What follows belongs to an exercise in optimizing a design on an open flow for small area, a short achievable clock period and few clock cycles; a production flow would make more cautious choices.
The RTL was checked by simulation tests, not by an equivalence proof against the original design.
Not every run is shown, and edits may drop behaviour that the tests do not exercise.

--- design/flow/config.mk ---
export PLATFORM = sky130hd
export DESIGN_NAME = core
export DESIGN_NICKNAME = core
export VERILOG_FILES = /design/flow/design.v
export SDC_FILE = /design/flow/constraint.sdc
export NUM_CORES = 4
export LEC_CHECK = 0
export CAP_MARGIN = 20
export CORE_MARGIN = 2
export CORE_UTILIZATION = 30
export PLACE_DENSITY = 0.5
export SLEW_MARGIN = 20
--- design/flow/constraint.sdc ---
create_clock -name core_clock -period 24.0 [get_ports {clock}]
set_input_delay 4.8000 -clock core_clock [delete_from_list [all_inputs] [get_ports {clock}]]
set_output_delay 4.8000 -clock core_clock [all_outputs]
set_load 0.01 [all_outputs]
--- design/flow/design.v ---
module core #(parameter WIDTH = 32) (
  input wire clock, nreset,
  input wire [31:0] programdata,
  input wire [WIDTH-1:0] readramdata,
  output wire writeram,
  output wire [WIDTH-1:0] programaddress,
  output wire [WIDTH-1:0] ramaddress,
  output wire [WIDTH-1:0] writeramdata
);
  wire [6:0] function7;
  wire [2:0] function3;
  wire [6:0] operation;
  wire [4:0] rs1, rs2, rd;
  assign function7 = programdata[31:25];
  assign function3 = programdata[14:12];
  assign operation = programdata[6:0];
  assign rs2 = programdata[24:20];
  assign rs1 = programdata[19:15];
  assign rd  = programdata[11:7];
  wire [WIDTH-1:0] newpc;
  pc #(WIDTH) pc(.clk(clock), .nrst(nreset), .addressin(newpc), .addressout(programaddress));
  wire memload, memstore, regwrite, aluimm;
  control control(.op(operation), .meml(memload), .mems(memstore), .regw(regwrite), .aluimm);
  assign writeram = memstore;
  wire [13:0] aluoperation;
  alucontrol alucontrol(.funct7(function7), .funct3(function3), .op(operation), .aluop(aluoperation));
  wire [WIDTH-1:0] imm;
  immextend #(WIDTH) immextend(.inst(programdata), .imm);
  wire [WIDTH-1:0] readdata1, readdata2, writebackdata;
  regfile #(WIDTH) regfile(.clk(clock), .nrst(nreset), .enw(regwrite), 
    .rs1addr(rs1), .rs2addr(rs2), .rdaddr(rd), 
    .rddata(writebackdata), .rs1data(readdata1), .rs2data(readdata2));
  wire [WIDTH-1:0] aludata2;
  mux #(WIDTH) immmux(.data1(imm), .data2(readdata2), .sel(aluimm), .datao(aludata2));
  wire signed [WIDTH-1:0] result;
  wire zero;
  alu #(WIDTH) alu(.aluop(aluoperation), .datain1(readdata1), .datain2(aludata2), .result, .zero);
  pccontrol #(WIDTH) pccontrol(.flag(zero), .pcoffset(imm), .pcin(programaddress), .pcout(newpc));
  mux #(WIDTH) wbmux(.data1(readramdata), .data2(result), .sel(memload), .datao(writebackdata));
  assign ramaddress = result;
  assign writeramdata = readdata2;
endmodule
module pc #(WIDTH = 32) (
  input wire clk, nrst,
  input wire [WIDTH-1:0] addressin,
  output reg [WIDTH-1:0] addressout
);
  always_ff @(posedge clk, negedge nrst)
    if (~nrst)
      addressout <= 0;
    else
      addressout <= addressin;
endmodule
module control (
  input wire [6:0] op,
  output wire meml, mems, regw, aluimm
);
  assign meml = op[6:4] == 3'b000;
  assign mems = op[6:4] == 3'b010;
  assign regw = (op[5:4] != 2'b10);
  assign aluimm = (~op[6]) & (op[5:4] != 2'b11);
endmodule
module alucontrol (
  input wire [6:0] funct7,
  input wire [2:0] funct3,
  input wire [6:0] op,
  output wire [13:0] aluop
);
  logic ADD, SLL, SRA, XOR, AND, OR, MUL, MULH, RBUS0;
  logic EQ, NE, LT, GE, BBUS0;
  assign EQ = op[6] & ~funct3[2] & ~funct3[0];
  assign NE = op[6] & ~funct3[2] &  funct3[0];
  assign LT = op[6] &  funct3[2] & ~funct3[0];
  assign GE = op[6] &  funct3[2] &  funct3[0];
  assign BBUS0 = ~op[6];
  assign RBUS0 = op[6];
  always_comb begin
    ADD  = 0;
    SLL  = 0;
    SRA  = 0;
    XOR  = 0;
    AND  = 0;
    OR   = 0;
    MUL  = 0;
    MULH = 0;
    if (~op[6])
      if (op[5:4] == 2'b11)  
        case (funct3)
          3'b000 : begin ADD  = ~funct7[0]; MUL  = funct7[0]; end
          3'b111 : AND  = 1;
          3'b110 : OR   = 1;
          3'b001 : begin SLL  = ~funct7[0]; MULH = funct7[0]; end
          3'b101 : SRA  = 1;
        endcase
      else if (funct3 == 3'b110)  
        XOR = 1;
      else  
        ADD = 1;
  end
  assign aluop = {
    ADD, SLL, SRA, XOR, AND, OR, MUL, MULH, RBUS0, 
    EQ, NE, LT, GE, BBUS0};
endmodule
module immextend #(WIDTH = 32) (
  input wire [31:0] inst,
  output logic [WIDTH-1:0] imm
);
  wire [11:0] immi, imms, immb;
  assign immb = {inst[31], inst[7], inst[30:25], inst[11:8]};
  assign imms = {inst[31:25], inst[11:7]};
  assign immi = inst[31:20];
  always_comb begin
    imm = 0;
    case (inst[6:4])
      3'b001: imm = {{(WIDTH-12){immi[11]}}, immi};  
      3'b000: imm = {{(WIDTH-12){immi[11]}}, immi};  
      3'b010: imm = {{(WIDTH-12){imms[11]}}, imms};  
      3'b110: imm = {{(WIDTH-13){immb[11]}}, immb, 1'b0};  
    endcase
  end
endmodule
module regfile #(parameter WIDTH = 32) (
  input wire clk, nrst, enw,
  input wire [4:0] rs1addr, rs2addr, rdaddr,
  input wire [WIDTH-1:0] rddata,
  output wire [WIDTH-1:0] rs1data, rs2data
);
  reg [WIDTH-1:0] x [31:0];
  assign rs1data = x[rs1addr];
  assign rs2data = x[rs2addr];
  always_ff @(posedge clk, negedge nrst) begin
    if (~nrst)
      for(int addr = 0; addr < 32; addr = addr + 1)
        x[addr] <= 0;
    else begin
      if (rdaddr != 0 && enw)
        x[rdaddr] <= rddata;
    end
  end
endmodule
module mux #(parameter WIDTH = 32) (
  input wire [WIDTH-1:0] data1, data2,
  input wire sel,
  output wire [WIDTH-1:0] datao
);
  assign datao = sel ? data1 : data2;
endmodule
module alu #(parameter WIDTH = 32)(
    input wire [13:0] aluop,
    input wire signed [WIDTH-1:0] datain1, datain2,
    output wire signed [WIDTH-1:0] result,
    output wire zero
);
    logic [2*WIDTH-1:0] databus;
    wire signed [2*WIDTH-1:0] data1, data2;
    assign data1 = {{WIDTH{datain1[WIDTH-1]}}, datain1};
    assign data2 = {{WIDTH{datain2[WIDTH-1]}}, datain2};
    always_comb begin
      databus = '0;
      if (aluop[13]) databus = {{WIDTH{1'b0}}, datain1} + {{WIDTH{1'b0}}, datain2};
      if (aluop[12]) databus = {{WIDTH{1'b0}}, datain1} << datain2[4:0];
      if (aluop[11]) databus = {{WIDTH{datain1[WIDTH-1]}}, (datain1 >>> datain2[4:0])};
      if (aluop[10]) databus = {{WIDTH{1'b0}}, datain1 ^ datain2};
      if (aluop[ 9]) databus = {{WIDTH{1'b0}}, datain1 & datain2};
      if (aluop[ 8]) databus = {{WIDTH{1'b0}}, datain1 | datain2};
      if (aluop[7] | aluop[6]) databus = data1 * data2;
      if (aluop[ 5]) databus = '0;
    end
    assign result[WIDTH-2:0]  = aluop[6] ? databus[2*WIDTH-1:WIDTH-1] : databus[WIDTH-2:0];  
    assign result[WIDTH-1]  = aluop[7] | aluop[6] ? databus[2*WIDTH-1] : databus[WIDTH-1];
    wire equal, less;
    assign equal = data1 == data2;
    assign less = data1 < data2;
    assign zero = aluop[4] ? equal : aluop[3] ? ~equal : aluop[2] ? less : aluop[1] ? (~less | equal) : 1'b0;
endmodule
module pccontrol #(parameter WIDTH = 32) (
  input wire flag,
  input wire [WIDTH-1:0] pcoffset,
  input wire [WIDTH-1:0] pcin,
  output wire [WIDTH-1:0] pcout
);
  assign pcout = flag ? pcin + pcoffset : pcin + 4;
endmodule
--- design/flow/run.sh ---
#!/bin/bash
# synth_recipe.tcl (not shown) runs the flow's synth.tcl, then flattens the netlist and writes it again
# the make line also repeats each setting of config.mk as NAME=value (left out here)
make -C /OpenROAD-flow-scripts/flow DESIGN_CONFIG=/design/flow/config.mk WORK_HOME=/design/flow/orfs CLKGATE_MAP_FILE= SYNTH_SCRIPT=/design/flow/synth_recipe.tcl finish
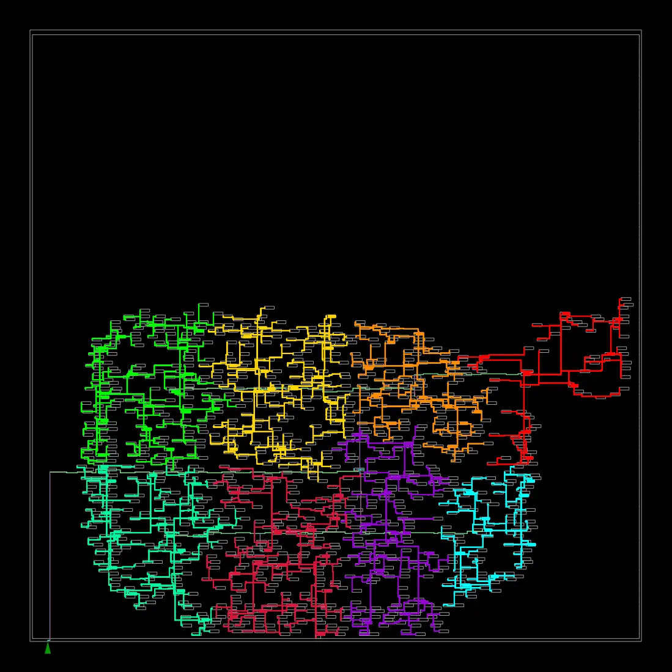
**Above:** run 1 (CTS result over the die).
H-tree Lvls: 3
sequential cells: 1056
clk sinks: 1056
CTS root buffer: clkbuf_16
total CTS buffers: 109

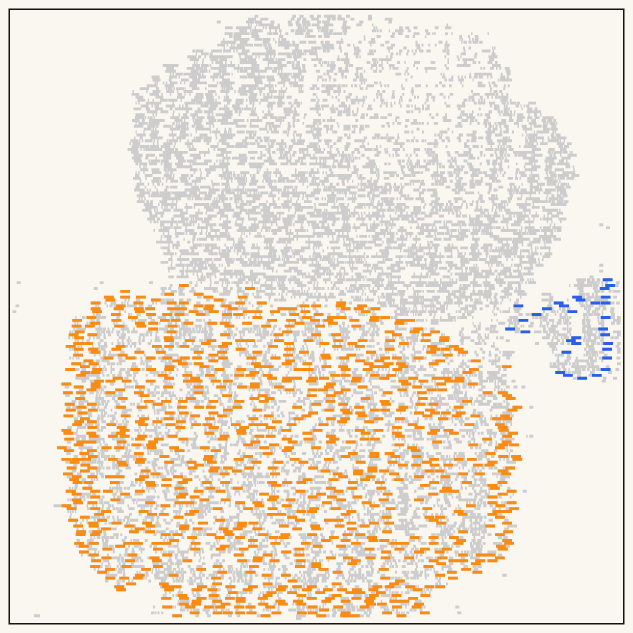
**Above:** run 1 (hierarchy map of the flops).
Other cells in gray.
`pc` -> blue  # sequential cells 32, where east
`regfile` -> orange  # sequential cells 1024
full die area: 331000 sq um
Non-Filler Instances: 15300
final core occ: 33.8%

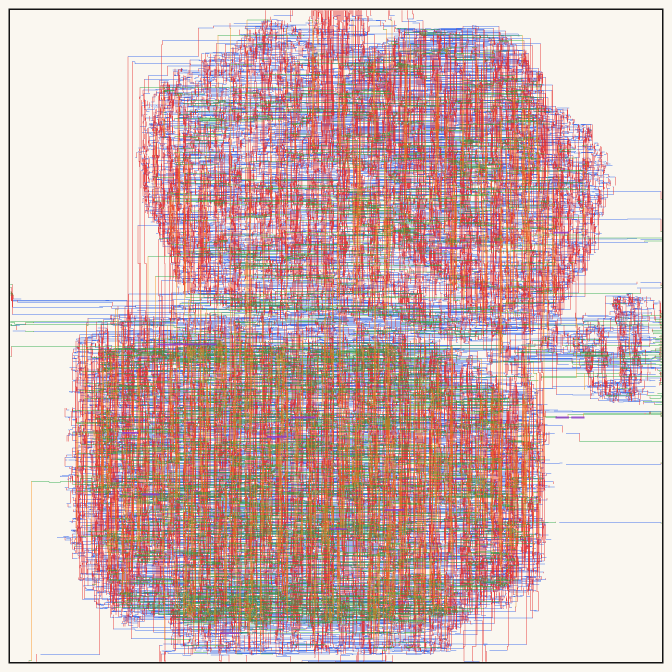
**Above:** run 1 (signal wires by layer).
M2 -> red  # wire length 219 mm
M4 -> orange  # wire length 40.0 mm
M3 -> green  # wire length 64.9 mm
M5 -> purple  # wire length 216 um
M1 -> blue  # wire length 203 mm

==> flow_metrics.tcl, run 1 <==
set metrics [dict create \
    multi_input_gates 7974 \
    grt_use_met3_pct 9.10 \
    slew-limit-headroom_pct 12.1 \
    drc 0 \
    area_growth_pct 11.9 \
    worst-path-stages 35 \
    hold_start "regfile.x[0][14]" \
    multi_input_area_share_pct 58.8 \
    top_layer_used "met5" \
    drt_pass1_iterations 10 \
    layout_common_cells "nand2_1 (1486), inv_1 (1126), fa_1 (1085), dfrtp_1 (1056), o21ai_0 (846)" \
    top_register "regfile.x" \
    ys_types 112 \
    end_kind "output port" \
    yosysTopAreaCellShare_pct 27.0 \
    netlist_area_sq_um 98000 \
    cts_tree "yes" \
    outcome "no timing/DRC/antenna violations" \
    synth_nets 12500 \
    finClkSkew_ns 0.0922 \
    nonClkBufAreaFrac_pct 4.68 \
    max_stage_delay_ns 0.83 \
    multiInputGateArea_sq_um 64500 \
    layout_commonest_cell "nand2_1" \
    dr_wl_met2_um 219000 \
    dpl_worst_slack_ns 0.640 \
    finalCritPeriodShare_pct 97.8 \
    worst_pin_slew_ns 1.32 \
    finalCriticalPeriod_ns 23.48 \
    synth_adder_area_share_pct 26.1 \
    crit_arrival_ns 18.68 \
    synth_area_leaders "dfrtp_1 (27%), fa_1 (22%), nand2_1 (5.8%), o21ai_0 (4.3%), inv_1 (4.3%)" \
    synth-edff-count 0 \
    r2r_start "regfile.x[21][0]" \
    grt.busiest_layer "met2" \
    die_w_um 576 \
    max-cap-violations 0 \
    ys_warn_count 6 \
]
Testbench counts for the RTL of run 1, summed over its fixed seeds: cycles 99,859.
**Run 1: cell classes on the final placement**

Scale bar: 200 um. Fill, decap, tap and diode cells in gray.
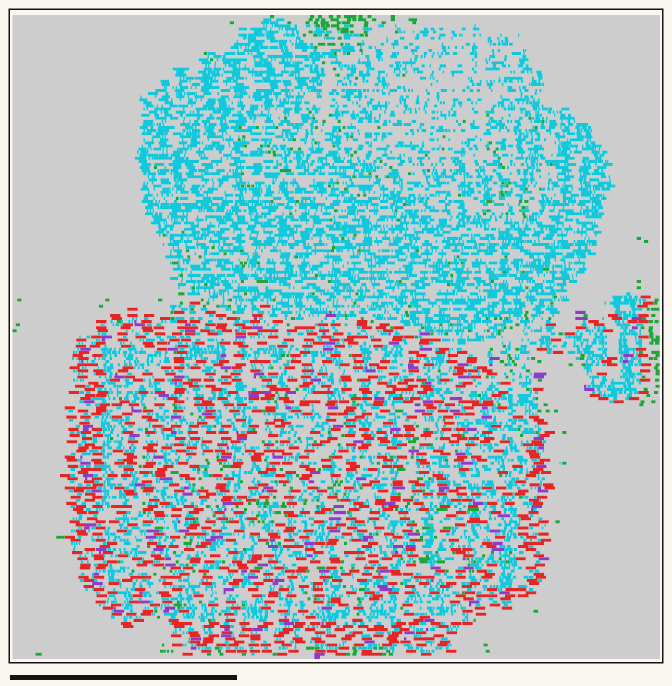

## Run 2: large edit since run 1, in outline
design/flow/design.v: 183 -> 3257 lines; modules unchanged: 0
  core: edited, 42 -> 162 lines
  regfile: edited, 19 -> 15 lines
  multree: new, 3080 lines
  removed: pc, control, alucontrol, immextend, mux, alu, pccontrol
==> module core as of run 2 <==
module core #(parameter WIDTH = 32) (
  input wire clock, nreset,
  input wire [31:0] programdata,
  input wire [WIDTH-1:0] readramdata,
  output wire writeram,
  output wire [WIDTH-1:0] programaddress,
  output wire [WIDTH-1:0] ramaddress,
  output wire [WIDTH-1:0] writeramdata
);
  reg [31:0] pc_f;                        
  reg [31:0] ir, pc_x;                    
  reg        v_x;
  reg        v_m, wen_m, ld_m, st_m, mul_m, mulh_m;
  reg [4:0]  rd_m;
  reg [31:0] res_m, a_m, b_m;
  reg        wen_w, mul_w, mulh_w;
  reg [4:0]  rd_w;
  reg [31:0] res_w;
  reg [63:0] ms_w, mc_w;                  
  reg        rst_q;                       
  reg        btb_v, pred_x;               
  reg [9:0]  btb_tag;
  reg [29:0] btb_tgt;
  reg        fbt_v;
  reg        upb_m, upf_m;                
  reg [9:0]  tag_m;
  reg [9:0]  fbt_tag;
  reg [29:0] fbt_tgt;
  assign programaddress = pc_f;
  wire hitb = btb_v & (pc_f[11:2] == btb_tag);
  wire hitf = fbt_v & (pc_f[11:2] == fbt_tag);
  wire hit = hitb | hitf;
  wire [31:0] pc_seq = hitb ? {btb_tgt, 2'b00} : hitf ? {fbt_tgt, 2'b00} : pc_f + 4;
  wire [2:0] f3  = ir[14:12];
  wire [4:0] rs1 = ir[19:15];
  wire [4:0] rs2 = ir[24:20];
  wire [4:0] rd  = ir[11:7];
  wire is_ld  = ir[6:4] == 3'b000;
  wire is_imm = ir[6:4] == 3'b001;
  wire is_st  = ir[6:4] == 3'b010;
  wire is_r   = ir[6:4] == 3'b011;
  wire is_br  = ir[6];
  wire is_mul = is_r & ir[25];
  wire use2   = is_r | is_st | is_br;
  wire wr     = (is_ld | is_imm | is_r) & (rd != 5'd0);
  wire [31:0] imm_i = {{20{ir[31]}}, ir[31:20]};
  wire [31:0] imm_s = {{20{ir[31]}}, ir[31:25], ir[11:7]};
  wire [31:0] imm_b = {{19{ir[31]}}, ir[31], ir[7], ir[30:25], ir[11:8], 1'b0};
  wire [31:0] target = pc_x + imm_b;
  wire [31:0] rf1, rf2;
  regfile rf(.clk(clock), .rst_q(rst_q), .we(wen_w), .wa(rd_w), .wd(wd_w),
             .ra1(rs1), .ra2(rs2), .rd1(rf1), .rd2(rf2));
  reg fm1, fm2, fw1, fw2;
  wire [31:0] a = fm1 ? res_m : fw1 ? res_w : rf1;
  wire [31:0] b = fm2 ? res_m : fw2 ? res_w : rf2;
  wire stall = v_x & (((ld_m | mul_m) & (fm1 | (use2 & fm2))) |
                      (mul_w & (fw1 | (use2 & fw2))));
  wire [31:0] op2  = is_r ? b : is_st ? imm_s : imm_i;
  wire [31:0] sum  = a + op2;
  wire [31:0] shl  = a << b[4:0];
  wire signed [31:0] as = a, bs = b;
  wire [31:0] shr  = as >>> b[4:0];
  reg  [31:0] res;
  always_comb begin
    case (f3)
      3'b111:  res = a & b;
      3'b110:  res = is_r ? (a | b) : (a ^ imm_i);
      3'b001:  res = shl;
      3'b101:  res = shr;
      default: res = sum;
    endcase
    if (is_ld | is_st) res = sum;
    if (is_br) res = target;             
  end
  wire eq = a == b;
  wire lt = as < bs;
  wire cond  = f3[2] ? (lt ^ f3[0]) : (eq ^ f3[0]);
  wire br_t  = is_br & cond;
  wire redirect = v_x & ~stall & (pred_x ? ~(br_t & (target == pc_f)) : br_t);
  wire [31:0] fix_pc = br_t ? target : pc_x + 4;
  wire [63:0] ms, mc;
  multree mt(.a(a_m), .b(b_m), .s(ms), .c(mc));
  wire [63:0] prod = ms_w + mc_w;
  wire [31:0] mres = mulh_w ? {prod[63], prod[61:31]} : {prod[63], prod[30:0]};
  wire [31:0] wd_w = mul_w ? mres : res_w;
  assign ramaddress   = res_m;
  assign writeramdata = b_m;
  assign writeram     = v_m & st_m;
  always_ff @(posedge clock, negedge nreset)
    if (~nreset) begin
      pc_f  <= 0;
      v_x   <= 0;
      v_m   <= 0;
      wen_m <= 0;
      wen_w <= 0;
      rst_q <= 0;
      btb_v <= 0;
      fbt_v <= 0;
      upb_m <= 0;
      upf_m <= 0;
    end else begin
      rst_q <= 1;
      if (redirect) begin
        pc_f <= fix_pc;
        v_x  <= 0;
      end else if (~stall) begin
        pc_f <= pc_seq;
        v_x  <= 1;
      end
      upb_m <= v_x & ~stall & br_t & ir[31];
      upf_m <= v_x & ~stall & br_t & ~ir[31];
      if (upb_m)
        btb_v <= 1;
      if (upf_m)
        fbt_v <= 1;
      v_m   <= v_x & ~stall;
      wen_m <= v_x & ~stall & wr;
      wen_w <= wen_m;
    end
  wire pm1 = programdata[19:15] == rd;
  wire pm2 = programdata[24:20] == rd;
  wire pw1 = programdata[19:15] == rd_m;
  wire pw2 = programdata[24:20] == rd_m;
  wire sw1 = rs1 == rd_m;
  wire sw2 = rs2 == rd_m;
  always_ff @(posedge clock) begin
    fm1 <= pm1 & (~stall & v_x & wr);
    fm2 <= pm2 & (~stall & v_x & wr);
    fw1 <= stall ? (wen_m & sw1) : (wen_m & pw1);
    fw2 <= stall ? (wen_m & sw2) : (wen_m & pw2);
  end
  always_ff @(posedge clock) begin
    tag_m <= pc_x[11:2];
    if (upb_m) begin
      btb_tag <= tag_m;
      btb_tgt <= res_m[31:2];
    end
    if (upf_m) begin
      fbt_tag <= tag_m;
      fbt_tgt <= res_m[31:2];
    end
    if (~stall) begin
      ir     <= programdata;
      pc_x   <= pc_f;
      pred_x <= hit;
    end
    ld_m   <= is_ld;
    st_m   <= is_st;
    mul_m  <= is_mul;
    mulh_m <= f3[0];
    rd_m   <= rd;
    res_m  <= res;
    a_m    <= a;
    b_m    <= b;
    rd_w   <= rd_m;
    mul_w  <= mul_m;
    mulh_w <= mulh_m;
    ms_w   <= ms;
    mc_w   <= mc;
    res_w  <= ld_m ? readramdata : res_m;
  end
endmodule
==> module regfile as of run 2 <==
module regfile (
  input wire clk, rst_q, we,
  input wire [4:0] wa, ra1, ra2,
  input wire [31:0] wd,
  output wire [31:0] rd1, rd2
);
  reg [31:0] x [1:31];
  assign rd1 = ra1 == 5'd0 ? 32'd0 : x[ra1];
  assign rd2 = ra2 == 5'd0 ? 32'd0 : x[ra2];
  wire [31:0] wdz = wd & {32{rst_q}};
  always_ff @(posedge clk)
    for (int i = 1; i < 32; i++)
      if (~rst_q | (we & wa == i))
        x[i] <= wdz;
endmodule
--- a/design/flow/config.mk
+++ b/design/flow/config.mk
@@ -6,7 +6,8 @@
 export NUM_CORES = 4
 export LEC_CHECK = 0
+export ABC_AREA = 1
 export CAP_MARGIN = 20
 export CORE_MARGIN = 2
-export CORE_UTILIZATION = 30
-export PLACE_DENSITY = 0.5
+export CORE_UTILIZATION = 50
+export PLACE_DENSITY = 0.6
 export SLEW_MARGIN = 20
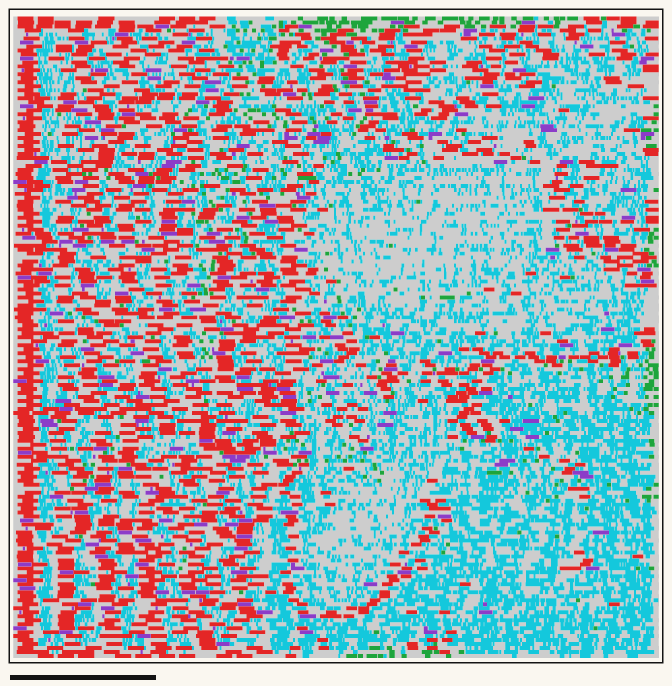
**Above:** run 2 (cell classes on the final placement).
Scale bar: 100 um. Fill, decap, tap and diode cells in gray.
sequential cells -> red  # cells 1457
clock drivers and dummy loads -> purple  # cells 305
remaining buffers and delay cells -> green  # cells 502
remaining logic cells -> cyan  # cells 9480
sequential cell area share: 37.4%
final core occ: 56.5%
final non-filler cell area: 109000 sq um

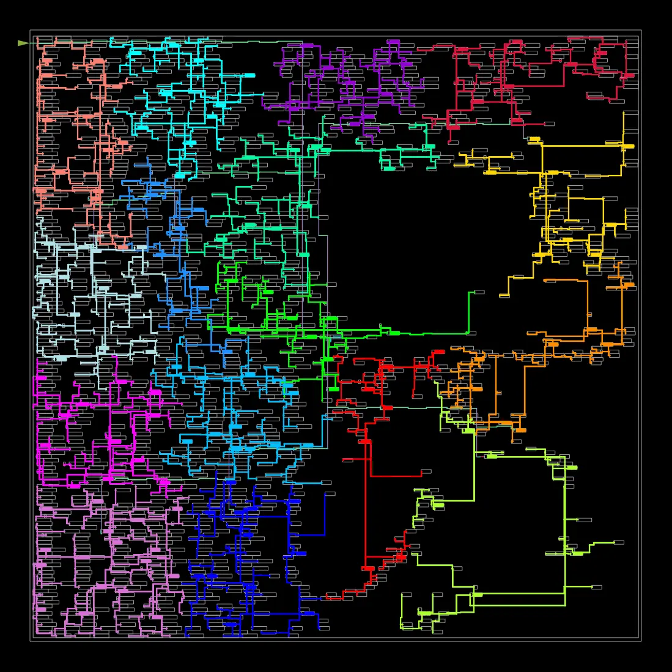
**Above:** run 2 (CTS result over the die).
clk sinks: 1457
total CTS buffers: 165
H-tree Lvls: 4

==> run 2 against run 1 <==
- maximum frequency grew 120%
- core utilization grew 23 points
- critical endpoint is now pc_f[1]
==> flow_metrics.tcl, run 2 <==
set metrics [dict create \
    multiInputGateArea_sq_um 50800 \
    outcome "no timing/DRC/antenna violations" \
    yosysTopAreaCellShare_pct 35.0 \
    max-cap-violations 0 \
    crit_arrival_ns 11.58 \
    synth_nets 12300 \
    area_growth_pct 12.0 \
    dpl_worst_slack_ns 14.16 \
    hold_start "mulh_m" \
    cts_root_buf "clkbuf_16" \
    die_w_um 445 \
    max_stage_delay_ns 1.09 \
    ys_types 65 \
    worst_pin_slew_ns 1.26 \
    slew-limit-headroom_pct 14.9 \
    finalCritPeriodShare_pct 45.4 \
    flops_and_latches 1457 \
    synth-edff-count 1133 \
    nonClkBufAreaFrac_pct 3.87 \
    finClkSkew_ns 0.0955 \
    worst-path-stages 32 \
    die_area_sq_um 198000 \
    drc 0 \
    layout_common_cells "nand2_1 (3168), edfxtp_1 (1133), inv_1 (1087), nor2_1 (834), nand3_1 (672)" \
    netlist_area_sq_um 97300 \
    grt_use_met3_pct 16.7 \
    ys_warn_count 35 \
    grt.busiest_layer "met2" \
    dr_wl_met2_um 198000 \
    final_cells 14300 \
    multi_input_area_share_pct 46.6 \
    synth_adder_area_share_pct 12.1 \
    drt_pass1_iterations 9 \
    r2r_start "ir[24]" \
    multi_input_gates 8349 \
    synth-xor-area-share_pct 5.61 \
    grtUsageMet2_pct 68.1 \
    top_layer_used "met5" \
    end_kind "register" \
    synth_cells 11600 \
]
Testbench counts for the RTL of run 2, summed over its fixed seeds: cycles 103,201.
**Run 2: register map, names as in the netlist**

Other sequential cells in the stronger gray, the rest of the logic in the fainter gray.
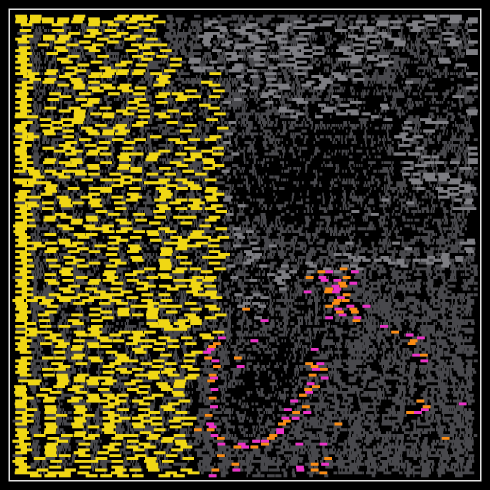

==> inputs of run 3 (changes only) <==
--- a/design/flow/design.v
+++ b/design/flow/design.v
@@ -8,9 +8,11 @@
   output wire [WIDTH-1:0] writeramdata
 );
   reg [31:0] pc_f;                        
-  reg [31:0] ir, pc_x;                    
-  reg        v_x;
-  reg        v_m, wen_m, ld_m, st_m, mul_m, mulh_m;
+  reg [31:0] ir_d, pc_d;                  
+  reg        v_d, pred_d;
+  reg [31:0] ir_x, pc_x, a_x, b_x;        
+  reg        v_x, pred_x;
+  reg        wen_m, ld_m, mul_m, mulh_m;
   reg [4:0]  rd_m;
   reg [31:0] res_m, a_m, b_m;
   reg        wen_w, mul_w, mulh_w;
@@ -18,48 +20,52 @@
   reg [31:0] res_w;
   reg [63:0] ms_w, mc_w;                  
   reg        rst_q;                       
-  reg        btb_v, pred_x;               
-  reg [9:0]  btb_tag;
-  reg [29:0] btb_tgt;
-  reg        fbt_v;
+  reg        fm1, fm2, fw1, fw2;          
+  reg        bw1, bw2;                    
+  reg        btb_v, fbt_v;                
+  reg [9:0]  btb_tag, fbt_tag;
+  reg [29:0] btb_tgt, fbt_tgt;
   reg        upb_m, upf_m;                
   reg [9:0]  tag_m;
-  reg [9:0]  fbt_tag;
-  reg [29:0] fbt_tgt;
-  assign programaddress = pc_f;
+  reg [31:0] pa_o, ra_o, wd_o;            
+  reg        we_o;
+  assign programaddress = pa_o;
   wire hitb = btb_v & (pc_f[11:2] == btb_tag);
   wire hitf = fbt_v & (pc_f[11:2] == fbt_tag);
-  wire hit = hitb | hitf;
   wire [31:0] pc_seq = hitb ? {btb_tgt, 2'b00} : hitf ? {fbt_tgt, 2'b00} : pc_f + 4;
-  wire [2:0] f3  = ir[14:12];
-  wire [4:0] rs1 = ir[19:15];
-  wire [4:0] rs2 = ir[24:20];
-  wire [4:0] rd  = ir[11:7];
-  wire is_ld  = ir[6:4] == 3'b000;
-  wire is_imm = ir[6:4] == 3'b001;
-  wire is_st  = ir[6:4] == 3'b010;
-  wire is_r   = ir[6:4] == 3'b011;
-  wire is_br  = ir[6];
-  wire is_mul = is_r & ir[25];
+  wire [4:0] rs1_d = ir_d[19:15];
+  wire [4:0] rs2_d = ir_d[24:20];
+  wire [31:0] rf1, rf2;
+  wire [31:0] wd_w;
+  regfile rf(.clk(clock), .rst_q(rst_q), .we(wen_w), .wa(rd_w), .wd(wd_w),
+             .ra1(rs1_d), .ra2(rs2_d), .rd1(rf1), .rd2(rf2));
+  wire [31:0] a_d = bw1 ? wd_w : rf1;
+  wire [31:0] b_d = bw2 ? wd_w : rf2;
+  wire [2:0] f3  = ir_x[14:12];
+  wire [4:0] rs1 = ir_x[19:15];
+  wire [4:0] rs2 = ir_x[24:20];
+  wire [4:0] rd  = ir_x[11:7];
+  wire is_ld  = ir_x[6:4] == 3'b000;
+  wire is_imm = ir_x[6:4] == 3'b001;
+  wire is_st  = ir_x[6:4] == 3'b010;
+  wire is_r   = ir_x[6:4] == 3'b011;
+  wire is_br  = ir_x[6];
+  wire is_mul = is_r & ir_x[25];
   wire use2   = is_r | is_st | is_br;
   wire wr     = (is_ld | is_imm | is_r) & (rd != 5'd0);
-  wire [31:0] imm_i = {{20{ir[31]}}, ir[31:20]};
-  wire [31:0] imm_s = {{20{ir[31]}}, ir[31:25], ir[11:7]};
-  wire [31:0] imm_b = {{19{ir[31]}}, ir[31], ir[7], ir[30:25], ir[11:8], 1'b0};
+  wire [31:0] imm_i = {{20{ir_x[31]}}, ir_x[31:20]};
+  wire [31:0] imm_s = {{20{ir_x[31]}}, ir_x[31:25], ir_x[11:7]};
+  wire [31:0] imm_b = {{19{ir_x[31]}}, ir_x[31], ir_x[7], ir_x[30:25], ir_x[11:8], 1'b0};
   wire [31:0] target = pc_x + imm_b;
-  wire [31:0] rf1, rf2;
-  regfile rf(.clk(clock), .rst_q(rst_q), .we(wen_w), .wa(rd_w), .wd(wd_w),
-             .ra1(rs1), .ra2(rs2), .rd1(rf1), .rd2(rf2));
-  reg fm1, fm2, fw1, fw2;
-  wire [31:0] a = fm1 ? res_m : fw1 ? res_w : rf1;
-  wire [31:0] b = fm2 ? res_m : fw2 ? res_w : rf2;
+  wire [31:0] a = fm1 ? res_m : fw1 ? res_w : a_x;
+  wire [31:0] b = fm2 ? res_m : fw2 ? res_w : b_x;
   wire stall = v_x & (((ld_m | mul_m) & (fm1 | (use2 & fm2))) |
                       (mul_w & (fw1 | (use2 & fw2))));
-  wire [31:0] op2  = is_r ? b : is_st ? imm_s : imm_i;
-  wire [31:0] sum  = a + op2;
-  wire [31:0] shl  = a << b[4:0];
+  wire [31:0] op2 = is_r ? b : is_st ? imm_s : imm_i;
+  wire [31:0] sum = a + op2;
   wire signed [31:0] as = a, bs = b;
-  wire [31:0] shr  = as >>> b[4:0];
+  wire [31:0] shl = a << b[4:0];
+  wire [31:0] shr = as >>> b[4:0];
   reg  [31:0] res;
   always_comb begin
     case (f3)
@@ -74,23 +80,24 @@
   end
   wire eq = a == b;
   wire lt = as < bs;
-  wire cond  = f3[2] ? (lt ^ f3[0]) : (eq ^ f3[0]);
-  wire br_t  = is_br & cond;
-  wire redirect = v_x & ~stall & (pred_x ? ~(br_t & (target == pc_f)) : br_t);
+  wire cond = f3[2] ? (lt ^ f3[0]) : (eq ^ f3[0]);
+  wire br_t = is_br & cond;
+  wire redirect = v_x & ~stall & (pred_x ? ~(br_t & (target == pc_d)) : br_t);
   wire [31:0] fix_pc = br_t ? target : pc_x + 4;
   wire [63:0] ms, mc;
   multree mt(.a(a_m), .b(b_m), .s(ms), .c(mc));
   wire [63:0] prod = ms_w + mc_w;
   wire [31:0] mres = mulh_w ? {prod[63], prod[61:31]} : {prod[63], prod[30:0]};
-  wire [31:0] wd_w = mul_w ? mres : res_w;
-  assign ramaddress   = res_m;
-  assign writeramdata = b_m;
-  assign writeram     = v_m & st_m;
+  assign wd_w = mul_w ? mres : res_w;
+  assign ramaddress   = ra_o;
+  assign writeramdata = wd_o;
+  assign writeram     = we_o;
   always_ff @(posedge clock, negedge nreset)
     if (~nreset) begin
       pc_f  <= 0;
+      we_o  <= 0;
+      v_d   <= 0;
       v_x   <= 0;
-      v_m   <= 0;
       wen_m <= 0;
       wen_w <= 0;
       rst_q <= 0;
@@ -102,61 +109,76 @@
       rst_q <= 1;
       if (redirect) begin
         pc_f <= fix_pc;
+        v_d  <= 0;
         v_x  <= 0;
       end else if (~stall) begin
         pc_f <= pc_seq;
-        v_x  <= 1;
+        v_d  <= 1;
+        v_x  <= v_d;
       end
-      upb_m <= v_x & ~stall & br_t & ir[31];
-      upf_m <= v_x & ~stall & br_t & ~ir[31];
-      if (upb_m)
-        btb_v <= 1;
-      if (upf_m)
-        fbt_v <= 1;
-      v_m   <= v_x & ~stall;
+      we_o  <= v_x & ~stall & is_st;
       wen_m <= v_x & ~stall & wr;
       wen_w <= wen_m;
+      upb_m <= v_x & ~stall & br_t & ir_x[31];
+      upf_m <= v_x & ~stall & br_t & ~ir_x[31];
+      if (upb_m) btb_v <= 1;
+      if (upf_m) fbt_v <= 1;
     end
-  wire pm1 = programdata[19:15] == rd;
-  wire pm2 = programdata[24:20] == rd;
-  wire pw1 = programdata[19:15] == rd_m;
-  wire pw2 = programdata[24:20] == rd_m;
-  wire sw1 = rs1 == rd_m;
-  wire sw2 = rs2 == rd_m;
+  wire [4:0] prs1 = programdata[19:15];
+  wire [4:0] prs2 = programdata[24:20];
+  wire wr_x = v_x & wr;
   always_ff @(posedge clock) begin
-    fm1 <= pm1 & (~stall & v_x & wr);
-    fm2 <= pm2 & (~stall & v_x & wr);
-    fw1 <= stall ? (wen_m & sw1) : (wen_m & pw1);
-    fw2 <= stall ? (wen_m & sw2) : (wen_m & pw2);
+    fm1 <= ~stall & wr_x & (rs1_d == rd);
+    fm2 <= ~stall & wr_x & (rs2_d == rd);
+    fw1 <= wen_m & (stall ? (rs1 == rd_m) : (rs1_d == rd_m));
+    fw2 <= wen_m & (stall ? (rs2 == rd_m) : (rs2_d == rd_m));
+    bw1 <= wen_m & (stall ? (rs1_d == rd_m) : (prs1 == rd_m));
+    bw2 <= wen_m & (stall ? (rs2_d == rd_m) : (prs2 == rd_m));
   end
+  always_ff @(posedge clock)
+    if (~nreset)
+      pa_o <= 0;
+    else if (redirect)
+      pa_o <= fix_pc;
+    else if (~stall)
+      pa_o <= pc_seq;
   always_ff @(posedge clock) begin
-    tag_m <= pc_x[11:2];
-    if (upb_m) begin
-      btb_tag <= tag_m;
-      btb_tgt <= res_m[31:2];
-    end
-    if (upf_m) begin
-      fbt_tag <= tag_m;
-      fbt_tgt <= res_m[31:2];
-    end
     if (~stall) begin
-      ir     <= programdata;
-      pc_x   <= pc_f;
-      pred_x <= hit;
+      ir_d   <= programdata;
+      pc_d   <= pc_f;
+      pred_d <= hitb | hitf;
+      ir_x   <= ir_d;
+      pc_x   <= pc_d;
+      pred_x <= pred_d;
+      a_x    <= a_d;
+      b_x    <= b_d;
+    end else begin
+      a_x    <= (fw1 & ~fm1 & mul_w) ? mres : a;
+      b_x    <= (fw2 & ~fm2 & mul_w) ? mres : b;
     end
     ld_m   <= is_ld;
-    st_m   <= is_st;
     mul_m  <= is_mul;
     mulh_m <= f3[0];
     rd_m   <= rd;
     res_m  <= res;
+    if (is_ld | is_st) ra_o <= sum;
+    if (is_st) wd_o <= b;
     a_m    <= a;
     b_m    <= b;
-    rd_w   <= rd_m;
+    tag_m  <= pc_x[11:2];
+    if (upb_m) begin
+      btb_tag <= tag_m;
+      btb_tgt <= res_m[31:2];
+    end
+    if (upf_m) begin
+      fbt_tag <= tag_m;
+      fbt_tgt <= res_m[31:2];
+    end
     mul_w  <= mul_m;
     mulh_w <= mulh_m;
     ms_w   <= ms;
     mc_w   <= mc;
+    rd_w   <= rd_m;
     res_w  <= ld_m ? readramdata : res_m;
   end
 endmodule
--- a/design/flow/config.mk
+++ b/design/flow/config.mk
@@ -6,8 +6,8 @@
 export NUM_CORES = 4
 export LEC_CHECK = 0
 export ABC_AREA = 1
-export CAP_MARGIN = 20
+export CAP_MARGIN = 50
 export CORE_MARGIN = 2
 export CORE_UTILIZATION = 50
 export PLACE_DENSITY = 0.6
-export SLEW_MARGIN = 20
+export SLEW_MARGIN = 50
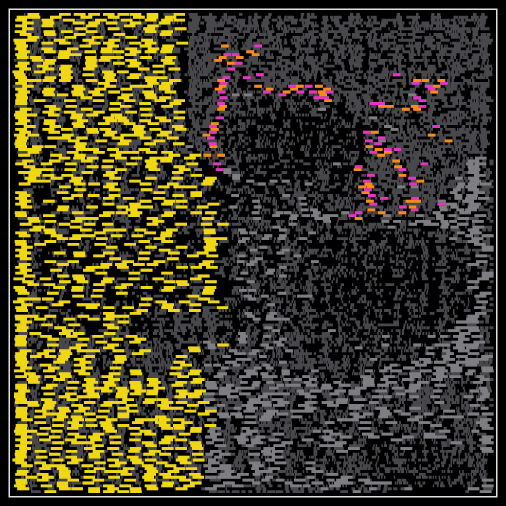
**Above:** run 3 (register map, names as in the netlist).
Other sequential cells in the stronger gray, the rest of the logic in the fainter gray.
`ms_w` -> magenta  # sequential cells 63
`rf.x` -> yellow  # sequential cells 992
`mc_w` -> orange  # sequential cells 62

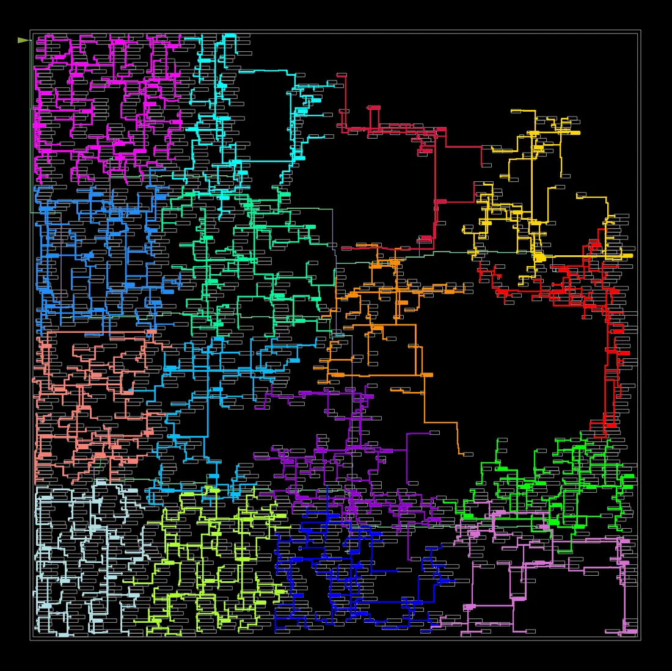
**Above:** run 3 (CTS result over the die).
total CTS buffers: 181
clk sinks: 1680
sequential cells: 1680

==> run 3 against run 2 <==
- worst hold slack improved by 0.015 ns
- sequential share of layout area increased by 2.4 points
- sequential cell count increased by 223
- worst setup slack improved by 4.1 ns
- highest routed layer unchanged
- still clean on timing, DRC and antenna
==> flow_metrics.tcl, run 3 <==
set metrics [dict create \
    worst-path-stages 1 \
    cts_hold_buf 0 \
    reg2reg_depth 25 \
    worst_pin_slew_ns 0.874 \
    cts_resized 0 \
    largest_reg_flops 992 \
    yosysTopAreaCellShare_pct 36.4 \
    grt.met1_usage_pct 59.3 \
    dominant-cell-class "multi-input combinational cells" \
    utilization_pct 56.5 \
    synth-main-ff-cell "edfxtp_1" \
    m1WireLength_um 181000 \
    clock_area_share_pct 5.12 \
    seq_area_share_pct 39.8 \
    dpl.cell_count 13900 \
    finalCriticalPeriod_ns 6.83 \
    ys_warn_count 35 \
    num_tap_cells 2704 \
    drt_pass1_iterations 9 \
    n_fill_cell 18400 \
    grt_max_degree 117 \
    final_cells 14300 \
    grt_use_met3_pct 15.5 \
    setup-tns-final_ns 0 \
    layout_commonest_cell "nand2_1" \
    synth_area_leaders "edfxtp_1 (36%), fa_1 (8.0%), nand2_1 (7.8%), dfxtp_1 (7.3%), inv_1 (5.2%)" \
    multi_input_gates 7521 \
    layout_common_cells "nand2_1 (2160), inv_1 (1387), edfxtp_1 (1258), o22ai_1 (694), o21ai_0 (629)" \
    finalCritPeriodShare_pct 28.5 \
    num_rows 167 \
    synth_cells 11300 \
    cts_tree "yes" \
    synth-edff-count 1258 \
    max-cap-violations 0 \
    netlist_area_sq_um 104000 \
    yosysSeqAreaShare_pct 44.7 \
    outcome "no timing/DRC/antenna violations" \
    worst_slack_ns 17.17 \
    path_cells "clkdlybuf4s50_1" \
    synth_nets 12100 \
    multiInputGateArea_sq_um 50500 \
    hold_start "mulh_m" \
    grt.busiest_layer "met2" \
    top_layer_used "met5" \
    grt.overflow.total 0 \
    nonClkBufAreaFrac_pct 4.07 \
    dr_wl_met2_um 204000 \
    cts_root_buf "clkbuf_16" \
    htree_levels 4 \
    end_kind "output port" \
    slowest_stage "clkdlybuf4s50_1" \
    synth-xor-area-share_pct 5.51 \
    r2r-end "pc_f[16]" \
    routed_wl_um 503000 \
    cts_setup_buffers 0 \
    drc 0 \
    dpl_worst_slack_ns 17.71 \
    max_stage_delay_ns 0.62 \
    final_cell_area_sq_um 117000 \
    core-area_sq_um 207000 \
    crit_arrival_ns 2.03 \
    drive_gt1_share_pct 8.79 \
    postRouteAntennaNets 0 \
    reg_top3 "rf.x (992), ms_w (63), mc_w (62)" \
    ys_types 77 \
    slew-limit-headroom_pct 41.6 \
    cp.required_ns 19.20 \
    min_to "mulh_w" \
    die_area_sq_um 211000 \
    grt_use_total_pct 46.7 \
    placed_cell_area_sq_um 110000 \
    worstHoldPathCells 0 \
    clockBufferDepth 3 \
    n_all_buffers 539 \
    r2r_start "fw2" \
    grt_pass1_wl_um 691000 \
    synth_adder_area_share_pct 11.4 \
    grtUsageMet2_pct 65.5 \
    muxShareOfSynthArea_pct 0.418 \
    die_w_um 460 \
    top_register "rf.x" \
    inv_count 1471 \
    area_growth_pct 12.4 \
    synth_top_family_by_area "compound AO/OA/AOI/OAI gates" \
    multi_input_area_share_pct 43.3 \
    finClkSkew_ns 0.128 \
]
Testbench counts for the RTL of run 3, summed over its fixed seeds: cycles 105,224.
**Run 3: M4 wires**

Cells faint in the background.
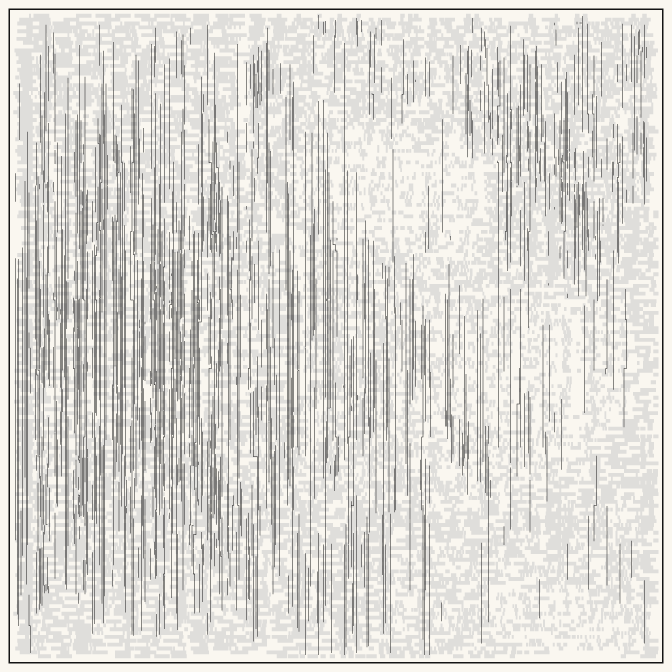

==> inputs of run 4 (changes only) <==
--- a/design/flow/design.v
+++ b/design/flow/design.v
@@ -82,8 +82,14 @@
   wire lt = as < bs;
   wire cond = f3[2] ? (lt ^ f3[0]) : (eq ^ f3[0]);
   wire br_t = is_br & cond;
-  wire redirect = v_x & ~stall & (pred_x ? ~(br_t & (target == pc_d)) : br_t);
-  wire [31:0] fix_pc = br_t ? target : pc_x + 4;
+  wire go = v_x & ~stall;
+  wire redir0 = go & pred_x;                                    
+  wire redir1 = go & (pred_x ? ~(is_br & (target == pc_d)) : is_br);   
+  wire redirect = cond ? redir1 : redir0;
+  wire [31:0] pc_hold = ~stall ? pc_seq : pc_f;
+  wire [31:0] next0 = redir0 ? pc_x + 4 : pc_hold;
+  wire [31:0] next1 = redir1 ? (is_br ? target : pc_x + 4) : pc_hold;
+  wire [31:0] pc_next = cond ? next1 : next0;
   wire [63:0] ms, mc;
   multree mt(.a(a_m), .b(b_m), .s(ms), .c(mc));
   wire [63:0] prod = ms_w + mc_w;
@@ -107,12 +113,11 @@
       upf_m <= 0;
     end else begin
       rst_q <= 1;
+      pc_f <= pc_next;
       if (redirect) begin
-        pc_f <= fix_pc;
         v_d  <= 0;
         v_x  <= 0;
       end else if (~stall) begin
-        pc_f <= pc_seq;
         v_d  <= 1;
         v_x  <= v_d;
       end
@@ -138,10 +143,8 @@
   always_ff @(posedge clock)
     if (~nreset)
       pa_o <= 0;
-    else if (redirect)
-      pa_o <= fix_pc;
-    else if (~stall)
-      pa_o <= pc_seq;
+    else
+      pa_o <= pc_next;
   always_ff @(posedge clock) begin
     if (~stall) begin
       ir_d   <= programdata;
==> design/flow/flow/run.sh (new file) <==
#!/bin/bash
set -euo pipefail
export BUFFER_PORTS_ARGS="-buffer_cell sky130_fd_sc_hd__buf_4"
bash standard.sh > standard.log 2>&1
==> design/flow/standard.sh (new file) <==
#!/bin/bash
# synth_recipe.tcl (not shown) runs the flow's synth.tcl, then flattens the netlist and writes it again
# the make line also repeats each setting of config.mk as NAME=value (left out here)
make -C /OpenROAD-flow-scripts/flow DESIGN_CONFIG=/design/flow/config.mk WORK_HOME=/design/flow/orfs CLKGATE_MAP_FILE= SYNTH_SCRIPT=/design/flow/synth_recipe.tcl "${@:-finish}"
removed: design/flow/run.sh
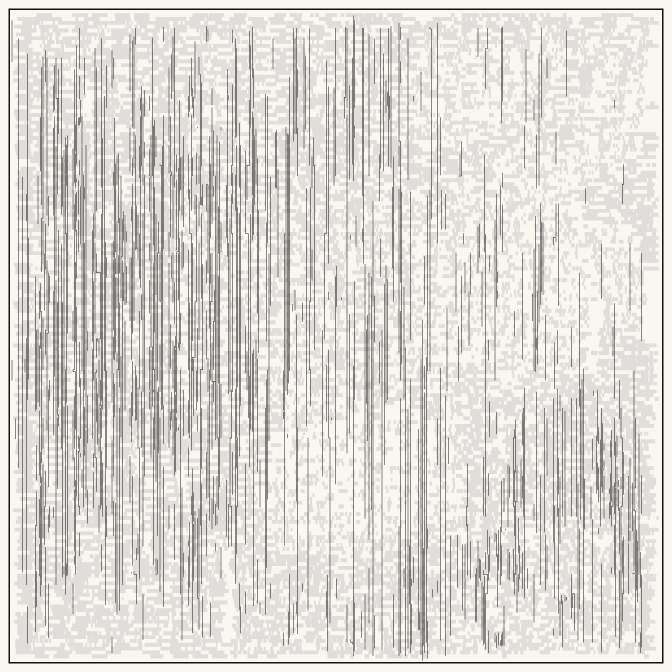
**Above:** run 4 (M4 wires).
Cells faint in the background.
nets with wire on the layer = 528
wire length on this layer = 47.4 mm
share of all routed wire = 9.4%
main direction = vertical
longest straight run = 304 um

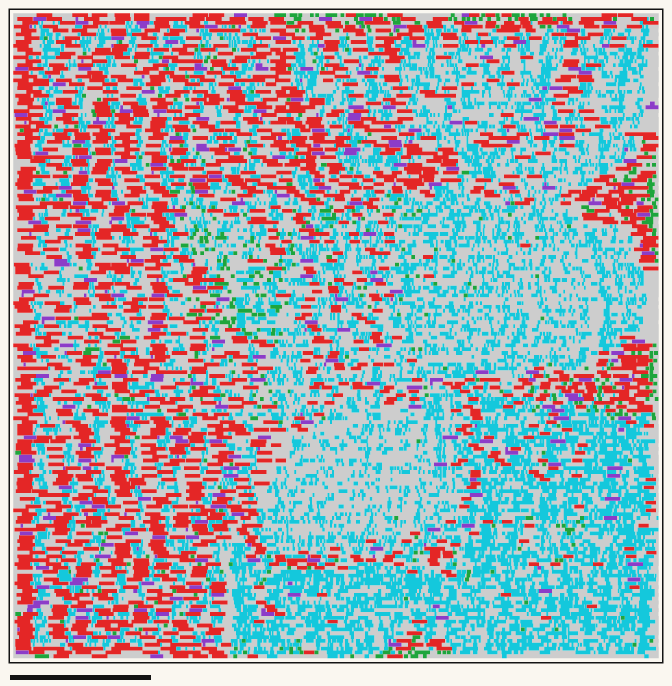
**Above:** run 4 (cell classes on the final placement).
Scale bar: 100 um. Fill, decap, tap and diode cells in gray.
remaining buffers and delay cells -> green  # cells 549
remaining logic cells -> cyan  # cells 9263
sequential cells -> red  # cells 1680
clock drivers and dummy loads -> purple  # cells 355
final core occ: 56.6%
num rows: 168
final non-filler cell area: 118000 sq um

==> run 4 against run 3 <==
- sequential share of layout area fell by 0.54 points
- sequential cell count did not move
- core utilization grew 0.14 points
- register-to-register slack improved by 0.55 ns
- non-clock buffer count increased by 10
- cell count grew 2.8%
- worst hold slack got worse by 0.016 ns
- critical path depth stayed put
- critical endpoint is now ramaddress[4]
==> flow_metrics.tcl, run 4 <==
set metrics [dict create \
    top_register "rf.x" \
    hold_start "mul_m" \
    ys_types 78 \
    nonClkBufAreaFrac_pct 3.76 \
    cts_hold_buf 0 \
    n_all_buffers 549 \
    dr_wl_met2_um 207000 \
    grt_pass1_wl_um 693000 \
    multiInputGateArea_sq_um 51500 \
    grt.overflow.total 0 \
    cts_setup_buffers 0 \
    m1WireLength_um 179000 \
    r2r-end "pa_o[0]" \
    synth_area_leaders "edfxtp_1 (36%), nand2_1 (8.0%), fa_1 (7.9%), dfxtp_1 (7.3%), inv_1 (5.3%)" \
    crit_arrival_ns 1.45 \
    n_fill_cell 18800 \
    netlist_area_sq_um 105000 \
    synth_adder_area_share_pct 11.3 \
    min_to "mul_w" \
    finalCriticalPeriod_ns 6.25 \
    dpl_worst_slack_ns 17.72 \
    drt_pass1_iterations 7 \
    cts_made_buffers 188 \
    cts_root_buf "clkbuf_16" \
    flops_and_latches 1680 \
    worstPathBufferInverterCount 1 \
    placed_cell_area_sq_um 111000 \
    max_stage_delay_ns 0.42 \
    worst_pin_slew_ns 0.879 \
    clockBufferDepth 3 \
    yosysSeqAreaShare_pct 44.3 \
    drc 0 \
    finClkSkew_ns 0.101 \
    num_tap_cells 2805 \
    muxShareOfSynthArea_pct 0.395 \
    dominant-cell-class "multi-input combinational cells" \
    clock_area_share_pct 5.51 \
    worst-path-stages 1 \
    reg_top3 "rf.x (992), ms_w (63), mc_w (62)" \
    final_cells 14700 \
    ys_warn_count 35 \
    layout_common_cells "nand2_1 (2222), inv_1 (1469), edfxtp_1 (1258), o22ai_1 (753), o21ai_0 (616)" \
    cts_resized 0 \
    setup-tns-final_ns 0 \
    clock-sinks 1680 \
    drive_gt1_share_pct 10.6 \
    grtUsageMet2_pct 66.2 \
    routed_wl_um 503000 \
    postRouteAntennaNets 0 \
    grt_max_degree 86 \
    path_cells "buf_4" \
    synth_top_family_by_area "compound AO/OA/AOI/OAI gates" \
    htree_levels 4 \
    grt_use_total_pct 46.4 \
    largest_reg_flops 992 \
    dpl.cell_count 14300 \
    die_w_um 462 \
    outcome "no timing/DRC/antenna violations" \
    r2r_start "fw2" \
    worst_slack_ns 17.75 \
    area_growth_pct 12.8 \
    grt.busiest_layer "met2" \
    synth-main-ff-cell "edfxtp_1" \
    core-area_sq_um 209000 \
    cp.required_ns 19.20 \
    seq_area_share_pct 39.3 \
    slowest_stage "edfxtp_1" \
    multi_input_gates 7723 \
    cts_tree "yes" \
    yosysTopAreaCellShare_pct 36.0 \
    slew-limit-headroom_pct 40.8 \
]
Testbench counts for the RTL of run 4, summed over its fixed seeds: cycles 105,224.
**Run 4: signal wires by layer**

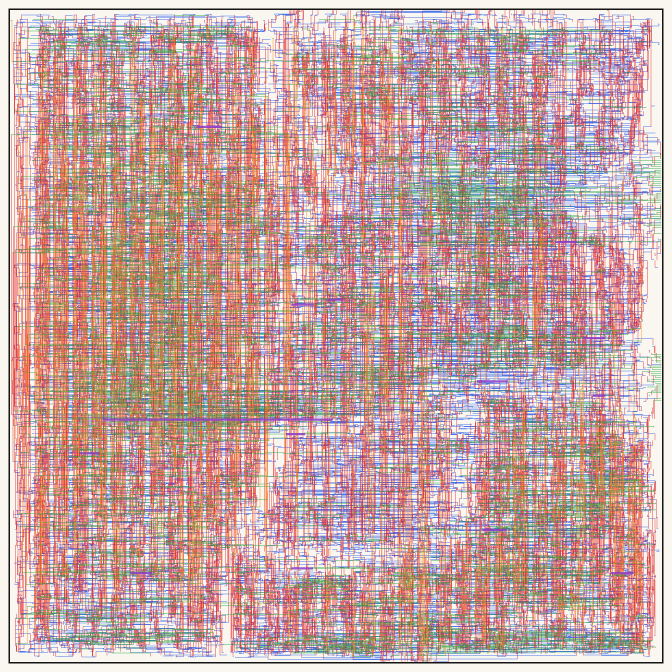

## Run 5: large edit since run 4, in outline
design/flow/design.v: 3282 -> 3213 lines; modules unchanged: 1
  core: edited, 187 -> 213 lines
  multree: edited, 3080 -> 2985 lines
==> module core as of run 5 <==
module core #(parameter WIDTH = 32) (
  input wire clock, nreset,
  input wire [31:0] programdata,
  input wire [WIDTH-1:0] readramdata,
  output wire writeram,
  output wire [WIDTH-1:0] programaddress,
  output wire [WIDTH-1:0] ramaddress,
  output wire [WIDTH-1:0] writeramdata
);
  reg [31:0] pc_f;                        
  reg [31:0] ir_d, pc_d;                  
  reg        v_d, pred_d;
  reg [31:0] ir_x, pc_x, a_x, b_x;        
  reg        v_x, pred_x;
  reg        wen_m, ld_m, mul_m, mulh_m;
  reg [4:0]  rd_m;
  reg [31:0] res_m, a_m;
  reg [15:0] one_m, two_m, neg_m;         
  reg        wen_w, mul_w, mulh_w;
  reg [4:0]  rd_w;
  reg [31:0] res_w;
  reg [63:0] ms_w, mc_w;                  
  reg        rst_q;                       
  reg        fm1, fm2, fw1, fw2;          
  reg        bw1, bw2;                    
  reg        sx1, sx2, sm1, sm2;          
  reg        btb_v, fbt_v;                
  reg [9:0]  btb_tag, fbt_tag;
  reg [29:0] btb_tgt, fbt_tgt;
  reg        upb_m, upf_m;                
  reg [9:0]  tag_m;
  reg [31:0] pa_o, ra_o, wd_o;            
  reg        we_o;
  assign programaddress = pa_o;
  wire hitb = btb_v & (pc_f[11:2] == btb_tag);
  wire hitf = fbt_v & (pc_f[11:2] == fbt_tag);
  wire [31:0] pc_seq = hitb ? {btb_tgt, 2'b00} : hitf ? {fbt_tgt, 2'b00} : pc_f + 4;
  wire [4:0] rs1_d = ir_d[19:15];
  wire [4:0] rs2_d = ir_d[24:20];
  wire [4:0] rd_d  = ir_d[11:7];
  wire wr_d = (ir_d[6:4] == 3'b000 || ir_d[6:4] == 3'b001 || ir_d[6:4] == 3'b011) && rd_d != 5'd0;
  wire [31:0] rf1, rf2;
  wire [31:0] wd_w;
  regfile rf(.clk(clock), .rst_q(rst_q), .we(wen_w), .wa(rd_w), .wd(wd_w),
             .ra1(rs1_d), .ra2(rs2_d), .rd1(rf1), .rd2(rf2));
  wire [31:0] a_d = bw1 ? wd_w : rf1;
  wire [31:0] b_d = bw2 ? wd_w : rf2;
  wire [2:0] f3  = ir_x[14:12];
  wire [4:0] rs1 = ir_x[19:15];
  wire [4:0] rs2 = ir_x[24:20];
  wire [4:0] rd  = ir_x[11:7];
  wire is_ld  = ir_x[6:4] == 3'b000;
  wire is_imm = ir_x[6:4] == 3'b001;
  wire is_st  = ir_x[6:4] == 3'b010;
  wire is_r   = ir_x[6:4] == 3'b011;
  wire is_br  = ir_x[6];
  wire is_mul = is_r & ir_x[25];
  wire use2   = is_r | is_st | is_br;
  wire wr     = (is_ld | is_imm | is_r) & (rd != 5'd0);
  wire [31:0] imm_i = {{20{ir_x[31]}}, ir_x[31:20]};
  wire [31:0] imm_s = {{20{ir_x[31]}}, ir_x[31:25], ir_x[11:7]};
  wire [31:0] imm_b = {{19{ir_x[31]}}, ir_x[31], ir_x[7], ir_x[30:25], ir_x[11:8], 1'b0};
  wire [31:0] target = pc_x + imm_b;
  wire [31:0] a = a_x;
  wire [31:0] b = b_x;
  wire stall = v_x & (((ld_m | mul_m) & (fm1 | (use2 & fm2))) |
                      (mul_w & (fw1 | (use2 & fw2))));
  wire [31:0] op2 = is_r ? b : is_st ? imm_s : imm_i;
  wire [31:0] sum = a + op2;
  wire signed [31:0] as = a, bs = b;
  wire [31:0] shl = a << b[4:0];
  wire [31:0] shr = as >>> b[4:0];
  reg  [31:0] res;
  always_comb begin
    case (f3)
      3'b111:  res = a & b;
      3'b110:  res = is_r ? (a | b) : (a ^ imm_i);
      3'b001:  res = shl;
      3'b101:  res = shr;
      default: res = sum;
    endcase
    if (is_ld | is_st) res = sum;
    if (is_br) res = target;             
  end
  wire eq = a == b;
  wire lt = as < bs;
  wire cond = f3[2] ? (lt ^ f3[0]) : (eq ^ f3[0]);
  wire br_t = is_br & cond;
  wire go = v_x & ~stall;
  wire redir0 = go & pred_x;                                    
  wire redir1 = go & (pred_x ? ~(is_br & (target == pc_d)) : is_br);   
  wire redirect = cond ? redir1 : redir0;
  wire [31:0] pc_hold = ~stall ? pc_seq : pc_f;
  wire [31:0] next0 = redir0 ? pc_x + 4 : pc_hold;
  wire [31:0] next1 = redir1 ? (is_br ? target : pc_x + 4) : pc_hold;
  wire [31:0] pc_next = cond ? next1 : next0;
  wire [31:0] mdata = ld_m ? readramdata : res_m;
  wire [31:0] a_n = sx1 ? res : sm1 ? mdata : a_d;
  wire [31:0] b_n = sx2 ? res : sm2 ? mdata : b_d;
  wire [32:0] bb = {b, 1'b0};
  reg  [15:0] bd_one, bd_two, bd_neg;
  always_comb
    for (int i = 0; i < 16; i++) begin
      bd_one[i] = bb[2*i] ^ bb[2*i+1];
      bd_two[i] = (bb[2*i+2] & ~bb[2*i+1] & ~bb[2*i]) | (~bb[2*i+2] & bb[2*i+1] & bb[2*i]);
      bd_neg[i] = bb[2*i+2];
    end
  wire [63:0] ms, mc;
  multree mt(.a(a_m), .one(one_m), .two(two_m), .neg(neg_m), .s(ms), .c(mc));
  wire [63:0] prod = ms_w + mc_w;
  wire [31:0] mres = mulh_w ? {prod[63], prod[61:31]} : {prod[63], prod[30:0]};
  assign wd_w = mul_w ? mres : res_w;
  assign ramaddress   = ra_o;
  assign writeramdata = wd_o;
  assign writeram     = we_o;
  always_ff @(posedge clock, negedge nreset)
    if (~nreset) begin
      pc_f  <= 0;
      we_o  <= 0;
      v_d   <= 0;
      v_x   <= 0;
      wen_m <= 0;
      wen_w <= 0;
      rst_q <= 0;
      btb_v <= 0;
      fbt_v <= 0;
      upb_m <= 0;
      upf_m <= 0;
    end else begin
      rst_q <= 1;
      pc_f <= pc_next;
      if (redirect) begin
        v_d  <= 0;
        v_x  <= 0;
      end else if (~stall) begin
        v_d  <= 1;
        v_x  <= v_d;
      end
      we_o  <= v_x & ~stall & is_st;
      wen_m <= v_x & ~stall & wr;
      wen_w <= wen_m;
      upb_m <= v_x & ~stall & br_t & ir_x[31];
      upf_m <= v_x & ~stall & br_t & ~ir_x[31];
      if (upb_m) btb_v <= 1;
      if (upf_m) fbt_v <= 1;
    end
  wire [4:0] prs1 = programdata[19:15];
  wire [4:0] prs2 = programdata[24:20];
  wire wr_x = v_x & wr;
  always_ff @(posedge clock) begin
    fm1 <= ~stall & wr_x & (rs1_d == rd);
    fm2 <= ~stall & wr_x & (rs2_d == rd);
    fw1 <= wen_m & (stall ? (rs1 == rd_m) : (rs1_d == rd_m));
    fw2 <= wen_m & (stall ? (rs2 == rd_m) : (rs2_d == rd_m));
    bw1 <= wen_m & (stall ? (rs1_d == rd_m) : (prs1 == rd_m));
    bw2 <= wen_m & (stall ? (rs2_d == rd_m) : (prs2 == rd_m));
    if (~stall) begin
      sx1 <= v_d & wr_d & (prs1 == rd_d);
      sx2 <= v_d & wr_d & (prs2 == rd_d);
      sm1 <= wr_x & (prs1 == rd);
      sm2 <= wr_x & (prs2 == rd);
    end else begin
      sm1 <= 0;
      sm2 <= 0;
    end
  end
  always_ff @(posedge clock)
    if (~nreset)
      pa_o <= 0;
    else
      pa_o <= pc_next;
  always_ff @(posedge clock) begin
    if (~stall) begin
      ir_d   <= programdata;
      pc_d   <= pc_f;
      pred_d <= hitb | hitf;
      ir_x   <= ir_d;
      pc_x   <= pc_d;
      pred_x <= pred_d;
      a_x    <= a_n;
      b_x    <= b_n;
    end else begin
      a_x    <= (fm1 & ld_m) ? readramdata : (fw1 & ~fm1 & mul_w) ? mres : a_x;
      b_x    <= (fm2 & ld_m) ? readramdata : (fw2 & ~fm2 & mul_w) ? mres : b_x;
    end
    ld_m   <= is_ld;
    mul_m  <= is_mul;
    mulh_m <= f3[0];
    rd_m   <= rd;
    res_m  <= res;
    ra_o   <= sum;
    if (is_st) wd_o <= b;
    a_m    <= a;
    one_m  <= bd_one;
    two_m  <= bd_two;
    neg_m  <= bd_neg;
    tag_m  <= pc_x[11:2];
    if (upb_m) begin
      btb_tag <= tag_m;
      btb_tgt <= res_m[31:2];
    end
    if (upf_m) begin
      fbt_tag <= tag_m;
      fbt_tgt <= res_m[31:2];
    end
    mul_w  <= mul_m;
    mulh_w <= mulh_m;
    ms_w   <= ms;
    mc_w   <= mc;
    rd_w   <= rd_m;
    res_w  <= ld_m ? readramdata : res_m;
  end
endmodule
--- a/design/flow/config.mk
+++ b/design/flow/config.mk
@@ -9,5 +9,5 @@
 export CAP_MARGIN = 50
 export CORE_MARGIN = 2
-export CORE_UTILIZATION = 50
-export PLACE_DENSITY = 0.6
+export CORE_UTILIZATION = 55
+export PLACE_DENSITY = 0.65
 export SLEW_MARGIN = 50
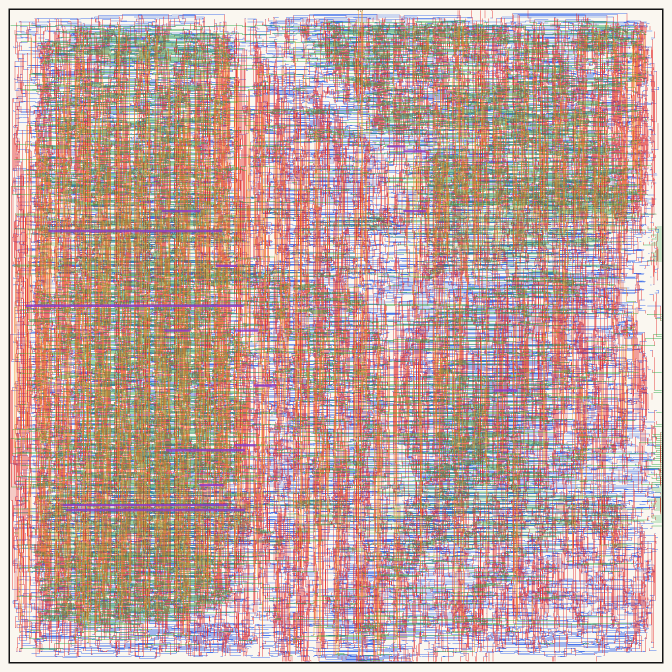
**Above:** run 5 (signal wires by layer).
M4 -> orange  # wire length 53.9 mm
M2 -> red  # wire length 203 mm
M1 -> blue  # wire length 173 mm
M3 -> green  # wire length 86.7 mm
M5 -> purple  # wire length 710 um

==> run 5 against run 4 <==
- core utilization rose by 5.0 points
- design area rose by 0.47%
- area after synthesis rose by 2.0%
- largest cell class unchanged
- count of clock-buffer cells in the layout did not move
- still clean on timing, DRC and antenna
- sequential share of layout area rose by 0.44 points
- synthesized cell count rose by 4.3%
- clock skew barely moved
==> flow_metrics.tcl, run 5 <==
set metrics [dict create \
    num_tap_cells 2526 \
    cts_setup_buffers 0 \
    top_register "rf.x" \
    cts_tree "yes" \
    placed_cell_area_sq_um 112000 \
    grt.overflow.total 0 \
    slowest_stage "edfxtp_1" \
    clock-sinks 1700 \
    synth_cells 12100 \
    yosysSeqAreaShare_pct 44.1 \
    multiInputGateArea_sq_um 51600 \
    setup-tns-final_ns 0 \
    worst_slack_ns 17.63 \
    n_fill_cell 16500 \
    routed_wl_um 517000 \
    grt_use_total_pct 51.1 \
    m1WireLength_um 173000 \
    reg_top3 "rf.x (992), ms_w (63), mc_w (62)" \
    core-area_sq_um 193000 \
    max-cap-violations 0 \
    end_kind "output port" \
    cts_made_buffers 183 \
    nonClkBufAreaFrac_pct 3.31 \
    clockBufferDepth 3 \
    grtUsageMet2_pct 70.1 \
    finalCriticalPeriod_ns 6.37 \
    grt.met1_usage_pct 61.5 \
    max_stage_delay_ns 0.51 \
    seq_area_share_pct 39.7 \
    cts_resized 0 \
    synth-edff-count 1292 \
    synth_adder_area_share_pct 11.0 \
    drive_gt1_share_pct 8.98 \
    flops_and_latches 1700 \
    area_growth_pct 11.1 \
    worst-path-stages 1 \
    layout_common_cells "nand2_1 (2532), inv_1 (1619), edfxtp_1 (1292), o22ai_1 (672), o21ai_0 (666)" \
    grt_use_met3_pct 24.2 \
    r2r-end "b_x[28]" \
    drt_pass1_iterations 11 \
    ys_warn_count 35 \
    top_layer_used "met5" \
    dr_wl_met2_um 203000 \
    synth_nets 12800 \
    nClkBuffers 241 \
    ys_types 70 \
    path_cells "buf_4" \
    largest_reg_flops 992 \
    clock_area_share_pct 5.27 \
    utilization_pct 61.6 \
    avgSynthCellArea_sq_um 8.85 \
    grt_max_degree 112 \
    inv_count 1720 \
    cts_root_buf "clkbuf_16" \
    async_flop_share_pct 2.47 \
    r2r_start "ir_x[6]" \
    synth_top_family_by_area "simple AND/OR/NAND/NOR gates" \
    final_cells 14900 \
    synth_area_leaders "edfxtp_1 (36%), nand2_1 (8.9%), fa_1 (7.8%), dfxtp_1 (6.9%), inv_1 (5.8%)" \
    yosysTopAreaCellShare_pct 36.3 \
    outcome "no timing/DRC/antenna violations" \
    hold_start "mul_m" \
    synth-xor-area-share_pct 5.51 \
    netlist_area_sq_um 107000 \
    worstHoldPathCells 0 \
    min_to "mul_w" \
    worst_pin_slew_ns 0.895 \
    dominant-cell-class "multi-input combinational cells" \
    cp.required_ns 19.20 \
    finalCritPeriodShare_pct 26.6 \
    reg2reg_depth 23 \
    n_all_buffers 490 \
    muxShareOfSynthArea_pct 0.143 \
    die_w_um 445 \
    layout_commonest_cell "nand2_1" \
    multi_input_area_share_pct 43.4 \
    num_rows 161 \
    dpl_worst_slack_ns 17.77 \
    crit_arrival_ns 1.57 \
    drc 0 \
    htree_levels 4 \
    multi_input_gates 8038 \
]
Testbench counts for the RTL of run 5, summed over its fixed seeds: cycles 105,224.
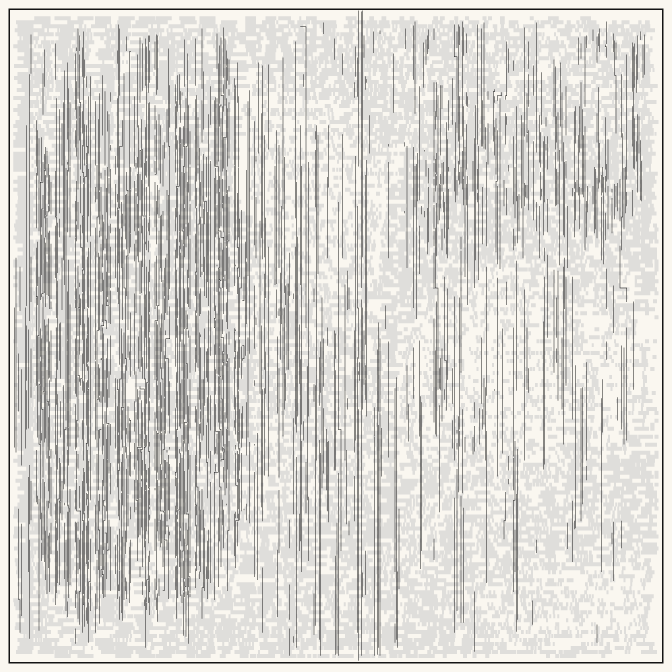
**Above:** run 5 (M4 wires).
Cells faint in the background.
share of all routed wire = 10%
nets with wire on the layer = 613
main direction = vertical

**Run 5: cell classes on the final placement**

Scale bar: 100 um. Fill, decap, tap and diode cells in gray.
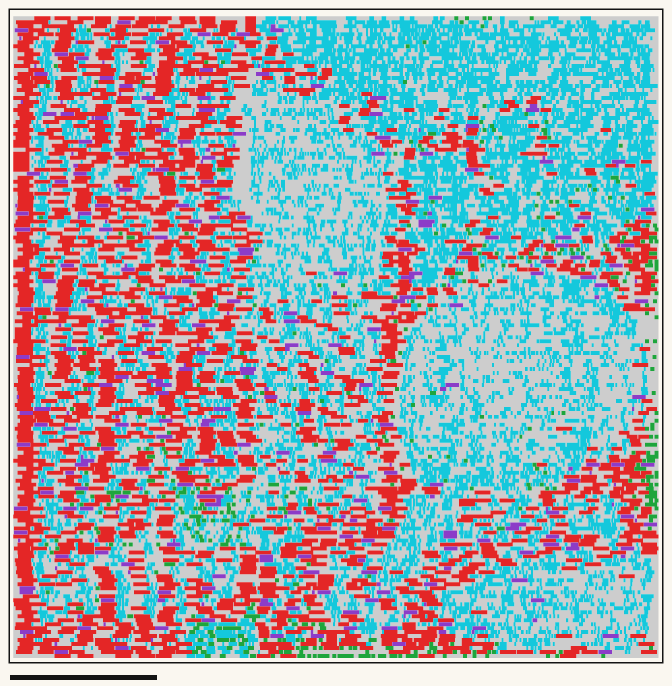

==> inputs of run 6 (changes only) <==
--- a/design/flow/config.mk
+++ b/design/flow/config.mk
@@ -9,5 +9,7 @@
 export CAP_MARGIN = 50
 export CORE_MARGIN = 2
 export CORE_UTILIZATION = 55
+export CTS_CLUSTER_DIAMETER = 80
+export CTS_CLUSTER_SIZE = 30
 export PLACE_DENSITY = 0.65
 export SLEW_MARGIN = 50
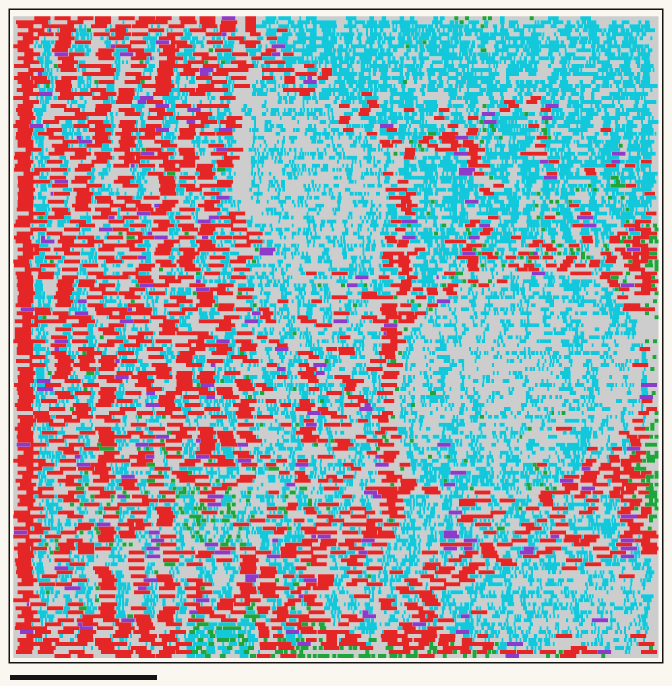
**Above:** run 6 (cell classes on the final placement).
Scale bar: 100 um. Fill, decap, tap and diode cells in gray.
remaining buffers and delay cells -> green  # cells 494
clock drivers and dummy loads -> purple  # cells 191
sequential cells -> red  # cells 1700
remaining logic cells -> cyan  # cells 9758
final core occ: 60.5%
final non-filler cell area: 117000 sq um
sequential cell area share: 40.5%

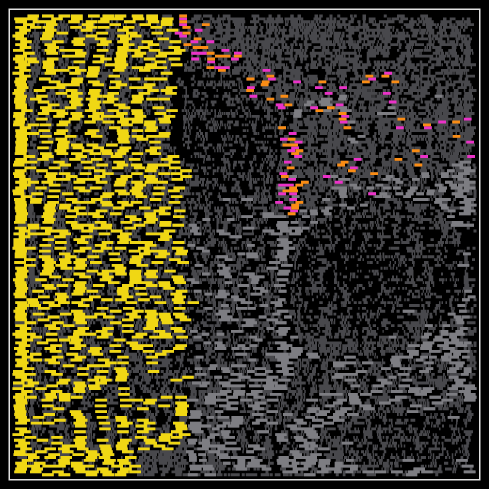
**Above:** run 6 (register map, names as in the netlist).
Other sequential cells in the stronger gray, the rest of the logic in the fainter gray.
`mc_w` -> orange  # sequential cells 62
`ms_w` -> magenta  # sequential cells 63
`rf.x` -> yellow  # sequential cells 992
FF+latch area: 47200 sq um

==> run 6 against run 5 <==
- count of clock-buffer cells in the layout shrank 133
- cell count shrank 1.1%
- highest routed layer unchanged
- via count shrank 0.80%
==> flow_metrics.tcl, run 6 <==
set metrics [dict create \
    largest_reg_flops 992 \
    r2r-end "a_x[26]" \
    grt.overflow.total 0 \
    drive_gt1_share_pct 8.32 \
    grt.busiest_layer "met2" \
    nonClkBufAreaFrac_pct 3.42 \
    cts_made_buffers 102 \
    clock-sinks 1700 \
    postRouteAntennaNets 0 \
    reg_top3 "rf.x (992), ms_w (63), mc_w (62)" \
    ys_types 70 \
    ys_warn_count 35 \
    routed_wl_um 513000 \
    worst-path-stages 24 \
    grt_use_met3_pct 23.0 \
    hold_start "pred_d" \
    flops_and_latches 1700 \
    num_tap_cells 2526 \
    clock_area_share_pct 3.46 \
    cts_setup_buffers 0 \
    nClkBuffers 108 \
    dpl_worst_slack_ns 17.77 \
    outcome "no timing/DRC/antenna violations" \
    async_flop_share_pct 2.47 \
    synth_nets 12800 \
    netlist_area_sq_um 107000 \
    cts_root_buf "clkbuf_16" \
    finalCritPeriodShare_pct 26.6 \
    muxShareOfSynthArea_pct 0.143 \
    end_kind "register" \
    layout_common_cells "nand2_1 (2532), inv_1 (1619), edfxtp_1 (1292), o22ai_1 (672), o21ai_0 (665)" \
    synth_area_leaders "edfxtp_1 (36%), nand2_1 (8.9%), fa_1 (7.8%), dfxtp_1 (6.9%), inv_1 (5.8%)" \
    slew-limit-headroom_pct 41.8 \
    cts_hold_buf 0 \
    worst_pin_slew_ns 0.869 \
    grtUsageMet2_pct 70.1 \
    max_stage_delay_ns 0.69 \
    multiInputGateArea_sq_um 51600 \
    worstPathBufferInverterCount 8 \
    multi_input_gates 8038 \
    worst_slack_ns 17.61 \
    die_area_sq_um 198000 \
    synth_top_family_by_area "simple AND/OR/NAND/NOR gates" \
    num_rows 161 \
    yosysSeqAreaShare_pct 44.1 \
    dominant-cell-class "multi-input combinational cells" \
    cts_resized 0 \
    n_all_buffers 494 \
    core-area_sq_um 193000 \
    synth-edff-count 1292 \
    area_growth_pct 9.04 \
    die_w_um 445 \
    synth-xor-area-share_pct 5.51 \
    drt_pass1_iterations 11 \
    setup-tns-final_ns 0 \
    finalCriticalPeriod_ns 6.39 \
    grt_use_total_pct 50.7 \
    htree_levels 3 \
    dpl.cell_count 14500 \
    finClkSkew_ns 0.0999 \
]

[what the ideal ports hide]
In the flow no input, the clock included, has a driving cell. The finished layouts below were timed again as built, in two steps.
Step 1: set_driving_cell puts a clkbuf_16 on clock and a buf_2 on each other input, an assumption about the parent block.
Step 2 also shifts input and output timing later by t, the mid clock arrival at the registers, as if the neighbouring blocks saw the same clock.
Three values: ideal ports, drivers, drivers and shift; two values: the first two.
| run | t, ns | slack for setup (ns) | latest minus earliest clock arrival (ns) | cell pins on the clock port's net |
|---|---|---|---|---|
| run 1 | 0.871 | 0.523 / 0.494 / 0.494 | 0.092 / 0.092 | 1 |
| run 2 | 0.948 | 13.108 / 13.108 / 13.108 | 0.095 / 0.096 | 1 |
| run 3 | 0.942 | 17.169 / 17.074 / 17.360 | 0.128 / 0.127 | 1 |
| run 4 | 0.976 | 17.749 / 17.637 / 17.648 | 0.103 / 0.102 | 1 |
| run 5 | 0.962 | 17.626 / 17.528 / 17.629 | 0.102 / 0.101 | 1 |
| run 6 | 0.913 | 17.609 / 17.556 / 17.609 | 0.100 / 0.099 | 1 |
After both steps every run listed still meets setup and hold. For run 4, which loses most, drivers alone change the setup slack by -0.112 ns; drivers and shift together by -0.101 ns.
